What follows belongs to an exercise in optimizing a design on an open flow for small area, a short achievable clock period and few clock cycles per item; a production flow would make more cautious choices. The RTL was checked by simulation tests, not by an equivalence proof against the original design. Some runs may be left out. An edit can pass the tests and still lose a function that they never use. Power and IR-drop figures of this design are not reliable: the tool's default activity estimate is inflated in some of its runs.

==> design/flow/design.v <==
module matvec_mul #(
    parameter R=8, C=8, W_X=4, W_K=3,
    localparam W_Y = W_X + W_K + $clog2(C)
  )(
    input  logic [R*C*W_K-1:0] k,
    input  logic [C*W_X-1:0]   x,
    output logic [R*W_Y-1:0]   y
  );
  always_comb begin
    for (int r = 0; r < R; r++) begin
      logic signed [W_Y-1:0] acc;
      acc = '0;
      for (int c = 0; c < C; c++)
        acc = acc + $signed(k[(r*C+c)*W_K +: W_K]) * $signed(x[c*W_X +: W_X]);
      y[r*W_Y +: W_Y] = acc;
    end
  end
endmodule
module axis_matvec_mul #(
    parameter R=8, C=8, W_X=4, W_K=3,
    localparam W_Y = W_X + W_K + $clog2(C)
)(
    input  logic clk, rstn,
    output logic s_axis_kx_tready,
    input  logic s_axis_kx_tvalid,
    input  logic [R*C*W_K + C*W_X -1:0] s_axis_kx_tdata,
    input  logic m_axis_y_tready,
    output logic m_axis_y_tvalid,
    output logic [R*W_Y-1:0] m_axis_y_tdata
);
    logic [R*W_Y-1:0] y;
    matvec_mul #(
        .R(R), .C(C), .W_X(W_X), .W_K(W_K)
    ) MATVEC (
        .k(s_axis_kx_tdata[R*C*W_K-1:0]),
        .x(s_axis_kx_tdata[R*C*W_K +: C*W_X]),
        .y(y)
    );
    assign s_axis_kx_tready = !m_axis_y_tvalid || m_axis_y_tready;
    always_ff @(posedge clk or negedge rstn) begin
        if (!rstn)
            m_axis_y_tvalid <= 1'b0;
        else if (s_axis_kx_tready)
            m_axis_y_tvalid <= s_axis_kx_tvalid;
    end
    always_ff @(posedge clk) begin
        if (s_axis_kx_tready)
            m_axis_y_tdata <= y;
    end
endmodule
==> design/flow/run.sh <==
#!/bin/bash
# synth_recipe.tcl (not shown) runs the flow's synth.tcl, then flattens the netlist and writes it again
# the make line also repeats each setting of config.mk as NAME=value (left out here)
make -C /OpenROAD-flow-scripts/flow DESIGN_CONFIG=/design/flow/config.mk WORK_HOME=/design/flow/orfs CLKGATE_MAP_FILE= SYNTH_SCRIPT=/design/flow/synth_recipe.tcl finish
==> design/flow/config.mk <==
export PLATFORM = sky130hd
export DESIGN_NAME = axis_matvec_mul
export DESIGN_NICKNAME = axis_matvec_mul
export VERILOG_FILES = /design/flow/design.v
export SDC_FILE = /design/flow/constraint.sdc
export NUM_CORES = 4
export LEC_CHECK = 0
export CAP_MARGIN = 20
export CORE_MARGIN = 2
export CORE_UTILIZATION = 40
export SLEW_MARGIN = 20
==> design/flow/constraint.sdc <==
create_clock -name core_clock -period 8.0 [get_ports {clk}]
set_input_delay 1.6000 -clock core_clock [delete_from_list [all_inputs] [get_ports {clk}]]
set_output_delay 1.6000 -clock core_clock [all_outputs]
set_load 0.01 [all_outputs]
### Signal wires on met1, run 1

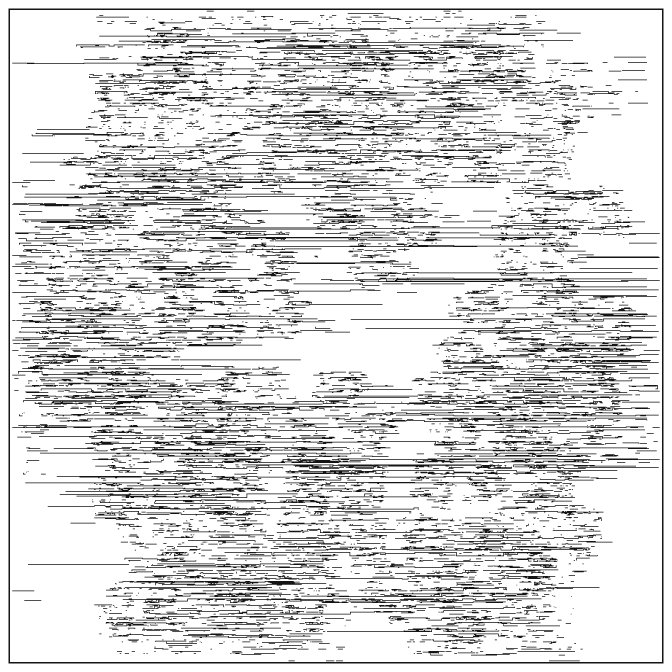
main direction	horizontal
wire length on this layer	43.3 mm
met1 GRT Util: 29.7%
final WL: 95,400 µm
via count: 24.8k

### Clock wiring as the flow saved it, run 1

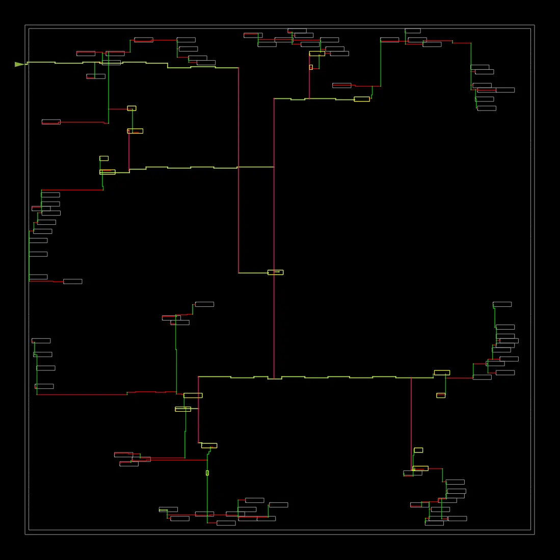
seq_cells: 81
clock skew: 0.0142 ns
cts bufs inserted: 9
Clock Sinks: 81

### Static IR drop, run 1

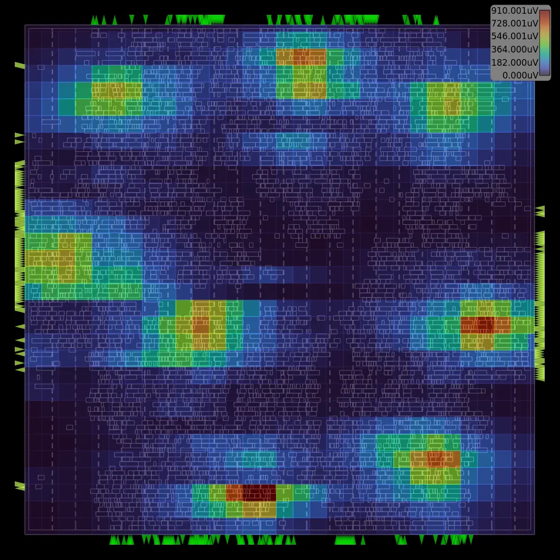

==> impl_results.md, run 1 <==
* Worst Hold End: m_axis_y_tvalid
* RSZ-0062 raised after global routing: no
* R2r startpoint: m_axis_y_tvalid
* Leading cell type in the layout, fill and taps excluded: inv_1
* Clock Path Buffers at 2
* Worst-skew pair later-pin latency at 0.43 ns
* H-Tree Depth at 3
* Fin. Hold Viols at 0
* Vias in the first global route at 26.9k
* DR top layer: met5
* CP required at slightly above 8 ns
* Gpl congestion at ~0.9
* Core Box Area at 89,600 µm²
* Port bufs at 309
* Setup crit end kind: flip-flop
* Nets at 5,529
* Post-layout util at between 40% and 50%
* # hold bufs at CTS at 0
* Post-synthesis sequential area ratio at 6.74%
* Crit path arrival time at approximately 7.6 ns
* Async set-reset flop share out of synthesis at 1.23%
* Flop2flop setup slack at 5.95 ns
* Yosys warns at 2
* Post-route DRC at 0
* Top FF cell, synth: edfxtp_1
* GRT Total Usage at 21.8%
* Crit path time final at ~7.5 ns
* HPWL after DPL at roughly 83,000 µm
* Met3 Wirelength at roughly 6700 µm
* WL met2 at 42,900 µm
* Most frequent cells in the layout: inv_1 (930), fa_1 (680), ha_1 (592)
* Vias/cell at 4.74
* R2R cell count at 2
* Mapped Cells at 3,724
* Min-delay src: m_axis_y_tvalid
* Number of routed nets with antenna violations at 0
* Post-CTS setup buffers at 0
* Register area at 2430 µm²
* Drt wl/cell at 18.3 µm
* CP Class: in -> reg
* Max-slew violations at 0
* Reg2reg end: m_axis_y_tdata[7]
* Total global routing overflow at 0
* TritonCTS clock tree: yes
* Starting Density at 40.2%
* Worst Max-Slew Pin Slew at 0.863 ns
* Final worst slack at 0.550 ns
* Relative slew slack at between 40 and 50%
* Hold Path Class: reg -> reg
* Run status: timing/DRC/antenna clean
* Avg Cell Area, Syn at 9.67 µm²
* Die height at approximately 300 µm
* DIE WIDTH at 304 µm
* Largest net degree at the start of global routing at 47
* Num rows at 110
* Final cycle utilization of the critical path at 93.1%
* Root buf cell: clkbuf_16
* Die area at 92,400 µm²
* Cell area after synthesis at about 36,000 µm²
* Max Clock Freq at 134 MHz
* Synth cell types at 42
* Layout Cells excl Fill at approximately 5.2k
* Setup TNS Final at 0 ns
* Layout cells sized above 1 at 3.35%
* Yosys reg bits at 81
* Global-route wire length before repair at 152,000 µm
* Setup violators final at 0
* Max-Cap Viols at 0
* Area Overhead vs Synth at 14.0%
* Drt initial violations at 1,181
* CP max FO at 15
* Initial antenna violation count at 31
* Met1 WL at 43,300 µm
* Pre-CTS worst setup slack at about 0.13 ns
* Multi-input gate area at 29,900 µm²
* # IOs at 310
* Post_cts resized at 0
* Filler instances at 8,565
* DR pass1 iterations at 5
Testbench counts for the RTL of run 1, summed over its fixed seeds: cycles 520, items 512.
[run 1: final cells by class]
cell class	count	share of cell area [%]
Tap cell	1176	3.58
Inverter	930	8.50
Clock inverter	2	0.0853
Antenna cell	13	0.0792
Timing Repair Buffer	358	8.45
Clock buffer	14	0.692
Multi-Input combinational cell	2649	72.7
Sequential cell	81	5.91
[run 1: per-stage QoR]
step / hold WS [ns] / cell area, µm²
after floorplan: 1.30 / 36000
after global placement: 1.01 / 40700
after detailed placement: 1.02 / 40700
after CTS: 1.04 / 41000
after global routing: 1.07 / 41000
final: 0.979 / 41100
[run 1: flip-flops by register name, indices dropped and copies added (netlist names)]
| signal | flops |
|---|---|
| m_axis_y_tvalid | 1 |
| m_axis_y_tdata | 80 |
[run 1: worst max-delay path: stages]
cell and delay [ns]:
clkdlybuf4s50_1 0.55, buf_4 0.27, and2_1 0.26, fa_1 0.43
ha_1 0.30, ha_1 0.22, fa_1 0.38, xor2_1 0.25
fa_1 0.50, fa_1 0.53, fa_1 0.55, inv_1 0.06
fa_1 0.54, inv_1 0.06, ha_1 0.36, a21o_1 0.18
a21oi_1 0.21, a31oi_1 0.12, nor2_1 0.12, xnor2_1 0.08
[run 1: synth_stat cells (40+ instances only)]
master,n,area [µm²]
nand2b_1,105,657
xnor2_1,197,1730
inv_1,930,3490
nor2_1,79,297
nand2_1,221,830
ha_1,592,7410
fa_1,680,13600
a21oi_1,88,440
xor2_1,118,1030
o21ai_0,40,200
nor2b_1,61,382
and2_1,299,1870
edfxtp_1,80,2400
clkbuf_1,63,236
a21o_1,68,510
[run 1: cells by family after synthesis]
logic type	Yosys count	share of synthesized area [%]
buffers and inverters	994	10.4
and+or+nand+nor	801	11.9
adders and majority gates	1272	58.4
muxes	24	0.744
AOI/OAI and AO/OA	237	4.24
xor gates and xnor gates	315	7.66
DFF	81	6.74
[run 1: routing by layer]
layer | vias to the layer above | GRT usage (%)
met4 | 36 | 6.06
met3 | 111 | 5.22
met5 | - | 0
met2 | 480 | 34.5
met1 | 12256 | 29.7
li1 | 11871 | -
[run 1: how the worst max path moves through the flow]
| stage | from | end | slack [ns] |
|---|---|---|---|
| after global placement | s_axis_kx_tdata[215] | m_axis_y_tdata[79] | 0.19 |
| after CTS | s_axis_kx_tdata[215] | m_axis_y_tdata[79] | 0.59 |
| after floorplan | s_axis_kx_tdata[222] | m_axis_y_tdata[69] | 0.84 |
| final | s_axis_kx_tdata[215] | m_axis_y_tdata[79] | 0.55 |
| after global routing | s_axis_kx_tdata[219] | m_axis_y_tdata[39] | 0.24 |
| after detailed placement | s_axis_kx_tdata[215] | m_axis_y_tdata[79] | 0.13 |
### The metal 4 layer, run 1

Bar = 100 µm.
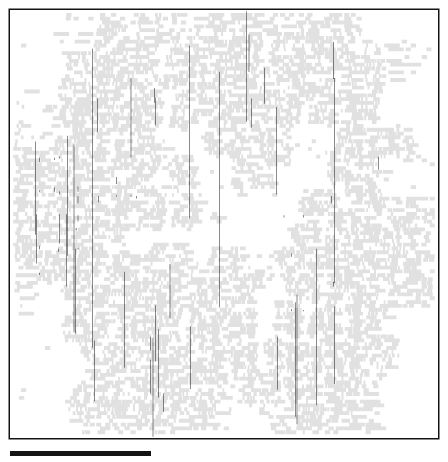

## Run 2: files that changed since run 1, shown whole
==> design/flow/design.v <==
module fa (input logic a, b, c, output logic s, co);
  assign {co, s} = a + b + c;
endmodule
module matvec_row (
    input  logic [23:0] k,
    input  logic [31:0] x,
    output logic [9:0]  y
);
    logic p1;
    logic p2;
    logic p3;
    logic p4;
    logic p5;
    logic p6;
    logic p7;
    logic p8;
    logic p9;
    logic p10;
    logic p11;
    logic p12;
    logic p13;
    logic p14;
    logic p15;
    logic p16;
    logic p17;
    logic p18;
    logic p19;
    logic p20;
    logic p21;
    logic p22;
    logic p23;
    logic p24;
    logic p25;
    logic p26;
    logic p27;
    logic p28;
    logic p29;
    logic p30;
    logic p31;
    logic p32;
    logic p33;
    logic p34;
    logic p35;
    logic p36;
    logic p37;
    logic p38;
    logic p39;
    logic p40;
    logic p41;
    logic p42;
    logic p43;
    logic p44;
    logic p45;
    logic p46;
    logic p47;
    logic p48;
    logic p49;
    logic p50;
    logic p51;
    logic p52;
    logic p53;
    logic p54;
    logic p55;
    logic p56;
    logic p57;
    logic p58;
    logic p59;
    logic p60;
    logic p61;
    logic p62;
    logic p63;
    logic p64;
    logic p65;
    logic p66;
    logic p67;
    logic p68;
    logic p69;
    logic p70;
    logic p71;
    logic p72;
    logic p73;
    logic p74;
    logic p75;
    logic p76;
    logic p77;
    logic p78;
    logic p79;
    logic p80;
    logic p81;
    logic p82;
    logic p83;
    logic p84;
    logic p85;
    logic p86;
    logic p87;
    logic p88;
    logic p89;
    logic p90;
    logic p91;
    logic p92;
    logic p93;
    logic p94;
    logic p95;
    logic p96;
    logic s97;
    logic c98;
    logic s99;
    logic c100;
    logic s101;
    logic c102;
    logic s103;
    logic c104;
    logic s105;
    logic c106;
    logic s107;
    logic c108;
    logic s109;
    logic c110;
    logic s111;
    logic c112;
    logic s113;
    logic c114;
    logic s115;
    logic c116;
    logic s117;
    logic c118;
    logic s119;
    logic c120;
    logic s121;
    logic c122;
    logic s123;
    logic c124;
    logic s125;
    logic c126;
    logic s127;
    logic c128;
    logic s129;
    logic c130;
    logic s131;
    logic c132;
    logic s133;
    logic c134;
    logic s135;
    logic c136;
    logic s137;
    logic c138;
    logic s139;
    logic c140;
    logic s141;
    logic c142;
    logic s143;
    logic c144;
    logic s145;
    logic c146;
    logic s147;
    logic c148;
    logic s149;
    logic c150;
    logic s151;
    logic c152;
    logic s153;
    logic c154;
    logic s155;
    logic c156;
    logic s157;
    logic c158;
    logic s159;
    logic c160;
    logic s161;
    logic c162;
    logic s163;
    logic c164;
    logic s165;
    logic c166;
    logic s167;
    logic c168;
    logic s169;
    logic c170;
    logic s171;
    logic c172;
    logic s173;
    logic c174;
    logic s175;
    logic c176;
    logic s177;
    logic c178;
    logic s179;
    logic c180;
    logic s181;
    logic c182;
    logic s183;
    logic c184;
    logic s185;
    logic c186;
    logic s187;
    logic c188;
    logic s189;
    logic c190;
    logic s191;
    logic c192;
    logic s193;
    logic c194;
    logic s195;
    logic c196;
    logic s197;
    logic c198;
    logic s199;
    logic c200;
    logic s201;
    logic c202;
    logic s203;
    logic c204;
    logic s205;
    logic c206;
    logic s207;
    logic c208;
    logic s209;
    logic c210;
    logic s211;
    logic c212;
    logic s213;
    logic c214;
    logic s215;
    logic c216;
    logic s217;
    logic c218;
    logic s219;
    logic c220;
    logic s221;
    logic c222;
    logic s223;
    logic c224;
    logic s225;
    logic c226;
    logic s227;
    logic c228;
    logic s229;
    logic c230;
    logic s231;
    logic c232;
    logic s233;
    logic c234;
    logic s235;
    logic c236;
    logic s237;
    logic c238;
    logic s239;
    logic c240;
    logic s241;
    logic c242;
    logic s243;
    logic c244;
    logic s245;
    logic c246;
    logic s247;
    logic c248;
    logic s249;
    logic c250;
    logic s251;
    logic c252;
    logic s253;
    logic c254;
    logic s255;
    logic c256;
    logic s257;
    logic c258;
    logic s259;
    logic c260;
    logic s261;
    logic c262;
    logic s263;
    logic c264;
    logic s265;
    logic c266;
    logic s267;
    logic c268;
    logic s269;
    logic c270;
    logic s271;
    logic c272;
    logic s273;
    logic c274;
    logic s275;
    logic c276;
    logic s277;
    logic c278;
    logic s279;
    logic c280;
    logic s281;
    logic c282;
    logic s283;
    assign p1 = k[0] & x[0];
    assign p2 = k[0] & x[1];
    assign p3 = k[0] & x[2];
    assign p4 = ~(k[0] & x[3]);
    assign p5 = k[1] & x[0];
    assign p6 = k[1] & x[1];
    assign p7 = k[1] & x[2];
    assign p8 = ~(k[1] & x[3]);
    assign p9 = ~(k[2] & x[0]);
    assign p10 = ~(k[2] & x[1]);
    assign p11 = ~(k[2] & x[2]);
    assign p12 = k[2] & x[3];
    assign p13 = k[3] & x[4];
    assign p14 = k[3] & x[5];
    assign p15 = k[3] & x[6];
    assign p16 = ~(k[3] & x[7]);
    assign p17 = k[4] & x[4];
    assign p18 = k[4] & x[5];
    assign p19 = k[4] & x[6];
    assign p20 = ~(k[4] & x[7]);
    assign p21 = ~(k[5] & x[4]);
    assign p22 = ~(k[5] & x[5]);
    assign p23 = ~(k[5] & x[6]);
    assign p24 = k[5] & x[7];
    assign p25 = k[6] & x[8];
    assign p26 = k[6] & x[9];
    assign p27 = k[6] & x[10];
    assign p28 = ~(k[6] & x[11]);
    assign p29 = k[7] & x[8];
    assign p30 = k[7] & x[9];
    assign p31 = k[7] & x[10];
    assign p32 = ~(k[7] & x[11]);
    assign p33 = ~(k[8] & x[8]);
    assign p34 = ~(k[8] & x[9]);
    assign p35 = ~(k[8] & x[10]);
    assign p36 = k[8] & x[11];
    assign p37 = k[9] & x[12];
    assign p38 = k[9] & x[13];
    assign p39 = k[9] & x[14];
    assign p40 = ~(k[9] & x[15]);
    assign p41 = k[10] & x[12];
    assign p42 = k[10] & x[13];
    assign p43 = k[10] & x[14];
    assign p44 = ~(k[10] & x[15]);
    assign p45 = ~(k[11] & x[12]);
    assign p46 = ~(k[11] & x[13]);
    assign p47 = ~(k[11] & x[14]);
    assign p48 = k[11] & x[15];
    assign p49 = k[12] & x[16];
    assign p50 = k[12] & x[17];
    assign p51 = k[12] & x[18];
    assign p52 = ~(k[12] & x[19]);
    assign p53 = k[13] & x[16];
    assign p54 = k[13] & x[17];
    assign p55 = k[13] & x[18];
    assign p56 = ~(k[13] & x[19]);
    assign p57 = ~(k[14] & x[16]);
    assign p58 = ~(k[14] & x[17]);
    assign p59 = ~(k[14] & x[18]);
    assign p60 = k[14] & x[19];
    assign p61 = k[15] & x[20];
    assign p62 = k[15] & x[21];
    assign p63 = k[15] & x[22];
    assign p64 = ~(k[15] & x[23]);
    assign p65 = k[16] & x[20];
    assign p66 = k[16] & x[21];
    assign p67 = k[16] & x[22];
    assign p68 = ~(k[16] & x[23]);
    assign p69 = ~(k[17] & x[20]);
    assign p70 = ~(k[17] & x[21]);
    assign p71 = ~(k[17] & x[22]);
    assign p72 = k[17] & x[23];
    assign p73 = k[18] & x[24];
    assign p74 = k[18] & x[25];
    assign p75 = k[18] & x[26];
    assign p76 = ~(k[18] & x[27]);
    assign p77 = k[19] & x[24];
    assign p78 = k[19] & x[25];
    assign p79 = k[19] & x[26];
    assign p80 = ~(k[19] & x[27]);
    assign p81 = ~(k[20] & x[24]);
    assign p82 = ~(k[20] & x[25]);
    assign p83 = ~(k[20] & x[26]);
    assign p84 = k[20] & x[27];
    assign p85 = k[21] & x[28];
    assign p86 = k[21] & x[29];
    assign p87 = k[21] & x[30];
    assign p88 = ~(k[21] & x[31]);
    assign p89 = k[22] & x[28];
    assign p90 = k[22] & x[29];
    assign p91 = k[22] & x[30];
    assign p92 = ~(k[22] & x[31]);
    assign p93 = ~(k[23] & x[28]);
    assign p94 = ~(k[23] & x[29]);
    assign p95 = ~(k[23] & x[30]);
    assign p96 = k[23] & x[31];
    fa u_fa1 (.a(p1), .b(p13), .c(p25), .s(s97), .co(c98));
    fa u_fa2 (.a(p37), .b(p49), .c(p61), .s(s99), .co(c100));
    fa u_fa3 (.a(p73), .b(p85), .c(s97), .s(s101), .co(c102));
    assign s103 = s99 ^ s101;
    assign c104 = s99 & s101;
    fa u_fa4 (.a(p14), .b(p17), .c(p2), .s(s105), .co(c106));
    fa u_fa5 (.a(p26), .b(p29), .c(p38), .s(s107), .co(c108));
    fa u_fa6 (.a(p41), .b(p5), .c(p50), .s(s109), .co(c110));
    fa u_fa7 (.a(p53), .b(p62), .c(p65), .s(s111), .co(c112));
    fa u_fa8 (.a(p74), .b(p77), .c(p86), .s(s113), .co(c114));
    fa u_fa9 (.a(p89), .b(c100), .c(c98), .s(s115), .co(c116));
    fa u_fa10 (.a(s105), .b(s107), .c(s109), .s(s117), .co(c118));
    fa u_fa11 (.a(s111), .b(s113), .c(c102), .s(s119), .co(c120));
    fa u_fa12 (.a(s115), .b(s117), .c(c104), .s(s121), .co(c122));
    assign s123 = s119 ^ s121;
    assign c124 = s119 & s121;
    fa u_fa13 (.a(p21), .b(p33), .c(p45), .s(s125), .co(c126));
    fa u_fa14 (.a(p57), .b(p69), .c(p81), .s(s127), .co(c128));
    fa u_fa15 (.a(p9), .b(p93), .c(p15), .s(s129), .co(c130));
    fa u_fa16 (.a(p18), .b(p27), .c(p3), .s(s131), .co(c132));
    fa u_fa17 (.a(p30), .b(p39), .c(p42), .s(s133), .co(c134));
    fa u_fa18 (.a(p51), .b(p54), .c(p6), .s(s135), .co(c136));
    fa u_fa19 (.a(p63), .b(p66), .c(p75), .s(s137), .co(c138));
    fa u_fa20 (.a(p78), .b(p87), .c(p90), .s(s139), .co(c140));
    fa u_fa21 (.a(c106), .b(c108), .c(c110), .s(s141), .co(c142));
    fa u_fa22 (.a(c112), .b(c114), .c(s125), .s(s143), .co(c144));
    fa u_fa23 (.a(s127), .b(s129), .c(s131), .s(s145), .co(c146));
    fa u_fa24 (.a(s133), .b(s135), .c(s137), .s(s147), .co(c148));
    fa u_fa25 (.a(s139), .b(c116), .c(c118), .s(s149), .co(c150));
    fa u_fa26 (.a(s141), .b(s143), .c(s145), .s(s151), .co(c152));
    fa u_fa27 (.a(s147), .b(c120), .c(s149), .s(s153), .co(c154));
    fa u_fa28 (.a(s151), .b(c122), .c(c124), .s(s155), .co(c156));
    assign s157 = s153 ^ s155;
    assign c158 = s153 & s155;
    fa u_fa29 (.a(p10), .b(p16), .c(p22), .s(s159), .co(c160));
    fa u_fa30 (.a(p28), .b(p34), .c(p4), .s(s161), .co(c162));
    fa u_fa31 (.a(p40), .b(p46), .c(p52), .s(s163), .co(c164));
    fa u_fa32 (.a(p58), .b(p64), .c(p70), .s(s165), .co(c166));
    fa u_fa33 (.a(p76), .b(p82), .c(p88), .s(s167), .co(c168));
    fa u_fa34 (.a(p94), .b(p19), .c(p31), .s(s169), .co(c170));
    fa u_fa35 (.a(p43), .b(p55), .c(p67), .s(s171), .co(c172));
    fa u_fa36 (.a(p7), .b(p79), .c(p91), .s(s173), .co(c174));
    fa u_fa37 (.a(c126), .b(c128), .c(c130), .s(s175), .co(c176));
    fa u_fa38 (.a(c132), .b(c134), .c(c136), .s(s177), .co(c178));
    fa u_fa39 (.a(c138), .b(c140), .c(s159), .s(s179), .co(c180));
    fa u_fa40 (.a(s161), .b(s163), .c(s165), .s(s181), .co(c182));
    fa u_fa41 (.a(s167), .b(s169), .c(s171), .s(s183), .co(c184));
    fa u_fa42 (.a(s173), .b(c142), .c(c144), .s(s185), .co(c186));
    fa u_fa43 (.a(c146), .b(c148), .c(s175), .s(s187), .co(c188));
    fa u_fa44 (.a(s177), .b(s179), .c(s181), .s(s189), .co(c190));
    fa u_fa45 (.a(s183), .b(c150), .c(s185), .s(s191), .co(c192));
    fa u_fa46 (.a(s187), .b(s189), .c(c152), .s(s193), .co(c194));
    fa u_fa47 (.a(c154), .b(s191), .c(s193), .s(s195), .co(c196));
    fa u_fa48 (.a(c156), .b(s195), .c(c158), .s(s197), .co(c198));
    fa u_fa49 (.a(p11), .b(p20), .c(p23), .s(s199), .co(c200));
    fa u_fa50 (.a(p32), .b(p35), .c(p44), .s(s201), .co(c202));
    fa u_fa51 (.a(p47), .b(p56), .c(p59), .s(s203), .co(c204));
    fa u_fa52 (.a(p68), .b(p71), .c(p8), .s(s205), .co(c206));
    fa u_fa53 (.a(p80), .b(p83), .c(p92), .s(s207), .co(c208));
    fa u_fa54 (.a(p95), .b(c160), .c(c162), .s(s209), .co(c210));
    fa u_fa55 (.a(c164), .b(c166), .c(c168), .s(s211), .co(c212));
    fa u_fa56 (.a(c170), .b(c172), .c(c174), .s(s213), .co(c214));
    fa u_fa57 (.a(s199), .b(s201), .c(s203), .s(s215), .co(c216));
    fa u_fa58 (.a(s205), .b(s207), .c(s209), .s(s217), .co(c218));
    fa u_fa59 (.a(s211), .b(c176), .c(c178), .s(s219), .co(c220));
    fa u_fa60 (.a(c180), .b(c182), .c(c184), .s(s221), .co(c222));
    fa u_fa61 (.a(s213), .b(s215), .c(c186), .s(s223), .co(c224));
    fa u_fa62 (.a(c188), .b(c190), .c(s217), .s(s225), .co(c226));
    fa u_fa63 (.a(s219), .b(s221), .c(s223), .s(s227), .co(c228));
    fa u_fa64 (.a(c192), .b(s225), .c(c194), .s(s229), .co(c230));
    fa u_fa65 (.a(s227), .b(c196), .c(s229), .s(s231), .co(c232));
    assign s233 = c198 ^ s231;
    assign c234 = c198 & s231;
    fa u_fa66 (.a(1'b1), .b(p12), .c(p24), .s(s235), .co(c236));
    fa u_fa67 (.a(p36), .b(p48), .c(p60), .s(s237), .co(c238));
    fa u_fa68 (.a(p72), .b(p84), .c(p96), .s(s239), .co(c240));
    fa u_fa69 (.a(c200), .b(c202), .c(c204), .s(s241), .co(c242));
    fa u_fa70 (.a(c206), .b(c208), .c(s235), .s(s243), .co(c244));
    fa u_fa71 (.a(s237), .b(s239), .c(c210), .s(s245), .co(c246));
    fa u_fa72 (.a(c212), .b(s241), .c(c214), .s(s247), .co(c248));
    fa u_fa73 (.a(c216), .b(s243), .c(c218), .s(s249), .co(c250));
    fa u_fa74 (.a(c220), .b(s245), .c(c222), .s(s251), .co(c252));
    fa u_fa75 (.a(s247), .b(c224), .c(c226), .s(s253), .co(c254));
    fa u_fa76 (.a(s249), .b(s251), .c(c228), .s(s255), .co(c256));
    fa u_fa77 (.a(c230), .b(s253), .c(s255), .s(s257), .co(c258));
    fa u_fa78 (.a(c232), .b(s257), .c(c234), .s(s259), .co(c260));
    fa u_fa79 (.a(1'b1), .b(c236), .c(c238), .s(s261), .co(c262));
    fa u_fa80 (.a(c240), .b(c242), .c(c244), .s(s263), .co(c264));
    fa u_fa81 (.a(s261), .b(c246), .c(c248), .s(s265), .co(c266));
    fa u_fa82 (.a(s263), .b(c250), .c(c252), .s(s267), .co(c268));
    fa u_fa83 (.a(s265), .b(c254), .c(s267), .s(s269), .co(c270));
    fa u_fa84 (.a(c256), .b(s269), .c(c258), .s(s271), .co(c272));
    assign s273 = c260 ^ s271;
    assign c274 = c260 & s271;
    fa u_fa85 (.a(c262), .b(c264), .c(c266), .s(s275), .co(c276));
    fa u_fa86 (.a(c268), .b(s275), .c(c270), .s(s277), .co(c278));
    fa u_fa87 (.a(s277), .b(c272), .c(c274), .s(s279), .co(c280));
    fa u_fa88 (.a(c276), .b(c278), .c(c280), .s(s281), .co(c282));
    assign s283 = 1'b1 ^ c282;
    assign y = {s283, s281, s279, s273, s259, s233, s197, s157, s123, s103};
endmodule
module matvec_mul #(
    parameter R=8, C=8, W_X=4, W_K=3,
    localparam W_Y = W_X + W_K + $clog2(C)
  )(
    input  logic [R*C*W_K-1:0] k,
    input  logic [C*W_X-1:0]   x,
    output logic [R*W_Y-1:0]   y
  );
  genvar r;
  for (r = 0; r < R; r = r + 1) begin : g_row
    matvec_row u_row (.k(k[r*C*W_K +: C*W_K]), .x(x), .y(y[r*W_Y +: W_Y]));
  end
endmodule
module axis_matvec_mul #(
    parameter R=8, C=8, W_X=4, W_K=3,
    localparam W_Y = W_X + W_K + $clog2(C)
)(
    input  logic clk, rstn,
    output logic s_axis_kx_tready,
    input  logic s_axis_kx_tvalid,
    input  logic [R*C*W_K + C*W_X -1:0] s_axis_kx_tdata,
    input  logic m_axis_y_tready,
    output logic m_axis_y_tvalid,
    output logic [R*W_Y-1:0] m_axis_y_tdata
);
    logic [R*W_Y-1:0] y;
    matvec_mul #(
        .R(R), .C(C), .W_X(W_X), .W_K(W_K)
    ) MATVEC (
        .k(s_axis_kx_tdata[R*C*W_K-1:0]),
        .x(s_axis_kx_tdata[R*C*W_K +: C*W_X]),
        .y(y)
    );
    assign s_axis_kx_tready = !m_axis_y_tvalid || m_axis_y_tready;
    always_ff @(posedge clk or negedge rstn) begin
        if (!rstn)
            m_axis_y_tvalid <= 1'b0;
        else if (s_axis_kx_tready)
            m_axis_y_tvalid <= s_axis_kx_tvalid;
    end
    always_ff @(posedge clk) begin
        if (s_axis_kx_tready)
            m_axis_y_tdata <= y;
    end
endmodule
==> design/flow/config.mk <==
export PLATFORM = sky130hd
export DESIGN_NAME = axis_matvec_mul
export DESIGN_NICKNAME = axis_matvec_mul
export VERILOG_FILES = /design/flow/design.v
export SDC_FILE = /design/flow/constraint.sdc
export NUM_CORES = 4
export LEC_CHECK = 0
export CAP_MARGIN = 20
export CORE_MARGIN = 2
export CORE_UTILIZATION = 40
export SLEW_MARGIN = 20
export SYNTH_HIERARCHICAL = 1
export SYNTH_MINIMUM_KEEP_SIZE = 0
### The metal 4 layer, run 2

Bar = 50 µm.
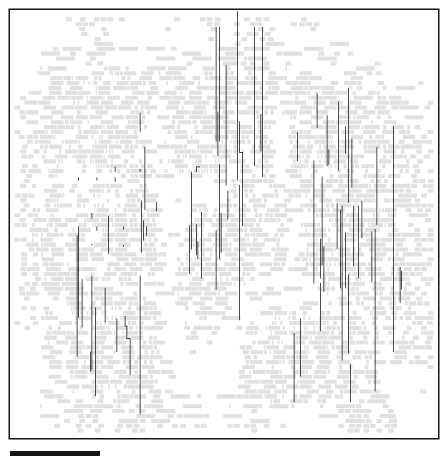
share of all routed wire	3.5%
wire length on this layer	2,560 µm
longest straight run	125 µm
nets with wire on the layer	45
main direction	vertical
via count: 14.5k
final WL: 72,600 µm

### Static IR drop, run 2

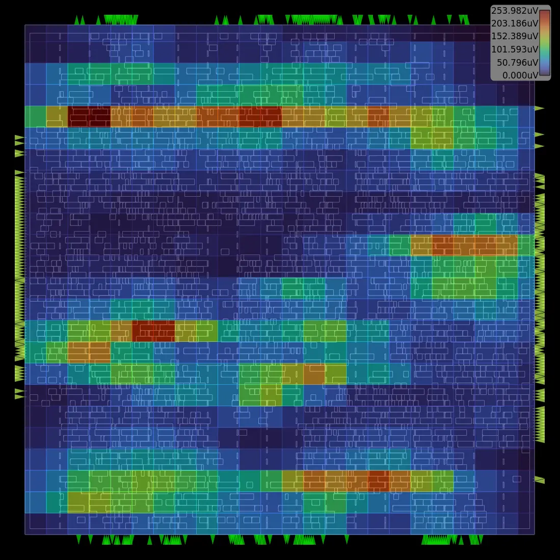

==> impl_results.md, run 2 <==
* Synth top area cells: fa_1 (64%), edfxtp_1 (11%), and2_1 (9.4%), nand2_1 (5.5%), and2_2 (4.1%)
* Worst Setup Start Kind: primary input
* Worst setup startpoint: s_axis_kx_tdata[193]
* R2r startpoint: m_axis_y_tvalid
* Crit path time final at 7.13 ns
* R2R cell count at 2
* Pre-CTS worst setup slack at between 0.4 and 0.5 ns
* # IOs at 310
* Biggest regs: m_axis_y_tdata (80), m_axis_y_tvalid (1)
* Slowest stage delay, CP at 0.62 ns
* Worst Max-Slew Pin Slew at 0.812 ns
* Flop2flop setup slack at 6.07 ns
* Post-CTS setup buffers at 0
* Layout cells sized above 1 at 8.65%
* Fin. Hold Viols at 0
* Post-synth top cells: fa_1 (704), and2_1 (328), nand2_1 (320)
* Run status: timing/DRC/antenna clean
* Relative slew slack at 45.9%
* Nets at 2,945
* Cell depth of the worst hold path at 1
* Avg Cell Area, Syn at 12.9 µm²
* Crit-path cells: clkdlybuf4s50_1 > buf_4 > nand2_1 > fa_1 > fa_1 > fa_1 > fa_1 > fa_1 > fa_1 > ha_1 > fa_1 > ha_1 > fa_1 > fa_1
* Final worst slack at 0.874 ns
* Setup TNS Final at 0 ns
* Gpl congestion at 0.933
* Min-delay src: m_axis_y_tvalid
* Root buf cell: clkbuf_16
* Max reg flops at 80
* Cell family with most CP delay: adder cells
* Number of routed nets with antenna violations at 0
* Clock Sinks at just over 80
* Leading cell type in the layout, fill and taps excluded: fa_1
* DR pass1 iterations at 6
* Die area at 56,500 µm²
* Die height at 238 µm
* Final cycle utilization of the critical path at 89.1%
* Setup crit end kind: flip-flop
* Global-route wire length before repair at about 110,000 µm
* CP required at 8.13 ns
* Post-synthesis sequential area ratio at 11.1%
* Mapped Cells at 1,691
* CP Class: in -> reg
* Area Overhead vs Synth at 19.6%
* RSZ-0062 raised after global routing: no
* Crit path arrival time at approximately 7.3 ns
* H-Tree Depth at 3
* Yosys reg bits at 81
* Buf/Inv on CP at 2
* Clock Path Buffers at 2
* Hold Path Class: reg -> reg
* Post-route DRC at 0
* Drt wl/cell at 27.1 µm
* Max Clock Freq at 140 MHz
* Biggest area consumer among synthesized cells: fa_1
* Starting Density at 40.5%
* Num rows at 85
* Most frequent cells in the layout: fa_1 (704), and2_1 (328), nand2_1 (320)
* Yosys warns at 7
* HPWL after DPL at 55,400 µm
* Vias/cell at ~5.4
* Reg2reg end: m_axis_y_tdata[50]
* Setup violators final at 0
* Cell area after synthesis at approximately 22,000 µm²
* Total global routing overflow at 0
* Vias in the first global route at ~18k
* Port bufs at 309
* Largest net degree at the start of global routing at between 40 and 50
* Worst Hold End: m_axis_y_tdata[20]
* Cts bufs inserted at 9
* Initial antenna violation count at 15
* TritonCTS clock tree: yes
* Max-Cap Viols at 0
* DIE WIDTH at 238 µm
* WHS at 1.10 ns
* CP max FO at 24
* # hold bufs at CTS at 0
* Core Box Area at roughly 54,000 µm²
* Most frequent CP cell: fa_1
* Synth top area share at 64.5%
* Drt initial violations at 1,062
* Max-slew violations at 0
* Synth cell types at 12
* Most frequent cell after synthesis: fa_1
* Top FF cell, synth: edfxtp_1
Testbench counts for the RTL of run 2, summed over its fixed seeds: cycles 520, items 512.
### Clock wiring as the flow saved it, run 2

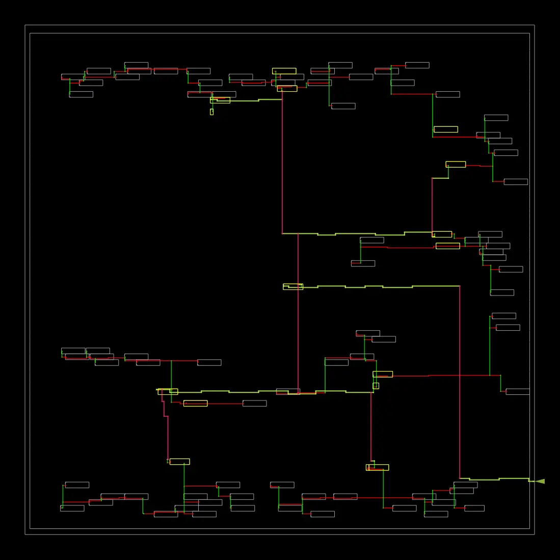
clock skew: 0.0104 ns
worst-skew pair later-pin latency: 0.39 ns
clk_buf instances: 11

[run 2: cell count changes after synthesis, moves of 88 or more]
| cell | delta |
|---|---|
| xor2_1 | -118 |
| nand2_1 | +99 |
| xnor2_1 | -197 |
| nand2b_1 | -105 |
| and2_2 | +120 |
| a21oi_1 | -88 |
| ha_1 | -552 |
| inv_1 | -922 |
[run 2: per-module statistics from Yosys, one instance, submodules excluded, excerpt]
module	times used	cells inside	cell area [µm²]
matvec_row	8	113	664
fa	704	1	20.0
axis_matvec_mul	1	83	2450
[run 2: worst reg2reg max path: cells and delay by family, from the launching register on]
| kind | cells | cell delay (ns) |
|---|---|---|
| buffers and inverters | 1 | 0.63 |
| DFF | 1 | 0.41 |
| and+or+nand+nor | 1 | 0.52 |
[run 2: area by class of cell]
| cell class | instances | area (µm²) |
|---|---|---|
| multi-input cells | 1530 | 18800 |
| clock buffers | 11 | 233 |
| diodes | 6 | 15.0 |
| fillers | 4779 | 27800 |
| flip-flops and latches | 81 | 2430 |
| clock inverters | 5 | 128 |
| inverters | 8 | 30.0 |
| repair buffers | 343 | 3610 |
| well taps | 696 | 871 |
[run 2: logic make-up after synthesis]
| kind of cell | Yosys count | share of synthesized area [%] |
|---|---|---|
| fa+ha+maj | 744 | 66.8 |
| buf+inv | 88 | 2.88 |
| flops | 81 | 11.1 |
| other cells | 8 | 0.137 |
| simple gates | 770 | 19.1 |
[run 2: worst max-delay path by stage]
stage | to | slack (ns) | depth (start not counted)
floorplan | m_axis_y_tdata[18] | 1.41 | 13
finish | m_axis_y_tdata[8] | 0.87 | 14
global route | m_axis_y_tdata[48] | 0.72 | 14
global placement | m_axis_y_tdata[8] | 0.50 | 14
detailed placement | m_axis_y_tdata[38] | 0.48 | 14
CTS | m_axis_y_tdata[38] | 0.90 | 14
[run 2: stage by stage]
stage | cell area [µm²] | instances | util, %
4_1_cts | 26100 | 2674 | 48.5
3_3_place_gp | 25800 | 2658 | 47.8
5_1_grt | 26100 | 2676 | 48.5
6_report | 26100 | 2680 | 48.5
3_5_place_dp | 25800 | 2658 | 47.8
2_1_floorplan | 21900 | 1699 | -
[run 2: metal layers]
layer	vias to the layer above	track usage (%)	share of wire, %	wire [µm]
li1	5666	-	-	-
met2	792	44.9	48	35200
met1	7865	35.7	38	27900
met3	163	6.56	9.4	6830
met5	-	0	0.14	98
met4	16	9.64	3.5	2560
### Signal wires on met1, run 2

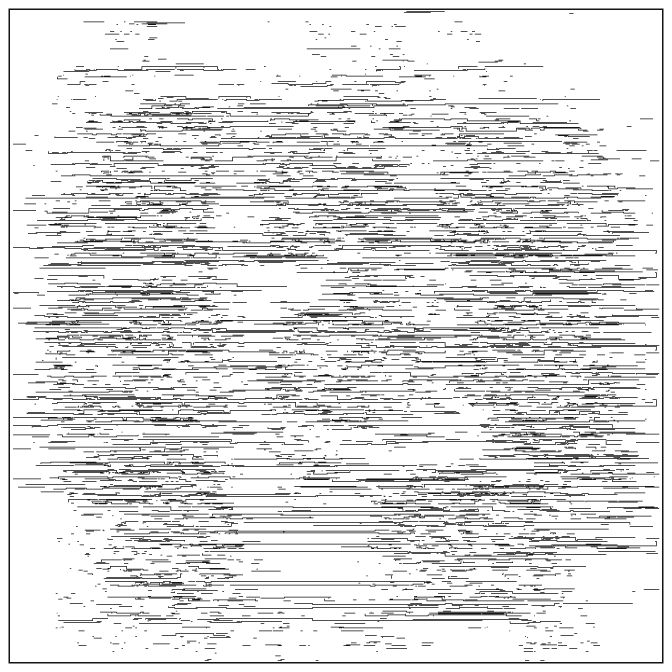

--- run 3 (changed files replaced; the others as in run 2) ---
==> design/flow/design.v <==
module fa (input logic a, b, c, output logic s, co);
    assign {co, s} = a + b + c;
endmodule
module matvec_row (
    input  logic [23:0] k,
    input  logic [31:0] x,
    output logic [9:0]  y
);
    logic s97;
    logic c97;
    logic s98;
    logic c98;
    logic s99;
    logic c99;
    logic s100;
    logic c100;
    logic s101;
    logic c101;
    logic s102;
    logic c102;
    logic s103;
    logic c103;
    logic s104;
    logic c104;
    logic s105;
    logic c105;
    logic s106;
    logic c106;
    logic s107;
    logic c107;
    logic s108;
    logic c108;
    logic s109;
    logic c109;
    logic s110;
    logic c110;
    logic s111;
    logic c111;
    logic s112;
    logic c112;
    logic s113;
    logic c113;
    logic s114;
    logic c114;
    logic s115;
    logic c115;
    logic s116;
    logic c116;
    logic s117;
    logic c117;
    logic s118;
    logic c118;
    logic s119;
    logic c119;
    logic s120;
    logic c120;
    logic s121;
    logic c121;
    logic s122;
    logic c122;
    logic s123;
    logic c123;
    logic s124;
    logic c124;
    logic s125;
    logic c125;
    logic s126;
    logic c126;
    logic s127;
    logic c127;
    logic s128;
    logic c128;
    logic s129;
    logic c129;
    logic s130;
    logic c130;
    logic s131;
    logic c131;
    logic s132;
    logic c132;
    logic s133;
    logic c133;
    logic s134;
    logic c134;
    logic s135;
    logic c135;
    logic s136;
    logic c136;
    logic s137;
    logic c137;
    logic s138;
    logic c138;
    logic s139;
    logic c139;
    logic s140;
    logic c140;
    logic s141;
    logic c141;
    logic s142;
    logic c142;
    logic s143;
    logic c143;
    logic s144;
    logic c144;
    logic s145;
    logic c145;
    logic s146;
    logic c146;
    logic s147;
    logic c147;
    logic s148;
    logic c148;
    logic s149;
    logic c149;
    logic s150;
    logic c150;
    logic s151;
    logic c151;
    logic s152;
    logic c152;
    logic s153;
    logic c153;
    logic s154;
    logic c154;
    logic s155;
    logic c155;
    logic s156;
    logic c156;
    logic s157;
    logic c157;
    logic s158;
    logic c158;
    logic s159;
    logic c159;
    logic s160;
    logic c160;
    logic s161;
    logic c161;
    logic s162;
    logic c162;
    logic s163;
    logic c163;
    logic s164;
    logic c164;
    logic s165;
    logic c165;
    logic s166;
    logic c166;
    logic s167;
    logic c167;
    logic s168;
    logic c168;
    logic s169;
    logic c169;
    logic s170;
    logic c170;
    logic s171;
    logic c171;
    logic s172;
    logic c172;
    logic s173;
    logic c173;
    logic s174;
    logic c174;
    logic s175;
    logic c175;
    logic s176;
    logic c176;
    logic s177;
    logic c177;
    logic s178;
    logic c178;
    logic s179;
    logic c179;
    logic s180;
    logic c180;
    logic pr0;
    logic pr1;
    logic pr2;
    logic pr3;
    logic pr4;
    logic pr5;
    logic pr6;
    logic pr7;
    logic pr8;
    logic pr9;
    logic pr10;
    logic pv11;
    logic pr12;
    logic pr13;
    logic pr14;
    logic pr15;
    logic pr16;
    logic pr17;
    logic pr18;
    logic pr19;
    logic pr20;
    logic pr21;
    logic pr22;
    logic pv23;
    logic pr24;
    logic pr25;
    logic pr26;
    logic pr27;
    logic pr28;
    logic pr29;
    logic pr30;
    logic pr31;
    logic pr32;
    logic pr33;
    logic pr34;
    logic pr35;
    logic pr36;
    logic pr37;
    logic pr38;
    logic pr39;
    logic pr40;
    logic pr41;
    logic pr42;
    logic pr43;
    logic pr44;
    logic pr45;
    logic pr46;
    logic pr47;
    logic pr48;
    logic pr49;
    logic pr50;
    logic pr51;
    logic pr52;
    logic pr53;
    logic pr54;
    logic pr55;
    logic pr56;
    logic pr57;
    logic pr58;
    logic pr59;
    logic pr60;
    logic pr61;
    logic pr62;
    logic pr63;
    logic pr64;
    logic pr65;
    logic pr66;
    logic pr67;
    logic pr68;
    logic pr69;
    logic pr70;
    logic pr71;
    logic pr72;
    logic pr73;
    logic pr74;
    logic pr75;
    logic pr76;
    logic pr77;
    logic pr78;
    logic pr79;
    logic pr80;
    logic pr81;
    logic pr82;
    logic pr83;
    logic pr84;
    logic pr85;
    logic pr86;
    logic pr87;
    logic pr88;
    logic pr89;
    logic pr90;
    logic pr91;
    logic pr92;
    logic pr93;
    logic pr94;
    logic pr95;
    logic [9:0] ya;
    logic [9:0] yb;
    assign pr0 = ~(k[0] & x[0]);
    assign pr1 = ~(k[0] & x[1]);
    assign pr2 = ~(k[0] & x[2]);
    assign pr3 = k[0] & x[3];
    assign pr4 = ~(k[1] & x[0]);
    assign pr5 = ~(k[1] & x[1]);
    assign pr6 = ~(k[1] & x[2]);
    assign pr7 = ~(k[1] & x[3]);
    assign pr8 = k[2] & x[0];
    assign pr9 = k[2] & x[1];
    assign pr10 = ~(k[2] & x[2]);
    assign pv11 = k[2] & x[3];
    assign pr12 = ~(k[3] & x[4]);
    assign pr13 = ~(k[3] & x[5]);
    assign pr14 = ~(k[3] & x[6]);
    assign pr15 = k[3] & x[7];
    assign pr16 = ~(k[4] & x[4]);
    assign pr17 = ~(k[4] & x[5]);
    assign pr18 = ~(k[4] & x[6]);
    assign pr19 = ~(k[4] & x[7]);
    assign pr20 = k[5] & x[4];
    assign pr21 = k[5] & x[5];
    assign pr22 = ~(k[5] & x[6]);
    assign pv23 = k[5] & x[7];
    assign pr24 = ~(k[6] & x[8]);
    assign pr25 = ~(k[6] & x[9]);
    assign pr26 = ~(k[6] & x[10]);
    assign pr27 = k[6] & x[11];
    assign pr28 = ~(k[7] & x[8]);
    assign pr29 = ~(k[7] & x[9]);
    assign pr30 = ~(k[7] & x[10]);
    assign pr31 = ~(k[7] & x[11]);
    assign pr32 = k[8] & x[8];
    assign pr33 = k[8] & x[9];
    assign pr34 = ~(k[8] & x[10]);
    assign pr35 = ~(k[8] & x[11]);
    assign pr36 = ~(k[9] & x[12]);
    assign pr37 = ~(k[9] & x[13]);
    assign pr38 = ~(k[9] & x[14]);
    assign pr39 = k[9] & x[15];
    assign pr40 = ~(k[10] & x[12]);
    assign pr41 = ~(k[10] & x[13]);
    assign pr42 = ~(k[10] & x[14]);
    assign pr43 = ~(k[10] & x[15]);
    assign pr44 = k[11] & x[12];
    assign pr45 = k[11] & x[13];
    assign pr46 = ~(k[11] & x[14]);
    assign pr47 = ~(k[11] & x[15]);
    assign pr48 = ~(k[12] & x[16]);
    assign pr49 = ~(k[12] & x[17]);
    assign pr50 = ~(k[12] & x[18]);
    assign pr51 = k[12] & x[19];
    assign pr52 = ~(k[13] & x[16]);
    assign pr53 = ~(k[13] & x[17]);
    assign pr54 = ~(k[13] & x[18]);
    assign pr55 = ~(k[13] & x[19]);
    assign pr56 = k[14] & x[16];
    assign pr57 = k[14] & x[17];
    assign pr58 = ~(k[14] & x[18]);
    assign pr59 = ~(k[14] & x[19]);
    assign pr60 = ~(k[15] & x[20]);
    assign pr61 = ~(k[15] & x[21]);
    assign pr62 = ~(k[15] & x[22]);
    assign pr63 = k[15] & x[23];
    assign pr64 = ~(k[16] & x[20]);
    assign pr65 = ~(k[16] & x[21]);
    assign pr66 = ~(k[16] & x[22]);
    assign pr67 = ~(k[16] & x[23]);
    assign pr68 = k[17] & x[20];
    assign pr69 = k[17] & x[21];
    assign pr70 = ~(k[17] & x[22]);
    assign pr71 = ~(k[17] & x[23]);
    assign pr72 = ~(k[18] & x[24]);
    assign pr73 = ~(k[18] & x[25]);
    assign pr74 = ~(k[18] & x[26]);
    assign pr75 = k[18] & x[27];
    assign pr76 = ~(k[19] & x[24]);
    assign pr77 = ~(k[19] & x[25]);
    assign pr78 = ~(k[19] & x[26]);
    assign pr79 = ~(k[19] & x[27]);
    assign pr80 = k[20] & x[24];
    assign pr81 = k[20] & x[25];
    assign pr82 = ~(k[20] & x[26]);
    assign pr83 = ~(k[20] & x[27]);
    assign pr84 = ~(k[21] & x[28]);
    assign pr85 = ~(k[21] & x[29]);
    assign pr86 = ~(k[21] & x[30]);
    assign pr87 = k[21] & x[31];
    assign pr88 = ~(k[22] & x[28]);
    assign pr89 = ~(k[22] & x[29]);
    assign pr90 = ~(k[22] & x[30]);
    assign pr91 = ~(k[22] & x[31]);
    assign pr92 = k[23] & x[28];
    assign pr93 = k[23] & x[29];
    assign pr94 = k[23] & x[30];
    assign pr95 = ~(k[23] & x[31]);
    fa u_fa97 (.a(pr0), .b(pr12), .c(pr24), .s(s97), .co(c97));
    fa u_fa98 (.a(pr36), .b(pr48), .c(pr60), .s(s98), .co(c98));
    fa u_fa99 (.a(pr72), .b(pr84), .c(s97), .s(s99), .co(c99));
    fa u_fa100 (.a(pr1), .b(pr4), .c(pr13), .s(s100), .co(c100));
    fa u_fa101 (.a(pr16), .b(pr25), .c(pr28), .s(s101), .co(c101));
    fa u_fa102 (.a(pr37), .b(pr40), .c(pr49), .s(s102), .co(c102));
    fa u_fa103 (.a(pr52), .b(pr61), .c(pr64), .s(s103), .co(c103));
    fa u_fa104 (.a(pr73), .b(pr76), .c(pr85), .s(s104), .co(c104));
    fa u_fa105 (.a(pr88), .b(c97), .c(c98), .s(s105), .co(c105));
    fa u_fa106 (.a(s100), .b(s101), .c(s102), .s(s106), .co(c106));
    fa u_fa107 (.a(s103), .b(s104), .c(c99), .s(s107), .co(c107));
    fa u_fa108 (.a(s105), .b(s106), .c(s107), .s(s108), .co(c108));
    fa u_fa109 (.a(pr2), .b(pr5), .c(pr8), .s(s109), .co(c109));
    fa u_fa110 (.a(pr14), .b(pr17), .c(pr20), .s(s110), .co(c110));
    fa u_fa111 (.a(pr26), .b(pr29), .c(pr32), .s(s111), .co(c111));
    fa u_fa112 (.a(pr38), .b(pr41), .c(pr44), .s(s112), .co(c112));
    fa u_fa113 (.a(pr50), .b(pr53), .c(pr56), .s(s113), .co(c113));
    fa u_fa114 (.a(pr62), .b(pr65), .c(pr68), .s(s114), .co(c114));
    fa u_fa115 (.a(pr74), .b(pr77), .c(pr80), .s(s115), .co(c115));
    fa u_fa116 (.a(pr86), .b(pr89), .c(pr92), .s(s116), .co(c116));
    fa u_fa117 (.a(c100), .b(c101), .c(c102), .s(s117), .co(c117));
    fa u_fa118 (.a(c103), .b(c104), .c(s109), .s(s118), .co(c118));
    fa u_fa119 (.a(s110), .b(s111), .c(s112), .s(s119), .co(c119));
    fa u_fa120 (.a(s113), .b(s114), .c(s115), .s(s120), .co(c120));
    fa u_fa121 (.a(s116), .b(c105), .c(c106), .s(s121), .co(c121));
    fa u_fa122 (.a(s117), .b(s118), .c(s119), .s(s122), .co(c122));
    fa u_fa123 (.a(s120), .b(c107), .c(s121), .s(s123), .co(c123));
    fa u_fa124 (.a(s122), .b(c108), .c(s123), .s(s124), .co(c124));
    fa u_fa125 (.a(pr3), .b(pr6), .c(pr9), .s(s125), .co(c125));
    fa u_fa126 (.a(pr15), .b(pr18), .c(pr21), .s(s126), .co(c126));
    fa u_fa127 (.a(pr27), .b(pr30), .c(pr33), .s(s127), .co(c127));
    fa u_fa128 (.a(pr39), .b(pr42), .c(pr45), .s(s128), .co(c128));
    fa u_fa129 (.a(pr51), .b(pr54), .c(pr57), .s(s129), .co(c129));
    fa u_fa130 (.a(pr63), .b(pr66), .c(pr69), .s(s130), .co(c130));
    fa u_fa131 (.a(pr75), .b(pr78), .c(pr81), .s(s131), .co(c131));
    fa u_fa132 (.a(pr87), .b(pr90), .c(pr93), .s(s132), .co(c132));
    fa u_fa133 (.a(c109), .b(c110), .c(c111), .s(s133), .co(c133));
    fa u_fa134 (.a(c112), .b(c113), .c(c114), .s(s134), .co(c134));
    fa u_fa135 (.a(c115), .b(c116), .c(s125), .s(s135), .co(c135));
    fa u_fa136 (.a(s126), .b(s127), .c(s128), .s(s136), .co(c136));
    fa u_fa137 (.a(s129), .b(s130), .c(s131), .s(s137), .co(c137));
    fa u_fa138 (.a(s132), .b(c117), .c(c118), .s(s138), .co(c138));
    fa u_fa139 (.a(c119), .b(c120), .c(s133), .s(s139), .co(c139));
    fa u_fa140 (.a(s134), .b(s135), .c(s136), .s(s140), .co(c140));
    fa u_fa141 (.a(s137), .b(c121), .c(c122), .s(s141), .co(c141));
    fa u_fa142 (.a(s138), .b(s139), .c(s140), .s(s142), .co(c142));
    fa u_fa143 (.a(c123), .b(s141), .c(s142), .s(s143), .co(c143));
    fa u_fa144 (.a(pr7), .b(pr10), .c(pr19), .s(s144), .co(c144));
    fa u_fa145 (.a(pr22), .b(pr31), .c(pr34), .s(s145), .co(c145));
    fa u_fa146 (.a(pr43), .b(pr46), .c(pr55), .s(s146), .co(c146));
    fa u_fa147 (.a(pr58), .b(pr67), .c(pr70), .s(s147), .co(c147));
    fa u_fa148 (.a(pr79), .b(pr82), .c(pr91), .s(s148), .co(c148));
    fa u_fa149 (.a(pr94), .b(c125), .c(c126), .s(s149), .co(c149));
    fa u_fa150 (.a(c127), .b(c128), .c(c129), .s(s150), .co(c150));
    fa u_fa151 (.a(c130), .b(c131), .c(c132), .s(s151), .co(c151));
    fa u_fa152 (.a(s144), .b(s145), .c(s146), .s(s152), .co(c152));
    fa u_fa153 (.a(~s147), .b(~s148), .c(c133), .s(s153), .co(c153));
    fa u_fa154 (.a(c134), .b(c135), .c(c136), .s(s154), .co(c154));
    fa u_fa155 (.a(c137), .b(s149), .c(s150), .s(s155), .co(c155));
    fa u_fa156 (.a(s151), .b(~s152), .c(c138), .s(s156), .co(c156));
    fa u_fa157 (.a(c139), .b(s153), .c(c140), .s(s157), .co(c157));
    fa u_fa158 (.a(s154), .b(s155), .c(c141), .s(s158), .co(c158));
    fa u_fa159 (.a(s156), .b(c142), .c(s157), .s(s159), .co(c159));
    fa u_fa160 (.a(s158), .b(c143), .c(s159), .s(s160), .co(c160));
    assign s161 = ~(pv11 ^ pv23);
    assign c161 = pv11 | pv23;
    fa u_fa162 (.a(pr35), .b(pr47), .c(pr59), .s(s162), .co(c162));
    fa u_fa163 (.a(pr71), .b(pr83), .c(pr95), .s(s163), .co(c163));
    fa u_fa164 (.a(~s161), .b(~c144), .c(~c145), .s(s164), .co(c164));
    fa u_fa165 (.a(c146), .b(c147), .c(c148), .s(s165), .co(c165));
    fa u_fa166 (.a(s162), .b(s163), .c(c149), .s(s166), .co(c166));
    fa u_fa167 (.a(c150), .b(c151), .c(~c152), .s(s167), .co(c167));
    fa u_fa168 (.a(s164), .b(~s165), .c(c153), .s(s168), .co(c168));
    fa u_fa169 (.a(c154), .b(c155), .c(s166), .s(s169), .co(c169));
    fa u_fa170 (.a(s167), .b(c156), .c(s168), .s(s170), .co(c170));
    fa u_fa171 (.a(c157), .b(s169), .c(c158), .s(s171), .co(c171));
    fa u_fa172 (.a(s170), .b(c159), .c(s171), .s(s172), .co(c172));
    assign s173 = ~(c161 ^ ~c162);
    assign c173 = c161 | ~c162;
    fa u_fa174 (.a(c163), .b(~s173), .c(c164), .s(s174), .co(c174));
    fa u_fa175 (.a(~c165), .b(c166), .c(c167), .s(s175), .co(c175));
    fa u_fa176 (.a(s174), .b(c168), .c(c169), .s(s176), .co(c176));
    fa u_fa177 (.a(s175), .b(c170), .c(s176), .s(s177), .co(c177));
    fa u_fa178 (.a(c171), .b(s177), .c(c172), .s(s178), .co(c178));
    fa u_fa179 (.a(~c173), .b(c174), .c(c175), .s(s179), .co(c179));
    fa u_fa180 (.a(c176), .b(s179), .c(c177), .s(s180), .co(c180));
    assign ya = {1'b1, ~c179, ~c178, ~s178, ~c160, ~s160, ~c124, ~s124, ~s108, ~s98};
    assign yb = {1'b0, ~c180, ~s180, 1'b0, ~s172, 1'b0, ~s143, 1'b0, 1'b0, ~s99};
    assign y = ya + yb;
endmodule
module matvec_mul #(
    parameter R=8, C=8, W_X=4, W_K=3,
    localparam W_Y = W_X + W_K + $clog2(C)
  )(
    input  logic [R*C*W_K-1:0] k,
    input  logic [C*W_X-1:0]   x,
    output logic [R*W_Y-1:0]   y
  );
  genvar r;
  for (r = 0; r < R; r = r + 1) begin : g_row
    matvec_row u_row (.k(k[r*C*W_K +: C*W_K]), .x(x), .y(y[r*W_Y +: W_Y]));
  end
endmodule
module axis_matvec_mul #(
    parameter R=8, C=8, W_X=4, W_K=3,
    localparam W_Y = W_X + W_K + $clog2(C)
)(
    input  logic clk, rstn,
    output logic s_axis_kx_tready,
    input  logic s_axis_kx_tvalid,
    input  logic [R*C*W_K + C*W_X -1:0] s_axis_kx_tdata,
    input  logic m_axis_y_tready,
    output logic m_axis_y_tvalid,
    output logic [R*W_Y-1:0] m_axis_y_tdata
);
    logic [R*W_Y-1:0] y;
    matvec_mul #(
        .R(R), .C(C), .W_X(W_X), .W_K(W_K)
    ) MATVEC (
        .k(s_axis_kx_tdata[R*C*W_K-1:0]),
        .x(s_axis_kx_tdata[R*C*W_K +: C*W_X]),
        .y(y)
    );
    assign s_axis_kx_tready = !m_axis_y_tvalid || m_axis_y_tready;
    always_ff @(posedge clk or negedge rstn) begin
        if (!rstn)
            m_axis_y_tvalid <= 1'b0;
        else if (s_axis_kx_tready)
            m_axis_y_tvalid <= s_axis_kx_tvalid;
    end
    always_ff @(posedge clk) begin
        if (s_axis_kx_tready)
            m_axis_y_tdata <= y;
    end
endmodule
### Signal wires on met1, run 3

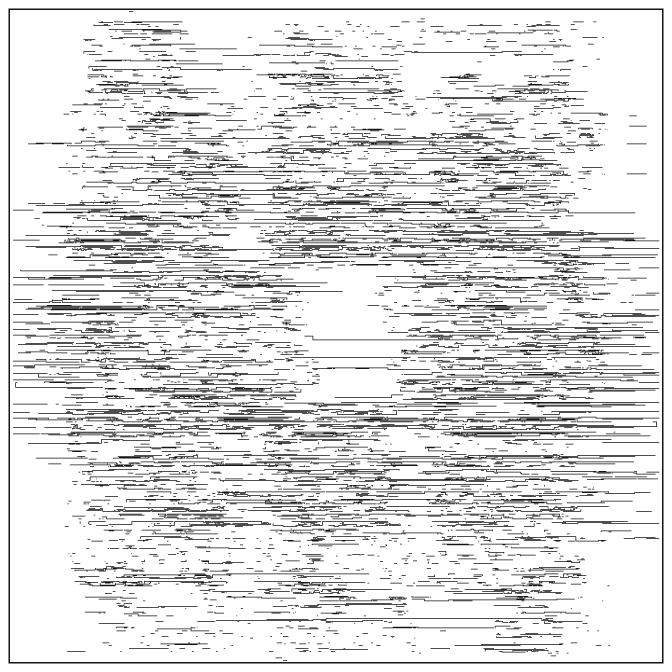
main direction	horizontal
longest straight run	78.7 µm
via count: 16.0k
met1 GRT Util: 34.5%
final WL: 70,600 µm

### The metal 3 layer, run 3

Bar = 50 µm.
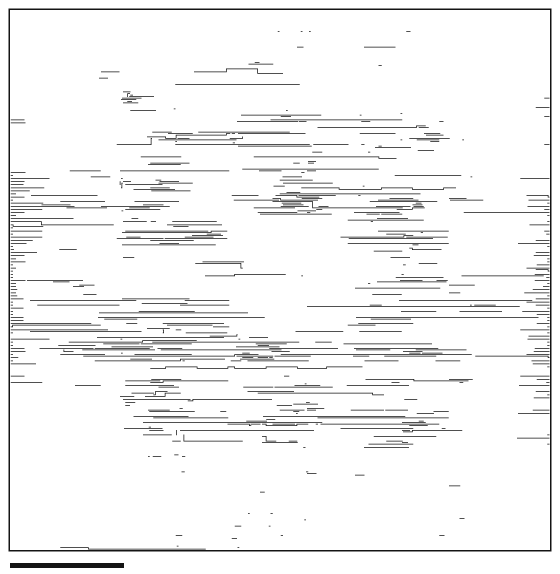
share of all routed wire	10%
nets with wire on the layer	312
main direction	horizontal
M3 GR Usage: 6.48%

==> impl_results.md, run 3 <==
* Mapped Cells at about 1.9k
* Relative slew slack at around half
* Fin. Hold Viols at 0
* Nets at 3,226
* # IOs at 310
* Slowest cell on crit path: fa_1
* Core Box Area at 53,900 µm²
* Final instance area at 26,400 µm²
* R2R cell count at 2
* Biggest regs: m_axis_y_tdata (80), m_axis_y_tvalid (1)
* Gpl congestion at 0.900
* Filler instances at 4,845
* Hold Path Class: reg -> reg
* HPWL after DPL at 56,400 µm
* DIE WIDTH at 238 µm
* Post_cts resized at 0
* Total global routing overflow at 0
* Number of routed nets with antenna violations at 0
* Cell area after synthesis at 21,800 µm²
* Top FF cell, synth: edfxtp_1
* Post-route DRC at 0
* CP required at 8.13 ns
* Post-CTS setup buffers at 0
* Synth top area cells: fa_1 (60%), edfxtp_1 (11%), nand2_1 (9.9%), and2_1 (5.7%), ha_1 (3.7%)
* Cell depth of the worst hold path at 2
* Layout Cells excl Fill at just under 3k
* Slowest stage delay, CP at 0.58 ns
* Die height at 238 µm
* Layout cells sized above 1 at 3.64%
* Post-synthesis sequential area ratio at 11.1%
* Global-route wire length before repair at approximately 110,000 µm
* Biggest area consumer among synthesized cells: fa_1
* Final cycle utilization of the critical path at 84.6%
* Setup TNS Final at 0 ns
* Vias in the first global route at 18.4k
* Run status: timing/DRC/antenna clean
* Biggest register: m_axis_y_tdata
* Max-slew violations at 0
* Largest net degree at the start of global routing at 51
* Max Clock Freq at 148 MHz
* Cts bufs inserted at 9
* Vias/cell at 5.35
* Clock Path Buffers at 2
* Clock Sinks at 81
* Setup violators final at 0
* DP Area at 26,100 µm²
* Drt initial violations at between 1k and 1.5k
* Clock skew at 0.0212 ns
* H-Tree Depth at 3
* Async set-reset flop share out of synthesis at 1.23%
* Area Overhead vs Synth at 20.9%
* Die area at 56,500 µm²
* Yosys reg bits at between 80 and 90
* Num rows at 85
* Worst Setup Start Kind: primary input
* Initial antenna violation count at 5
* Avg Cell Area, Syn at 11.4 µm²
* Yosys warns at 7
* CP Class: in -> reg
* TritonCTS clock tree: yes
* GRT Total Usage at a little over a quarter
* DR pass1 iterations at 5
* Post-synth top cells: fa_1 (656), nand2_1 (576), and2_1 (200)
* RSZ-0062 raised after global routing: no
* Drt wl/cell at 23.7 µm
* Synth cell types at 24
* Most frequent CP cell: fa_1
* Worst Max-Slew Pin Slew at 0.769 ns
* Port bufs at 309
* Starting Density at 40.5%
* CP max FO at 24
* Most frequent cell after synthesis: fa_1
Testbench counts for the RTL of run 3, summed over its fixed seeds: cycles 520, items 512.
### Static IR drop, run 3

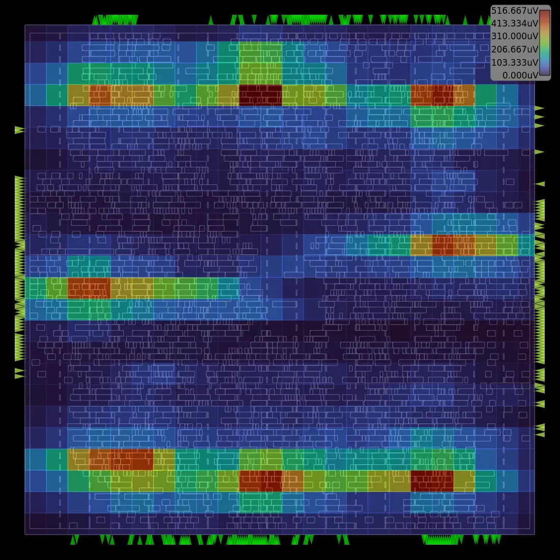

## run 3: final cells by class
cell class	count	area [µm²]	share of cell area, %
antenna	3	7.51	0.0284
clock buffer	10	229	0.867
sequential	81	2430	9.19
clock inverter	5	81.3	0.308
tap	696	871	3.30
inverter	160	601	2.27
timing repair buffer	344	3380	12.8
multi-input combinational	1682	18800	71.2
## run 3: modules after synthesis (local to each module, per instance), a selection
| module | flip-flops and latches | copies in the design | cells | area [µm²] |
|---|---|---|---|---|
| axis_matvec_mul | 81 | 1 | 83 | 2450 |
| fa | 0 | 656 | 1 | 20.0 |
| matvec_row | 0 | 8 | 148 | 783 |
## run 3: final timing paths
| check | start | end | slack, ns |
|---|---|---|---|
| setup / recovery | s_axis_kx_tdata[202] | m_axis_y_tdata[7] | 1.24 |
| hold / removal | m_axis_y_tvalid | m_axis_y_tvalid | 0.89 |
| setup reg to reg | m_axis_y_tvalid | m_axis_y_tdata[8] | 6.00 |
| hold reg to reg | m_axis_y_tvalid | m_axis_y_tvalid | 0.89 |
| max in group asynchronous | rstn | m_axis_y_tvalid | 6.58 |
| min in group asynchronous | rstn | m_axis_y_tvalid | 1.33 |
## run 3: cell families after synthesis
| family | after synthesis | synth area share (%) |
|---|---|---|
| XOR/XNOR | 56 | 2.24 |
| adder cells (fa/ha/maj) | 720 | 63.8 |
| flip-flops | 81 | 11.1 |
| AO/OA/AOI/OAI | 40 | 1.74 |
| AND/OR/NAND/NOR | 866 | 18.4 |
| buffers and inverters | 160 | 2.75 |
## run 3: through the flow
step	worst slack (ns)	hold WS [ns]
global placement	0.941	0.885
global route	1.00	0.967
detailed placement	0.854	0.912
finish	1.24	0.892
CTS	1.27	0.932
floorplan	2.00	1.12
## run 3: metal layers
| layer | part of all wire [%] | GRT usage [%] | vias up |
|---|---|---|---|
| met3 | 10 | 6.48 | 115 |
| li1 | - | - | 6621 |
| met2 | 48 | 43.4 | 903 |
| met1 | 38 | 34.5 | 8321 |
| met4 | 3.6 | 9.53 | 2 |
| met5 | 0.023 | 0 | - |
## run 3: worst max-delay path, delay by kind of cell
family	cells	cell delay, ns
compound gates	1	0.13
xor+xnor	1	0.15
fa+ha+maj	8	3.52
buf+inv	3	0.93
simple gates	3	0.56
### The metal 2 layer, run 3

Bar = 50 µm.
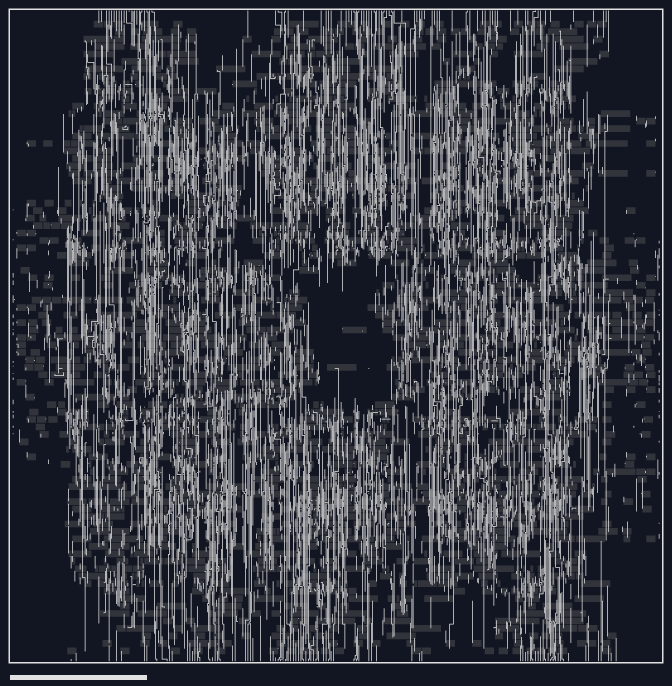

==> run 4, diff against run 3 <==
==> design/flow/flow/run.sh (new file) <==
#!/bin/bash
# The standard layout, with each port's buffer a sky130_fd_sc_hd__buf_1
# (the standard flow picks a larger delay buffer).  Each step's full output
# is in orfs/logs; make's own output is in make.log.
set -euo pipefail
export BUFFER_PORTS_ARGS="-buffer_cell sky130_fd_sc_hd__buf_1"
bash standard.sh finish > make.log 2>&1
==> design/flow/standard.sh (new file) <==
#!/bin/bash
# synth_recipe.tcl (not shown) runs the flow's synth.tcl, then flattens the netlist and writes it again
# the make line also repeats each setting of config.mk as NAME=value (left out here)
make -C /OpenROAD-flow-scripts/flow DESIGN_CONFIG=/design/flow/config.mk WORK_HOME=/design/flow/orfs CLKGATE_MAP_FILE= SYNTH_SCRIPT=/design/flow/synth_recipe.tcl "${@:-finish}"
--- a/design/flow/config.mk
+++ b/design/flow/config.mk
@@ -8,6 +8,7 @@
 export CAP_MARGIN = 20
 export CORE_MARGIN = 2
 export CORE_UTILIZATION = 40
+export SETUP_SLACK_MARGIN = 1.5
 export SLEW_MARGIN = 20
 export SYNTH_HIERARCHICAL = 1
 export SYNTH_MINIMUM_KEEP_SIZE = 0
removed: design/flow/run.sh
### The metal 2 layer, run 4

Bar = 50 µm.
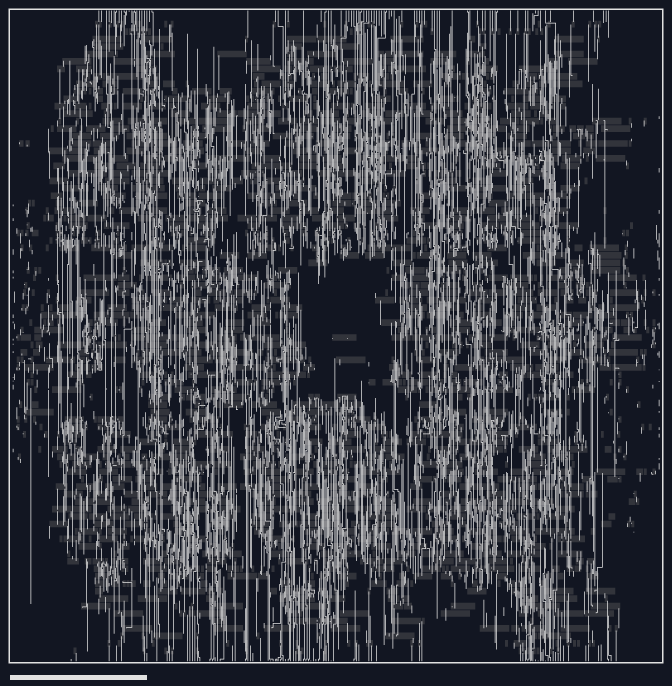
main direction	vertical
share of all routed wire	49%
final WL: 72,000 µm
GRT met2 Usage: 43.9%
via count: 16.1k

### Static IR drop, run 4

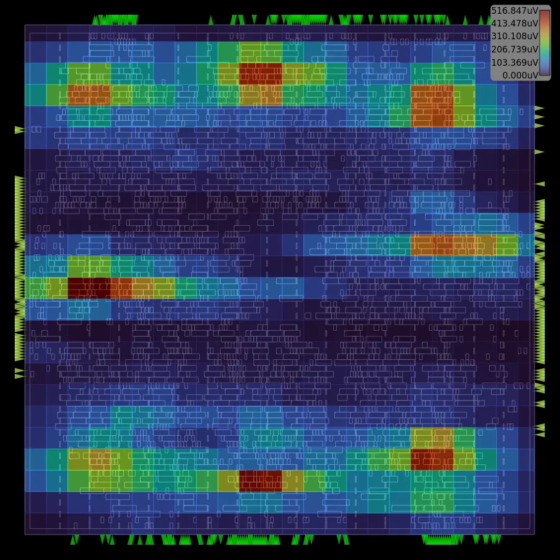

### The metal 3 layer, run 4

Bar = 50 µm.
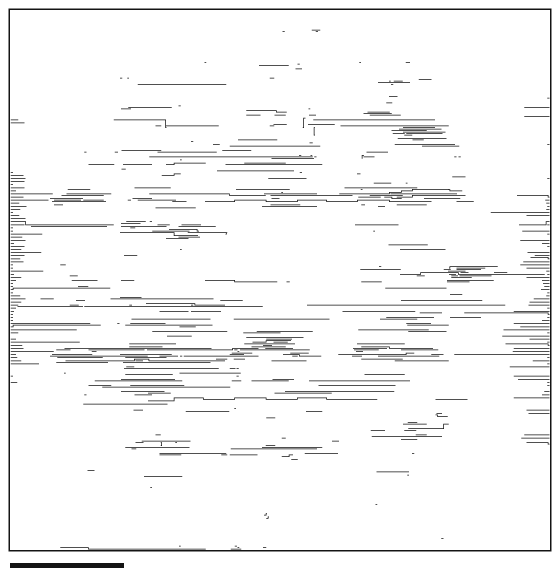
nets with wire on the layer	293
wire length on this layer	5,980 µm
M3 GR Usage: 5.60%

==> impl_results.md, run 4 <==
* Run status: timing/DRC/antenna clean
* Max Clock Freq at around 160 MHz
* CP Class: in -> reg
* GR peak layer: met2
* Setup violators final at 0
* Pre-CTS worst setup slack at 1.03 ns
* CP max FO at 22
* Worst-skew pair later-pin latency at 0.42 ns
* Met1 GRT Util at 35.9%
* Cell depth of the worst hold path at 2
* Most frequent CP cell: fa_1
* Final instance area at 24,500 µm²
* Post-route DRC at 0
* Avg Cell Area, Syn at 11.4 µm²
* Filler instances at 5,117
* Drt wl/cell at 24.1 µm
* Setup TNS Final at 0 ns
* Post-synth top cells: fa_1 (656), nand2_1 (576), and2_1 (200)
* Cell area after synthesis at 21,800 µm²
* Port bufs at 309
* Synth top area share at 60.1%
* Max-Cap Viols at 0
* Yosys reg bits at 81
* Relative slew slack at 34.9%
* Initial antenna violation count at 17
* Slowest stage delay, CP at approximately 0.63 ns
* Hold Path Class: reg -> reg
* Async set-reset flop share out of synthesis at 1.23%
* Max-slew violations at 0
* # hold bufs at CTS at 0
* Area Overhead vs Synth at 12.0%
* Leading cell type in the layout, fill and taps excluded: fa_1
* Min-delay src: m_axis_y_tvalid
* Biggest register: m_axis_y_tdata
* Root buf cell: clkbuf_16
* Worst Hold End: m_axis_y_tvalid
* Largest net degree at the start of global routing at approximately 50
* DR pass1 iterations at 5
* Worst Max-Slew Pin Slew at roughly 1 ns
* # IOs at 310
* Post-CTS setup buffers at 0
* Number of routed nets with antenna violations at 0
* Vias/cell at 5.38
* Max reg flops at 80
* Slowest cell on crit path: buf_2
* H-Tree Depth at 3
* Biggest area consumer among synthesized cells: fa_1
* Top FF cell, synth: edfxtp_1
* Final worst slack at 1.64 ns
* R2R cell count at 2
* Biggest regs: m_axis_y_tdata (80), m_axis_y_tvalid (1)
* Mapped Cells at 1,923
* Cts bufs inserted at 9
* Clock Sinks at between 80 and 90
* Die height at around 240 µm
* Layout cells sized above 1 at under 10%
* Final cycle utilization of the critical path at 79.5%
* Register area at 2430 µm²
* Post-synthesis sequential area ratio at 11.1%
* Fin. Hold Viols at 0
* Vias in the first global route at 18.7k
* DP Area at approximately 24,000 µm²
* Drt initial violations at 1,112
* Starting Density at between 40% and 50%
* Clock Path Buffers at 2
* Nets at approximately 3.2k
* Yosys warns at 7
==> run 4: cell counts after synthesis <==
No cell type changed its count.
==> run 4: kinds of logic (layout without fill, tap and decap cells) <==
| group | Yosys count | after routing | synth area share (%) |
|---|---|---|---|
| adders and majority gates | 720 | 720 | 63.8 |
| AOI/OAI and AO/OA | 40 | 40 | 1.74 |
| buffers and inverters | 160 | 509 | 2.75 |
| and+or+nand+nor | 866 | 866 | 18.4 |
| xor gates and xnor gates | 56 | 56 | 2.24 |
| other | 0 | 16 | 0 |
| DFF | 81 | 81 | 11.1 |
==> run 4: worst max-delay path by stage <==
stage,end,depth (start not counted),slack [ns],startpoint
floorplan,m_axis_y_tdata[17],14,2.00,s_axis_kx_tdata[196]
global placement,m_axis_y_tdata[67],15,1.14,s_axis_kx_tdata[194]
detailed placement,m_axis_y_tdata[49],14,1.03,s_axis_kx_tdata[194]
CTS,m_axis_y_tdata[79],13,1.50,s_axis_kx_tdata[210]
global route,m_axis_y_tdata[59],14,1.50,s_axis_kx_tdata[194]
finish,m_axis_y_tdata[79],13,1.64,s_axis_kx_tdata[222]
==> run 4: area by class of cell <==
type	instances	share of cell area, %
antenna	16	0.164
clock buffer	11	0.951
clock inverter	5	0.327
inverter	160	2.46
multi-input combinational	1682	76.9
sequential	81	9.92
tap	696	3.56
timing repair buffer	333	5.68
==> run 4: per-module statistics from Yosys, one instance, submodules excluded, excerpt <==
| module | flops+latches | area, µm² | times used | cells |
|---|---|---|---|---|
| axis_matvec_mul | 81 | 2450 | 1 | 83 |
| matvec_row | 0 | 783 | 8 | 148 |
| fa | 0 | 20.0 | 656 | 1 |
==> run 4: stage by stage <==
step	utilization, %	hold slack (ns)	std cells
2_1_floorplan	-	1.12	1923
3_3_place_gp	44.7	0.896	2952
3_5_place_dp	44.7	0.932	2952
4_1_cts	45.2	0.901	2968
5_1_grt	45.4	0.915	2983
6_report	45.4	0.906	2984
==> run 4: routing by layer <==
layer  share of wire (%)  routed length [µm]
met5               0.036                  26
met4                 3.1                2240
met3                 8.3                5980
met2                  49               35000
met1                  40               28700
==> run 4: critical path, delay by kind of cell <==
kind	cells	cell delay [ns]
simple gates	1	0.18
buf+inv	2	0.71
fa+ha+maj	8	3.54
compound gates	2	0.51
### The metal 4 layer, run 4

Bar = 50 µm.
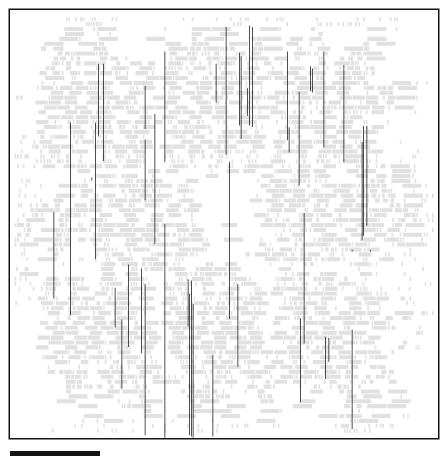

==> run 5, diff against run 4 <==
--- a/design/flow/config.mk
+++ b/design/flow/config.mk
@@ -8,7 +8,7 @@
 export CAP_MARGIN = 20
 export CORE_MARGIN = 2
 export CORE_UTILIZATION = 40
-export SETUP_SLACK_MARGIN = 1.5
+export SETUP_SLACK_MARGIN = 3
 export SLEW_MARGIN = 20
 export SYNTH_HIERARCHICAL = 1
 export SYNTH_MINIMUM_KEEP_SIZE = 0
### The metal 4 layer, run 5

Bar = 50 µm.
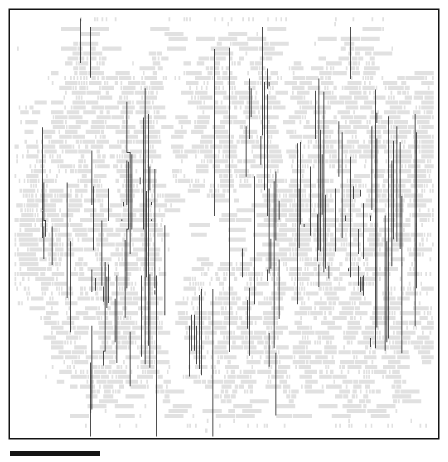
wire length on this layer	4,970 µm
main direction	vertical
longest straight run	169 µm
final WL: 86,500 µm
via count: 17.3k

### The metal 3 layer, run 5

Bar = 50 µm.
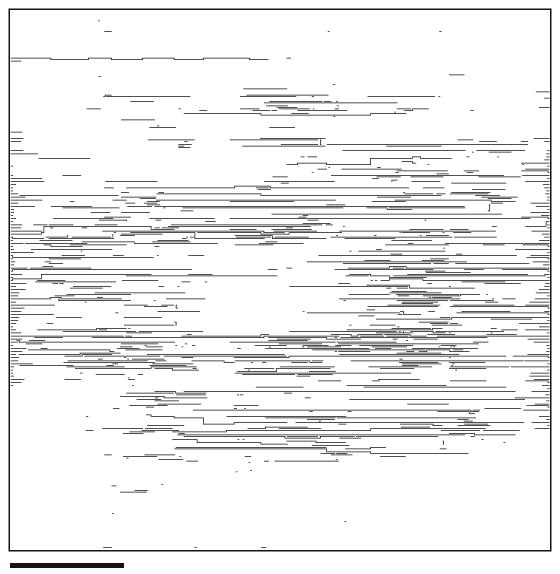
share of all routed wire	14%
wire length on this layer	11,900 µm
longest straight run	146 µm
M3 GR Usage: 13.9%

==> impl_results.md, run 5 <==
* Run status: timing/DRC/antenna clean
* Final instance area at 27,800 µm²
* DP Area at 24,600 µm²
* Most frequent CP cell: fa_2
* Crit path arrival time at 6.02 ns
* Max-Cap Viols at 0
* Clock Path Buffers at 2
* Largest net degree at the start of global routing at 43
* Cts bufs inserted at 9
* HPWL after DPL at 56,600 µm
* Flop2flop setup slack at 6.05 ns
* Global-route wire length before repair at 123,000 µm
* Gpl congestion at 0.900
* Relative slew slack at a little over half
* Post-route DRC at 0
* Mapped Cells at 1,923
* Final cycle utilization of the critical path at about three quarters
* Max Clock Freq at 170 MHz
* Synth top area cells: fa_1 (60%), edfxtp_1 (11%), nand2_1 (9.9%), and2_1 (5.7%), ha_1 (3.7%)
* R2R cell count at 2
* Die area at 56,500 µm²
* Post-synth top cells: fa_1 (656), nand2_1 (576), and2_1 (200)
* Total global routing overflow at 0
* Max-slew violations at 0
* R2r startpoint: m_axis_y_tvalid
* Avg Cell Area, Syn at 11.4 µm²
* DIE WIDTH at 238 µm
* WHS at between 0.9 and 1 ns
* Clock skew at 0.0144 ns
* Root buf cell: clkbuf_16
* Initial antenna violation count at 26
* Synth cell types at 24
* Setup violators final at 0
* RSZ-0062 raised after global routing: yes
* Starting Density at between 40% and 50%
* # hold bufs at CTS at 0
* Crit-path cells: buf_12 > buf_12 > and2_4 > fa_1 > fa_1 > fa_2 > fa_2 > fa_2 > fa_1 > fa_2 > inv_2 > ha_4 > nor2b_4 > or2_4 > o311a_1 > xor2_1
* Number of routed nets with antenna violations at 0
* CP max FO at 6
* Yosys warns at 7
* Leading cell type in the layout, fill and taps excluded: nand2_1
* Most frequent cell after synthesis: fa_1
* Clock Sinks at slightly above 80
* Yosys reg bits at 81
* Core Box Area at 53,900 µm²
* Placed Instances at 2,955
* Drt initial violations at 1,466
* Layout Cells excl Fill at slightly above 3k
* Most frequent cells in the layout: nand2_1 (569), fa_1 (489), buf_1 (269)
* Filler instances at 4,787
* CP required at 8.14 ns
* Vias/cell at 5.61
* Biggest regs: m_axis_y_tdata (80), m_axis_y_tvalid (1)
* Num rows at 85
* TritonCTS clock tree: yes
* Setup TNS Final at 0 ns
* Worst Max-Slew Pin Slew at 0.692 ns
* Area Overhead vs Synth at 27.3%
* Fin. Hold Viols at 0
* Post-synth EDFFs at 80
* Port bufs at a little over 300
* Hold Path Class: in -> async
* Die height at 238 µm
* Top FF cell, synth: edfxtp_1
* Reg2reg end: m_axis_y_tdata[70]
* Async set-reset flop share out of synthesis at 1.23%
* Drt wl/cell at about 28 µm
* Slowest cell on crit path: fa_1
* H-Tree Depth at 3
* # IOs at 310
* Post-synthesis sequential area ratio at 11.1%
* Biggest area consumer among synthesized cells: fa_1
* Biggest register: m_axis_y_tdata
* Setup crit end kind: flip-flop
* Worst-skew pair later-pin latency at 0.39 ns
* Crit path time final at 5.88 ns
* Max reg flops at 80
* GRT Total Usage at between 30% and 40%
* Cell area after synthesis at 21,800 µm²
* Worst Setup Start Kind: primary input
* Synth top area share at between 60% and 70%
* Vias in the first global route at slightly below 20k
* Worst setup startpoint: s_axis_kx_tdata[200]
* Slowest stage delay, CP at between 0.5 and 0.6 ns
* CP Class: in -> reg
* Clock slew at reported path FFs at about 0.070 ns
* DR pass1 iterations at 8
* Layout cells sized above 1 at 21.0%
* Nets at 3,301
### Signal wires on met1, run 5

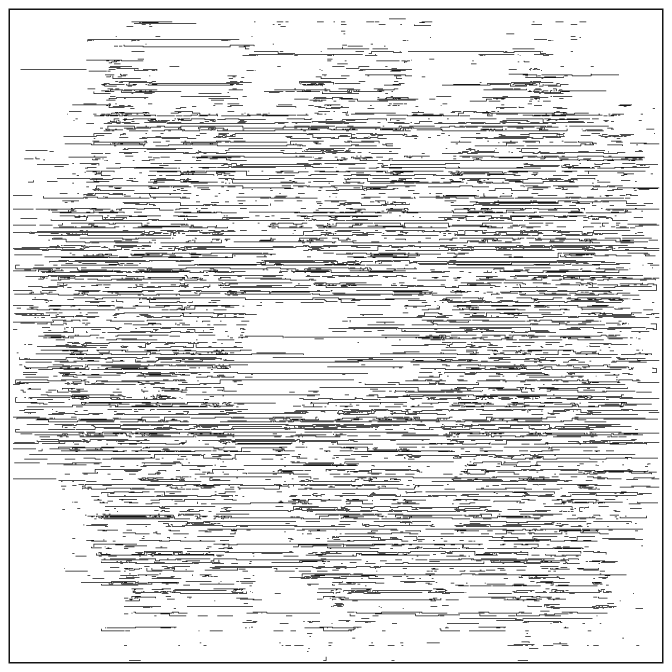
share of all routed wire	36%
longest straight run	66.7 µm
met1 GRT Util: 38.1%

[run 5: cells by family (layout without fill, tap and decap cells)]
| family | count (synthesis) | count (layout) | synth area share (%) |
|---|---|---|---|
| and+or+nand+nor | 866 | 866 | 18.4 |
| other | 0 | 27 | 0 |
| xor gates and xnor gates | 56 | 56 | 2.24 |
| DFF | 81 | 81 | 11.1 |
| buffers and inverters | 160 | 595 | 2.75 |
| adders and majority gates | 720 | 720 | 63.8 |
| AOI/OAI and AO/OA | 40 | 40 | 1.74 |
[run 5: layout make-up]
cell class / count / area, µm² / share of cell area, %
clock buffer: 10 / 229 / 0.824
multi-input combinational: 1682 / 19900 / 71.7
sequential: 81 / 2430 / 8.73
inverter: 160 / 603 / 2.17
antenna: 27 / 67.6 / 0.243
clock inverter: 6 / 25.0 / 0.0900
tap: 696 / 871 / 3.13
timing repair buffer: 419 / 3660 / 13.2
[run 5: how the worst max path moves through the flow]
stage	slack [ns]	depth (start not counted)	to
final	2.12	16	m_axis_y_tdata[67]
after floorplan	2.18	14	m_axis_y_tdata[17]
after global placement	1.35	15	m_axis_y_tdata[17]
after global routing	2.02	16	m_axis_y_tdata[67]
after detailed placement	1.26	15	m_axis_y_tdata[67]
after CTS	2.14	16	m_axis_y_tdata[48]
[run 5: per-module statistics from Yosys (local to each module, per instance), a selection]
module | cells | flip-flops and latches | copies in the design | cell area [µm²]
fa | 1 | 0 | 656 | 20.0
axis_matvec_mul | 83 | 81 | 1 | 2450
matvec_row | 148 | 0 | 8 | 783
[run 5: worst max-delay path: cells and delay by family]
kind            cells  cell delay (ns)
compound gates      1             0.14
xor+xnor            1             0.15
fa+ha+maj           8             3.29
buf+inv             3             0.32
simple gates        3             0.53
[run 5: per-layer routing]
| layer | up-vias | global-route usage, % | wire length, µm |
|---|---|---|---|
| li1 | 6837 | - | - |
| met1 | 8981 | 38.1 | 31200 |
| met2 | 1176 | 46.5 | 38300 |
| met5 | - | 0 | 98 |
| met4 | 14 | 15.8 | 4970 |
| met3 | 262 | 13.9 | 11900 |
[run 5: stage by stage]
stage	utilization, %	worst slack [ns]
CTS	50.1	2.14
finish	51.6	2.12
global placement	45.6	1.35
floorplan	-	2.18
global route	51.5	2.02
detailed placement	45.6	1.26
[run 5: what timing repair did]
| action | CTS | global route |
|---|---|---|
| cloned | 29 | 8 |
| pin swaps | 97 | 76 |
| setup buffers | 24 | 22 |
| resized for setup | 314 | 108 |
| setup endpoints to repair | 56 | 54 |
### The metal 2 layer, run 5

Bar = 50 µm.
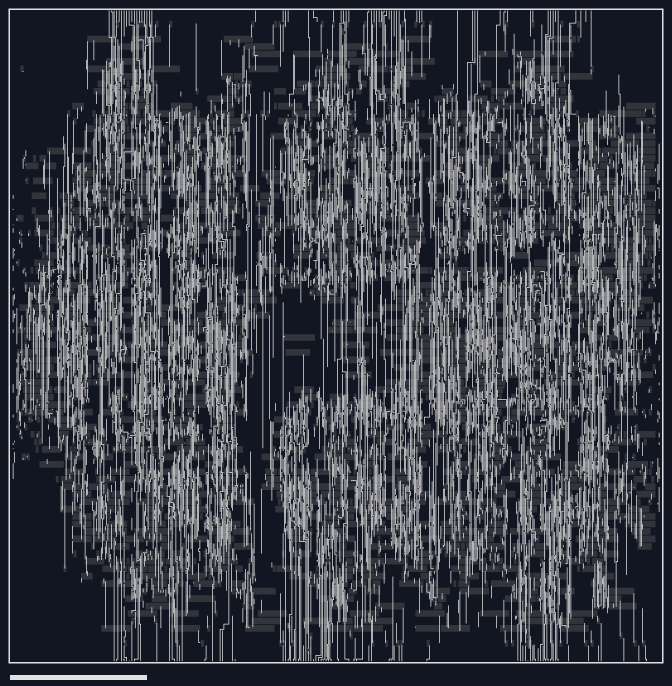

==> run 6, diff against run 5 <==
--- a/design/flow/config.mk
+++ b/design/flow/config.mk
@@ -8,7 +8,7 @@
 export CAP_MARGIN = 20
 export CORE_MARGIN = 2
 export CORE_UTILIZATION = 40
-export SETUP_SLACK_MARGIN = 3
+export SETUP_SLACK_MARGIN = 2
 export SLEW_MARGIN = 20
 export SYNTH_HIERARCHICAL = 1
 export SYNTH_MINIMUM_KEEP_SIZE = 0
### The metal 2 layer, run 6

Bar = 50 µm.
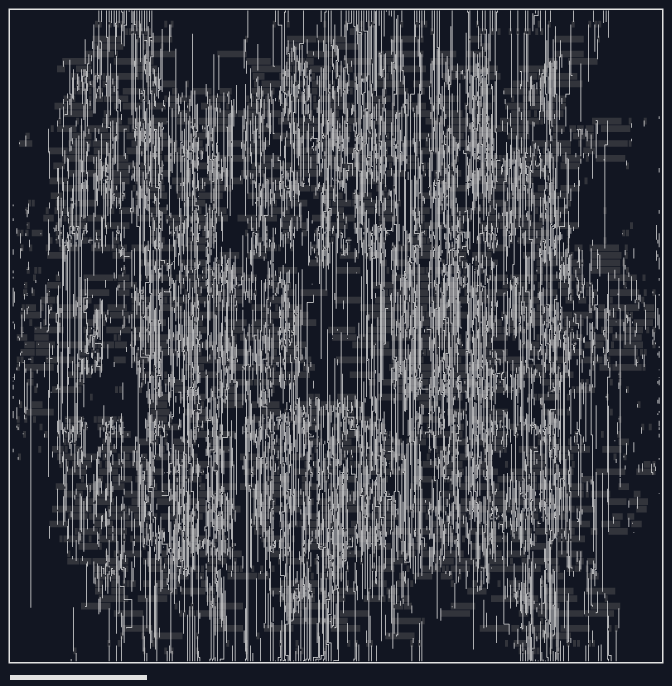
share of all routed wire	47%
longest straight run	87.0 µm
nets with wire on the layer	2,945
via count: 16.7k
final WL: 82,300 µm
GRT met2 Usage: 46.3%

### The metal 4 layer, run 6

Bar = 50 µm.
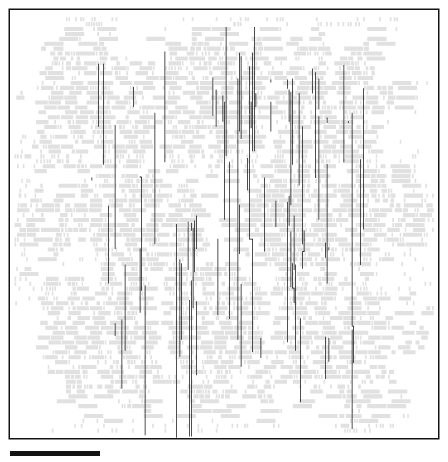
nets with wire on the layer	55
share of all routed wire	4.1%
main direction	vertical
longest straight run	145 µm
wire length on this layer	3,380 µm

### Static IR drop, run 6

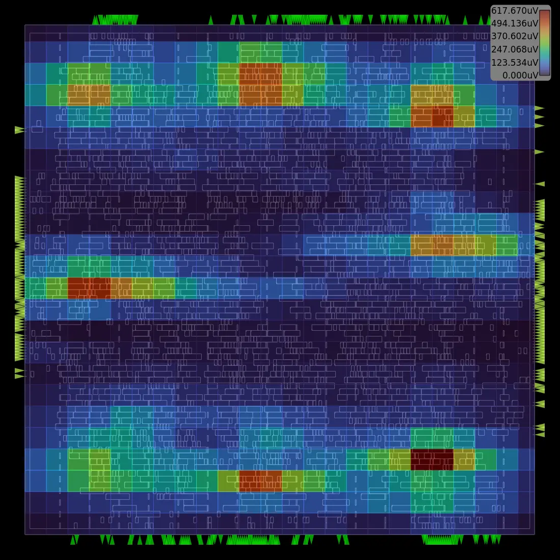

==> impl_results.md, run 6 <==
* RSZ-0062 raised after global routing: yes
* Max-slew violations at 0
* Layout Cells excl Fill at 3,028
* Slowest cell on crit path: fa_2
* DIE WIDTH at 238 µm
* Root buf cell: clkbuf_16
* Largest net degree at the start of global routing at 51
* Setup violators final at 0
* Clock Path Buffers at 2
* Cts bufs inserted at 9
* Placed Instances at 2,952
* Num rows at 85
* Most frequent CP cell: fa_2
* # hold bufs at CTS at 0
* Crit-path cells: buf_12 > buf_12 > and2_4 > fa_1 > fa_1 > fa_2 > fa_2 > fa_2 > fa_1 > fa_2 > inv_2 > ha_4 > nor2b_4 > or2_4 > o311a_1 > xor2_1
* Met1 WL at 31,200 µm
* H-Tree Depth at 3
* Area Overhead vs Synth at 19.7%
* Most frequent cells in the layout: fa_1 (582), nand2_1 (576), buf_1 (278)
* Biggest register: m_axis_y_tdata
* Nets at 3,258
* Number of routed nets with antenna violations at 0
* Top FF cell, synth: edfxtp_1
* Layout cells sized above 1 at 10.8%
* Core Box Area at 53,900 µm²
* Worst Setup Start Kind: primary input
* Met3 Wirelength at 9140 µm
* Synth top area share at 60.1%
* HPWL after DPL at 57,200 µm
* Die area at 56,500 µm²
* Synth top area cells: fa_1 (60%), edfxtp_1 (11%), nand2_1 (9.9%), and2_1 (5.7%), ha_1 (3.7%)
* Clock skew at around 0.027 ns
* DR top layer: met5
* Vias/cell at 5.51
* Post-synthesis sequential area ratio at 11.1%
* Post-synth EDFFs at 80
* Max-Cap Viols at 0
* Starting Density at 40.5%
* GRT Total Usage at 29.0%
* Biggest regs: m_axis_y_tdata (80), m_axis_y_tvalid (1)
* Async set-reset flop share out of synthesis at 1.23%
* Initial antenna violation count at 19
* Final cycle utilization of the critical path at about three quarters
* Drt initial violations at 1,509
* Post-synth top cells: fa_1 (656), nand2_1 (576), and2_1 (200)
* Avg Cell Area, Syn at roughly 11 µm²
* Total global routing overflow at 0
* Buf/Inv on CP at 3
* Clock slew at reported path FFs at about 0.090 ns
* Vias in the first global route at 19.0k
* Cell area after synthesis at between 20,000 and 25,000 µm²
* Run status: timing/DRC/antenna clean
* Port bufs at just over 300
* Crit path arrival time at 6.15 ns
* Worst-skew pair later-pin latency at 0.42 ns
* Clock Sinks at 81
* Post-route DRC at 0
* Slowest stage delay, CP at 0.56 ns
* Cell family with most CP delay: adder cells
* WL met2 at 38,500 µm
* Post-layout util at 48.5%
* Setup TNS Final at 0 ns
* Max Clock Freq at 167 MHz
* Final worst slack at 2.01 ns
* TritonCTS clock tree: yes
* Mapped Cells at between 1.5k and 2k
* Fin. Hold Viols at 0
* Hold Path Class: reg -> reg
* Biggest area consumer among synthesized cells: fa_1
* Worst Max-Slew Pin Slew at 0.885 ns
run 6: logic make-up after synthesis:
logic type	after synthesis	synth area share, %
adders and majority gates	720	63.8
and+or+nand+nor	866	18.4
buffers and inverters	160	2.75
DFF	81	11.1
xor gates and xnor gates	56	2.24
AOI/OAI and AO/OA	40	1.74
run 6: repair_timing:
action | 4_1_cts | 5_1_grt
setup buffers | 9 | 7
cloned | 14 | 13
endpoints found under the setup margin | 32 | 24
pin swaps | 23 | 47
gates resized for setup | 146 | 109
run 6: final timing paths:
path,from,endpoint,slack [ns],cells after the start
worst max-delay path,s_axis_kx_tdata[196],m_axis_y_tdata[7],2.01,16
worst min-delay path,m_axis_y_tvalid,m_axis_y_tvalid,0.91,2
worst max register to register,m_axis_y_tvalid,m_axis_y_tdata[67],5.98,2
worst min register to register,m_axis_y_tvalid,m_axis_y_tvalid,0.91,2
max in group asynchronous,rstn,m_axis_y_tvalid,6.98,1
min in group asynchronous,rstn,m_axis_y_tvalid,0.92,1
run 6: through the flow:
| stage | hold slack (ns) | instance area [µm²] |
|---|---|---|
| 3_3_place_gp | 0.896 | 24100 |
| 4_1_cts | 0.901 | 25400 |
| 2_1_floorplan | 1.12 | 21800 |
| 3_5_place_dp | 0.932 | 24100 |
| 5_1_grt | 0.915 | 26100 |
| 6_report | 0.906 | 26200 |
run 6: layer usage:
layer | global-route usage, % | vias up
li1 | - | 6720
met1 | 38.7 | 8767
met2 | 46.3 | 1014
met3 | 6.91 | 171
met4 | 10.7 | 6
met5 | 0 | -
run 6: tightest hold or removal path: stages (launching register included):
cell	delay (ns)
dfrtp_1	0.40
nand2b_4	0.31
nand2b_2	0.17
run 6: final cells by class:
cell class / instances / area [µm²]
multi-input cells: 1682 / 19200
fillers: 4965 / 27800
clock buffers: 11 / 233
flip-flops and latches: 81 / 2430
repair buffers: 376 / 2670
inverters: 160 / 601
clock inverters: 5 / 80.1
diodes: 17 / 42.5
well taps: 696 / 871
run 6: modules after synthesis (local to each module, per instance), a selection:
module | cell area [µm²] | copies in the design | flops+latches
matvec_row | 783 | 8 | 0
fa | 20.0 | 656 | 0
axis_matvec_mul | 2450 | 1 | 81
### Clock wiring as the flow saved it, run 6

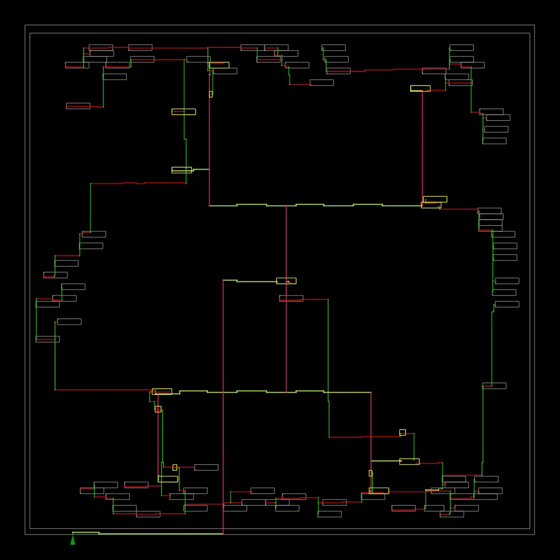

==> run 7, diff against run 6 <==
--- a/design/flow/config.mk
+++ b/design/flow/config.mk
@@ -8,7 +8,6 @@
 export CAP_MARGIN = 20
 export CORE_MARGIN = 2
 export CORE_UTILIZATION = 40
-export SETUP_SLACK_MARGIN = 2
 export SLEW_MARGIN = 20
 export SYNTH_HIERARCHICAL = 1
 export SYNTH_MINIMUM_KEEP_SIZE = 0
### Clock wiring as the flow saved it, run 7

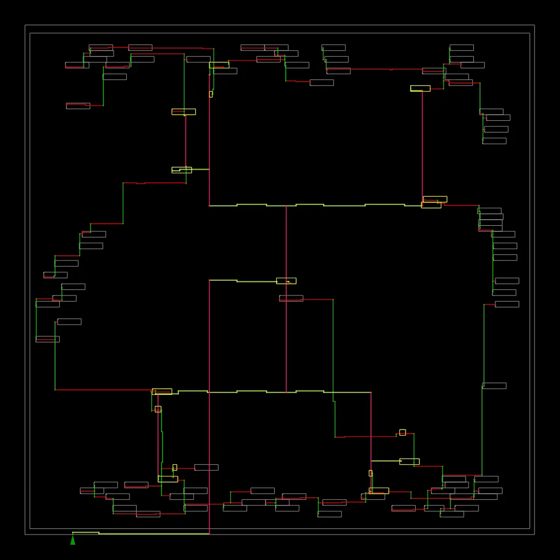
clock skew: 0.0268 ns
worst-skew pair later-pin latency: 0.42 ns

### The metal 4 layer, run 7

Bar = 50 µm.
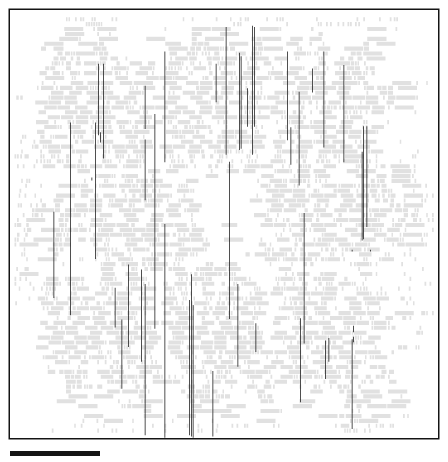
main direction	vertical
wire length on this layer	2,310 µm
share of all routed wire	3.2%
longest straight run	119 µm
via count: 16.0k
final WL: 71,900 µm

==> impl_results.md, run 7 <==
* Clock Sinks at 81
* Crit path arrival time at 6.79 ns
* Placed Instances at between 2k and 3k
* Register area at 2430 µm²
* Fin. Hold Viols at 0
* Max-Cap Viols at 0
* Flop2flop setup slack at 5.98 ns
* Cts bufs inserted at 9
* Avg Cell Area, Syn at around 11 µm²
* Run status: timing/DRC/antenna clean
* Post-CTS setup buffers at 0
* Relative slew slack at 34.5%
* WHS at 0.908 ns
* CP Class: in -> reg
* Leading cell type in the layout, fill and taps excluded: fa_1
* Setup crit end kind: flip-flop
* Yosys reg bits at 81
* Die height at 238 µm
* Starting Density at 40.5%
* Area Overhead vs Synth at 11.8%
* Top FF cell, synth: edfxtp_1
* RSZ-0062 raised after global routing: no
* Post-synth EDFFs at 80
* GRT Total Usage at 27.0%
* Port bufs at 309
* Synth cell types at 24
* Die area at 56,500 µm²
* Total global routing overflow at 0
* Adder-cell area share of the yosys netlist at 63.8%
* TritonCTS clock tree: yes
* Nets at 3,215
* Mux cell area share after synthesis at 0%
* Multi-input gate area at 18,800 µm²
* Cell area after synthesis at ~22,000 µm²
* Filler instances at 5,124
* Core Box Area at ~54,000 µm²
* Setup violators final at 0
* Max reg flops at 80
* Root buf cell: clkbuf_16
* Combinational family with the most area after synthesis: adder cells
* Max Clock Freq at between 150 and 200 MHz
* # hold bufs at CTS at 0
* Max-slew violations at 0
* Largest net degree at the start of global routing at 51
* Vias/cell at 5.38
* Layout cells sized above 1 at 3.74%
* Worst Max-Slew Pin Slew at 0.983 ns
* DR pass1 iterations at 5
* Biggest regs: m_axis_y_tdata (80), m_axis_y_tvalid (1)
* Layout Cells excl Fill at 2,983
* Post-synthesis sequential area ratio at between 10 and 15%
* XOR/XNOR Fraction of Synth Area at 2.24%
* H-Tree Depth at 3
* Post-synth top cells: fa_1 (656), nand2_1 (576), and2_1 (200)
* Mapped Cells at 1,923
* Num rows at 85
* Post-route DRC at 0
* Setup TNS Final at 0 ns
* Synth top area cells: fa_1 (60%), edfxtp_1 (11%), nand2_1 (9.9%), and2_1 (5.7%), ha_1 (3.7%)
* Most frequent cell after synthesis: fa_1
* Clock Path Buffers at 2
* Synth top area share at 60.1%
* Yosys warns at 7
* Initial antenna violation count at 17
* # IOs at 310
* Number of routed nets with antenna violations at 0
* Drt initial violations at 1,053
* Clock slew at reported path FFs at 0.09 ns
* Biggest register: m_axis_y_tdata
* Hold Path Class: reg -> reg
* Gpl congestion at 0.874
* Worst Setup Start Kind: primary input
* Crit path time final at 6.57 ns
* Biggest area consumer among synthesized cells: fa_1
### Signal wires on met1, run 7

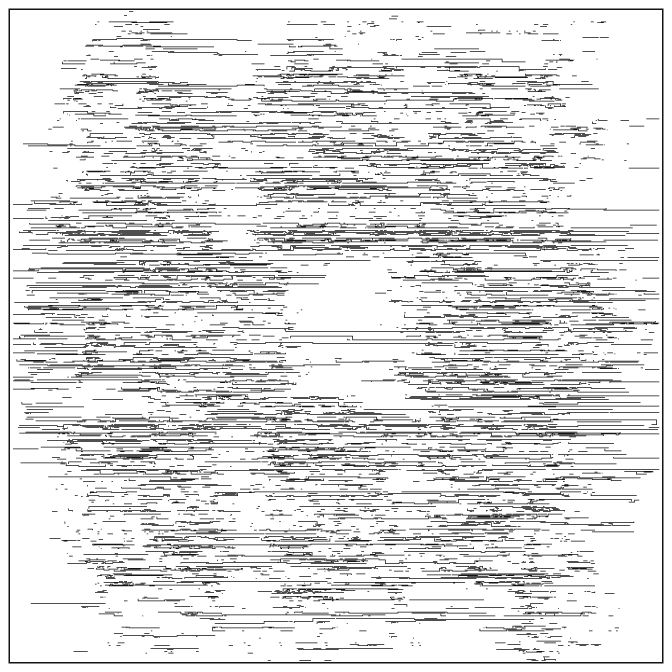
nets with wire on the layer	2,724
main direction	horizontal
longest straight run	61.2 µm
share of all routed wire	40%
wire length on this layer	28.7 mm
met1 GRT Util: 35.9%

[run 7: cell counts after synthesis]
Identical to the previous run, type by type.
[run 7: path summary, 6_finish.rpt]
path / startpoint / end / cells after the start
max in group asynchronous: rstn / m_axis_y_tvalid / 1
min reg2reg: m_axis_y_tvalid / m_axis_y_tvalid / 2
min: m_axis_y_tvalid / m_axis_y_tvalid / 2
max: s_axis_kx_tdata[194] / m_axis_y_tdata[9] / 14
min in group asynchronous: rstn / m_axis_y_tvalid / 1
max reg2reg: m_axis_y_tvalid / m_axis_y_tdata[65] / 2
[run 7: stage by stage]
| stage | setup WS [ns] | cell area (µm²) |
|---|---|---|
| 3_5_place_dp | 1.03 | 24100 |
| 2_1_floorplan | 2.00 | 21800 |
| 3_3_place_gp | 1.14 | 24100 |
| 6_report | 1.43 | 24400 |
| 5_1_grt | 1.21 | 24400 |
| 4_1_cts | 1.48 | 24400 |
[run 7: layout make-up]
class,instances,area share [%]
diodes,15,0.154
clock buffers,11,0.953
clock inverters,5,0.328
inverters,160,2.46
multi-input cells,1682,77.1
flip-flops and latches,81,9.94
well taps,696,3.57
repair buffers,333,5.55
[run 7: metal layers]
metal  global-route usage [%]  routed length [µm]  vias to the layer above
li1                         -                   -                     6617
met1                     35.9               28700                     8515
met2                     43.9               34900                      794
met3                     5.60                5970                      104
met4                     10.0                2310                        4
met5                        0                  26                        -
[run 7: cell families (layout without fill, tap and decap cells)]
logic type	Yosys count	in the layout
other	0	15
buffers and inverters	160	509
DFF	81	81
adders and majority gates	720	720
and+or+nand+nor	866	866
xor gates and xnor gates	56	56
AOI/OAI and AO/OA	40	40
[run 7: modules after synthesis, one instance, submodules excluded, a selection]
module | area [µm²] | flops+latches
axis_matvec_mul | 2450 | 81
fa | 20.0 | 0
matvec_row | 783 | 0
[run 7: critical path, stage by stage]
cell and delay (ns):
clkbuf_2 0.65, nand2_1 0.19, fa_1 0.61, fa_1 0.44, fa_1 0.43, fa_1 0.41
fa_1 0.39, fa_1 0.48, fa_1 0.40, fa_1 0.37, inv_1 0.06, ha_1 0.27
a31o_2 0.25, a211oi_1 0.24
### The metal 2 layer, run 7

Bar = 50 µm.
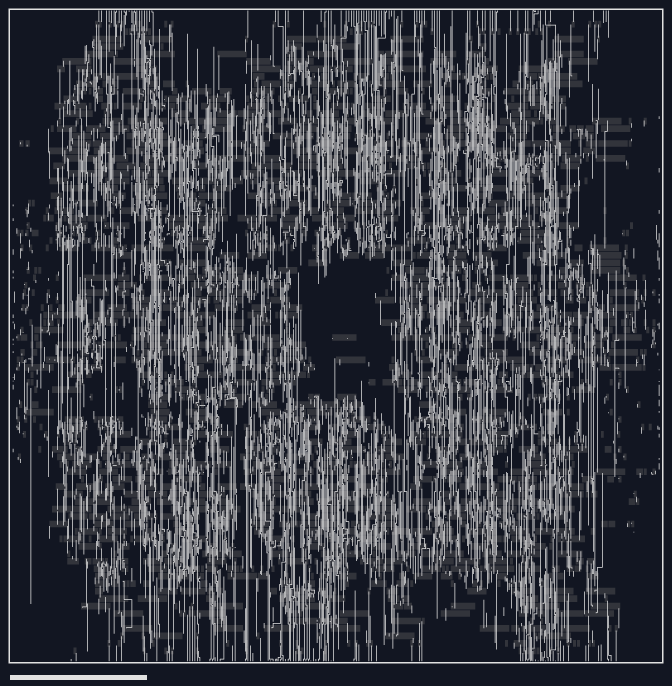

==> run 8, diff against run 7 <==
--- a/design/flow/config.mk
+++ b/design/flow/config.mk
@@ -7,7 +7,9 @@
 export LEC_CHECK = 0
 export CAP_MARGIN = 20
 export CORE_MARGIN = 2
-export CORE_UTILIZATION = 40
+export CORE_UTILIZATION = 70
+export PLACE_DENSITY = 0.8
+export SETUP_SLACK_MARGIN = 1.5
 export SLEW_MARGIN = 20
 export SYNTH_HIERARCHICAL = 1
 export SYNTH_MINIMUM_KEEP_SIZE = 0
### The metal 2 layer, run 8

Bar = 50 µm.
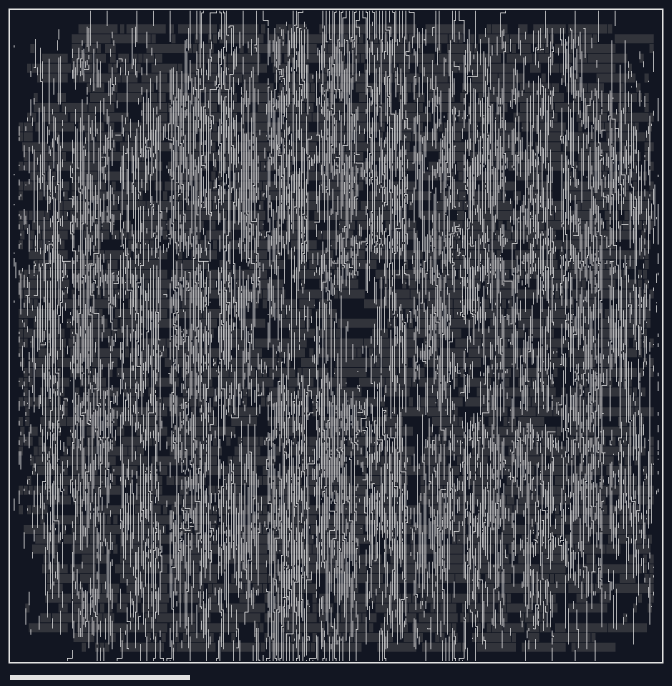
wire length on this layer	28.6 mm
share of all routed wire	46%
via count: 16.6k
final WL: 62,600 µm
GRT met2 Usage: 62.5%

### Static IR drop, run 8

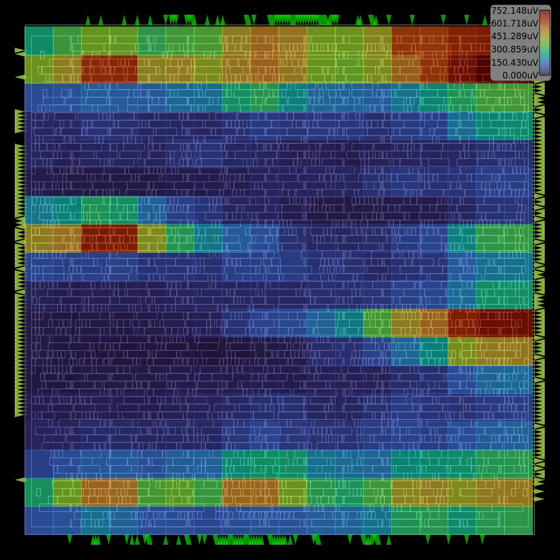

==> impl_results.md, run 8 <==
* Run status: timing/DRC/antenna clean
* HPWL after DPL at roughly 50,000 µm
* Crit path time final at approximately 6.4 ns
* Die area at 32,600 µm²
* Biggest area consumer among synthesized cells: fa_1
* Worst Hold End: m_axis_y_tdata[19]
* Gpl congestion at between 0.9 and 1
* Biggest regs: m_axis_y_tdata (80), m_axis_y_tvalid (1)
* Final cycle utilization of the critical path at 80.1%
* Post-synth EDFFs at 80
* Filler instances at 2,044
* Min-delay src: m_axis_y_tvalid
* R2R cell count at 2
* # IOs at 310
* Relative slew slack at between 20% and 30%
* Global-route wire length before repair at between 100,000 and 150,000 µm
* Setup crit end kind: flip-flop
* Num rows at 64
* Register area at around 2400 µm²
* Worst Setup Start Kind: primary input
* Largest net degree at the start of global routing at 57
* CP max FO at 13
* Drt wl/cell at roughly 23 µm
* Cell depth of the worst hold path at 1
* Synth cell types at 24
* Nets at 3,224
* Adder-cell area share of the yosys netlist at 63.8%
* H-Tree Depth at 3
* Pre-CTS worst setup slack at 1.26 ns
* CP Class: in -> reg
* Post-synthesis sequential area ratio at approximately 11%
* RSZ-0062 raised after global routing: yes
* Flop2flop setup slack at 6.04 ns
* R2r startpoint: m_axis_y_tvalid
* Starting Density at between 70 and 80%
* DR pass1 iterations at 6
* Die height at 181 µm
* Max reg flops at 80
* Post-CTS setup buffers at 0
* Total global routing overflow at 0
* Combinational family with the most area after synthesis: adder cells
* Drt initial violations at 1,669
* Layout cells sized above 1 at under 10%
* Post-synth top cells: fa_1 (656), nand2_1 (576), and2_1 (200)
* Max Clock Freq at 156 MHz
* Most frequent cell after synthesis: fa_1
* Leading cell type in the layout, fill and taps excluded: fa_1
* Mux cell area share after synthesis at 0%
* Cell area after synthesis at about 22,000 µm²
* Clock Path Buffers at 2
* GRT Total Usage at about 41%
* Worst-skew pair later-pin latency at between 0.3 and 0.4 ns
* Synth top area share at 60.1%
* Avg Cell Area, Syn at 11.4 µm²
* Biggest register: m_axis_y_tdata
* Top FF cell, synth: edfxtp_1
* Async set-reset flop share out of synthesis at 1.23%
* Worst Max-Slew Pin Slew at about 1.1 ns
* Vias in the first global route at roughly 19k
* Synth top area cells: fa_1 (60%), edfxtp_1 (11%), nand2_1 (9.9%), and2_1 (5.7%), ha_1 (3.7%)
* Mapped Cells at 1,923
* Max-Cap Viols at 0
* Final worst slack at 1.60 ns
* CP required at 8.11 ns
* Clock slew at reported path FFs at 0.07 ns
* Most frequent cells in the layout: fa_1 (656), nand2_1 (576), buf_1 (309)
* Compound-Gate Fraction of Synth Area at around 1.7%
* Reg2reg end: m_axis_y_tdata[7]
* Vias/cell at 6.21
* Hold Path Class: reg -> reg
* Clock Sinks at 81
* Crit path arrival time at 6.52 ns
* Area Overhead vs Synth at 10.1%
* DIE WIDTH at 181 µm
* Setup violators final at 0
* Setup TNS Final at 0 ns
* Number of routed nets with antenna violations at 0
* Max-slew violations at 0
* Post-route DRC at 0
* Initial antenna violation count at 0
* TritonCTS clock tree: yes
* Root buf cell: clkbuf_16
* Core Box Area at 30,700 µm²
* XOR/XNOR Fraction of Synth Area at 2.24%
* Fin. Hold Viols at 0
* Multi-input gate area at 18,800 µm²
* Simple-gate area share of the yosys netlist at between 10% and 20%
* Port bufs at just over 300
* Clock skew at 0.0107 ns
* Yosys warns at 7
* N_diodes at 0
* Cts bufs inserted at 9
### Signal wires on met1, run 8

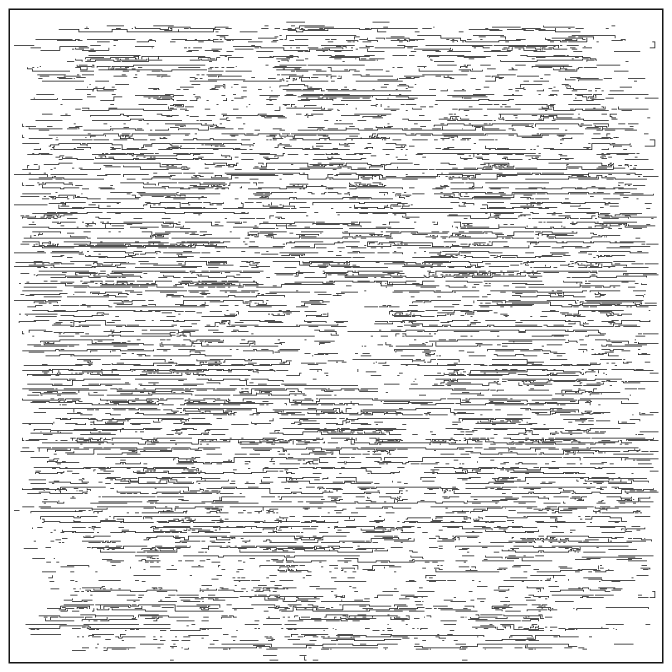
nets with wire on the layer	2,686
longest straight run	51.5 µm
share of all routed wire	33%
met1 GRT Util: 54.6%

==> run 8: cell counts after synthesis <==
Identical to the previous run, type by type.
==> run 8: logic make-up after synthesis <==
kind of cell / after synthesis
AO/OA/AOI/OAI: 40
XOR/XNOR: 56
adder cells (fa/ha/maj): 720
buffers and inverters: 160
flip-flops: 81
AND/OR/NAND/NOR: 866
==> run 8: per-layer routing <==
layer | wire length, µm | track usage, % | up-vias
li1 | - | - | 6609
met1 | 20900 | 54.6 | 8321
met2 | 28600 | 62.5 | 1413
met3 | 9580 | 13.9 | 250
met4 | 3590 | 19.6 | 0
met5 | 0 | 0 | -
==> run 8: modules after synthesis, one instance, submodules excluded, excerpt <==
module           flip-flops and latches  area, µm²  copies in the design
axis_matvec_mul                      81       2450                     1
matvec_row                            0        783                     8
fa                                    0       20.0                   656
==> run 8: per-stage QoR <==
stage / hold slack, ns / utilization [%] / cells / instance area [µm²]
6_report: 0.904 / 78.4 / 2674 / 24000
5_1_grt: 0.963 / 78.4 / 2674 / 24000
4_1_cts: 0.913 / 78.3 / 2674 / 24000
3_5_place_dp: 0.895 / 77.4 / 2661 / 23800
3_3_place_gp: 0.883 / 77.4 / 2661 / 23800
2_1_floorplan: 1.12 / - / 1923 / 21800
==> run 8: repair_timing <==
item | in CTS | in global routing
hold buffers | 0 | 0
gates resized for setup | 0 | 6
endpoints found under the setup margin | 0 | 6
==> run 8: layout make-up <==
type | count | share of cell area (%)
multi-input cells | 1682 | 78.3
flip-flops and latches | 81 | 10.1
repair buffers | 342 | 5.95
inverters | 160 | 2.50
well taps | 396 | 2.06
clock buffers | 9 | 0.937
clock inverters | 4 | 0.198
==> run 8: worst max path at each step <==
stage | from | to | slack, ns | depth (start not counted)
final | s_axis_kx_tdata[223] | m_axis_y_tdata[7] | 1.60 | 15
after global routing | s_axis_kx_tdata[198] | m_axis_y_tdata[9] | 1.49 | 15
after CTS | s_axis_kx_tdata[194] | m_axis_y_tdata[69] | 1.64 | 15
after detailed placement | s_axis_kx_tdata[194] | m_axis_y_tdata[69] | 1.26 | 15
after global placement | s_axis_kx_tdata[194] | m_axis_y_tdata[69] | 1.35 | 15
after floorplan | s_axis_kx_tdata[196] | m_axis_y_tdata[17] | 2.00 | 14
==> run 8: worst max-delay path, cell delays in order <==
cell     delay (ns)
buf_1          0.82
buf_4          0.42
nand2_1        0.11
fa_1           0.40
fa_1           0.50
inv_1          0.05
fa_1           0.53
fa_1           0.46
fa_1           0.57
inv_1          0.05
ha_1           0.29
nor2b_2        0.18
or2_4          0.23
o311a_1        0.14
xor2_1         0.16

## Gallery

The metal 3 layer.
image #1
Bar = 100 µm.
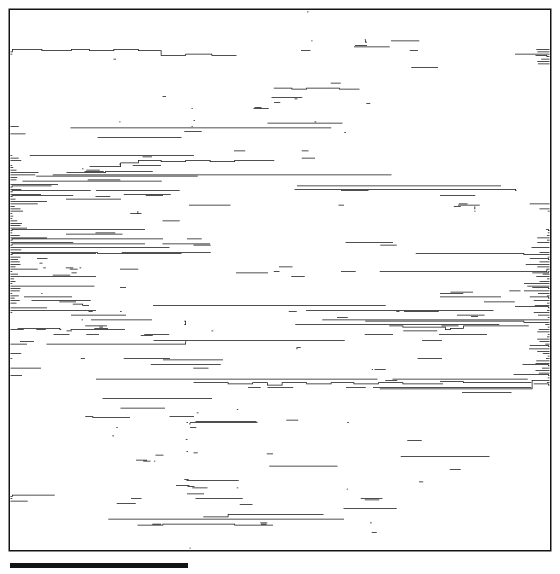
image #2
Bar = 50 µm.
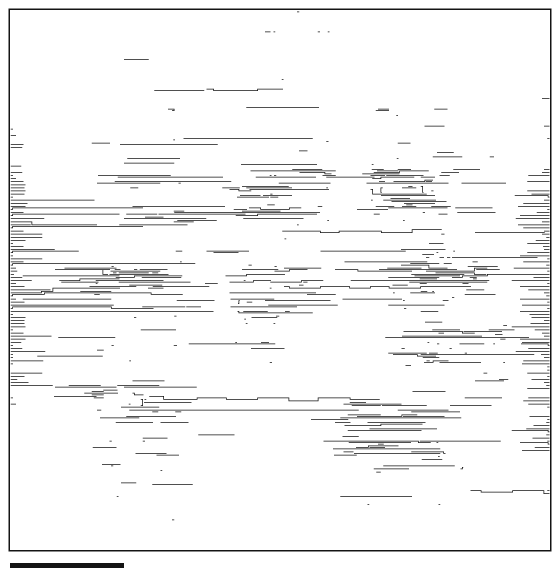
image #3
Bar = 50 µm.
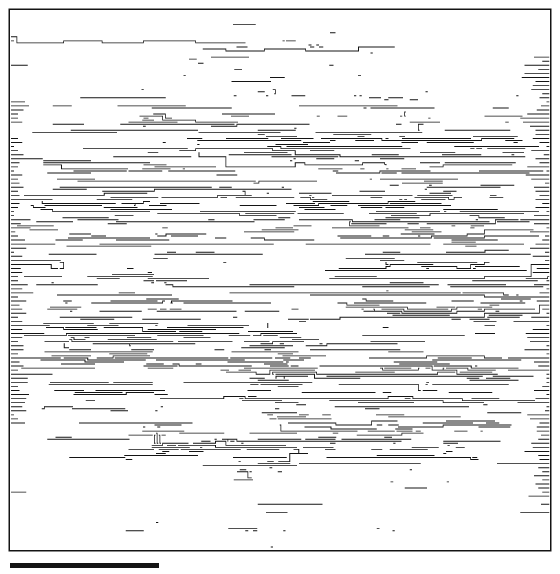
Image #3 comes from run 8.
Image #2 comes from run 2.
Image #1 comes from run 1.

Key to image #1:
nets with wire on the layer	257
share of all routed wire	7.0%
wire length on this layer	6,660 µm
longest straight run	190 µm
main direction	horizontal

==> re-timing with driven ports <==
In the flow no input, the clock included, has a driving cell. The finished layouts below were timed again as built, in two steps.
Step 1 (the two cells are an assumption about what drives the block):
set clk [get_ports {clk}]
set_driving_cell -lib_cell sky130_fd_sc_hd__clkbuf_16 $clk
set_driving_cell -lib_cell sky130_fd_sc_hd__buf_2 [delete_from_list [all_inputs] $clk]
Step 2, shift: input delay + t, output delay - t, t = (earliest + latest rising clock arrival at the registers) / 2. This alone moves slack from input paths to output paths.
a / b / c = ideal ports / drivers / drivers and shift; a / b = the first two.
run | shift t [ns] | slack for setup (ns) | clock arrival spread, ns | pins driven straight from the clock port
run 1 | 0.481 | 0.550 / 0.584 / 0.104 | 0.025 / 0.025 | 1
run 2 | 0.450 | 0.874 / 0.908 / 0.459 | 0.015 / 0.015 | 1
run 3 | 0.453 | 1.235 / 1.272 / 0.820 | 0.023 / 0.023 | 1
run 4 | 0.464 | 1.641 / 1.665 / 1.201 | 0.029 / 0.029 | 1
run 5 | 0.443 | 2.115 / 2.122 / 1.679 | 0.014 / 0.015 | 1
run 6 | 0.466 | 2.014 / 2.020 / 1.554 | 0.029 / 0.029 | 1
run 7 | 0.463 | 1.434 / 1.467 / 1.004 | 0.028 / 0.028 | 1
run 8 | 0.427 | 1.596 / 1.618 / 1.190 | 0.015 / 0.015 | 1
After both steps setup and hold are still met in every run listed. For run 6, which loses most, drivers alone change the setup slack by +0.006 ns; drivers and shift together by -0.460 ns.
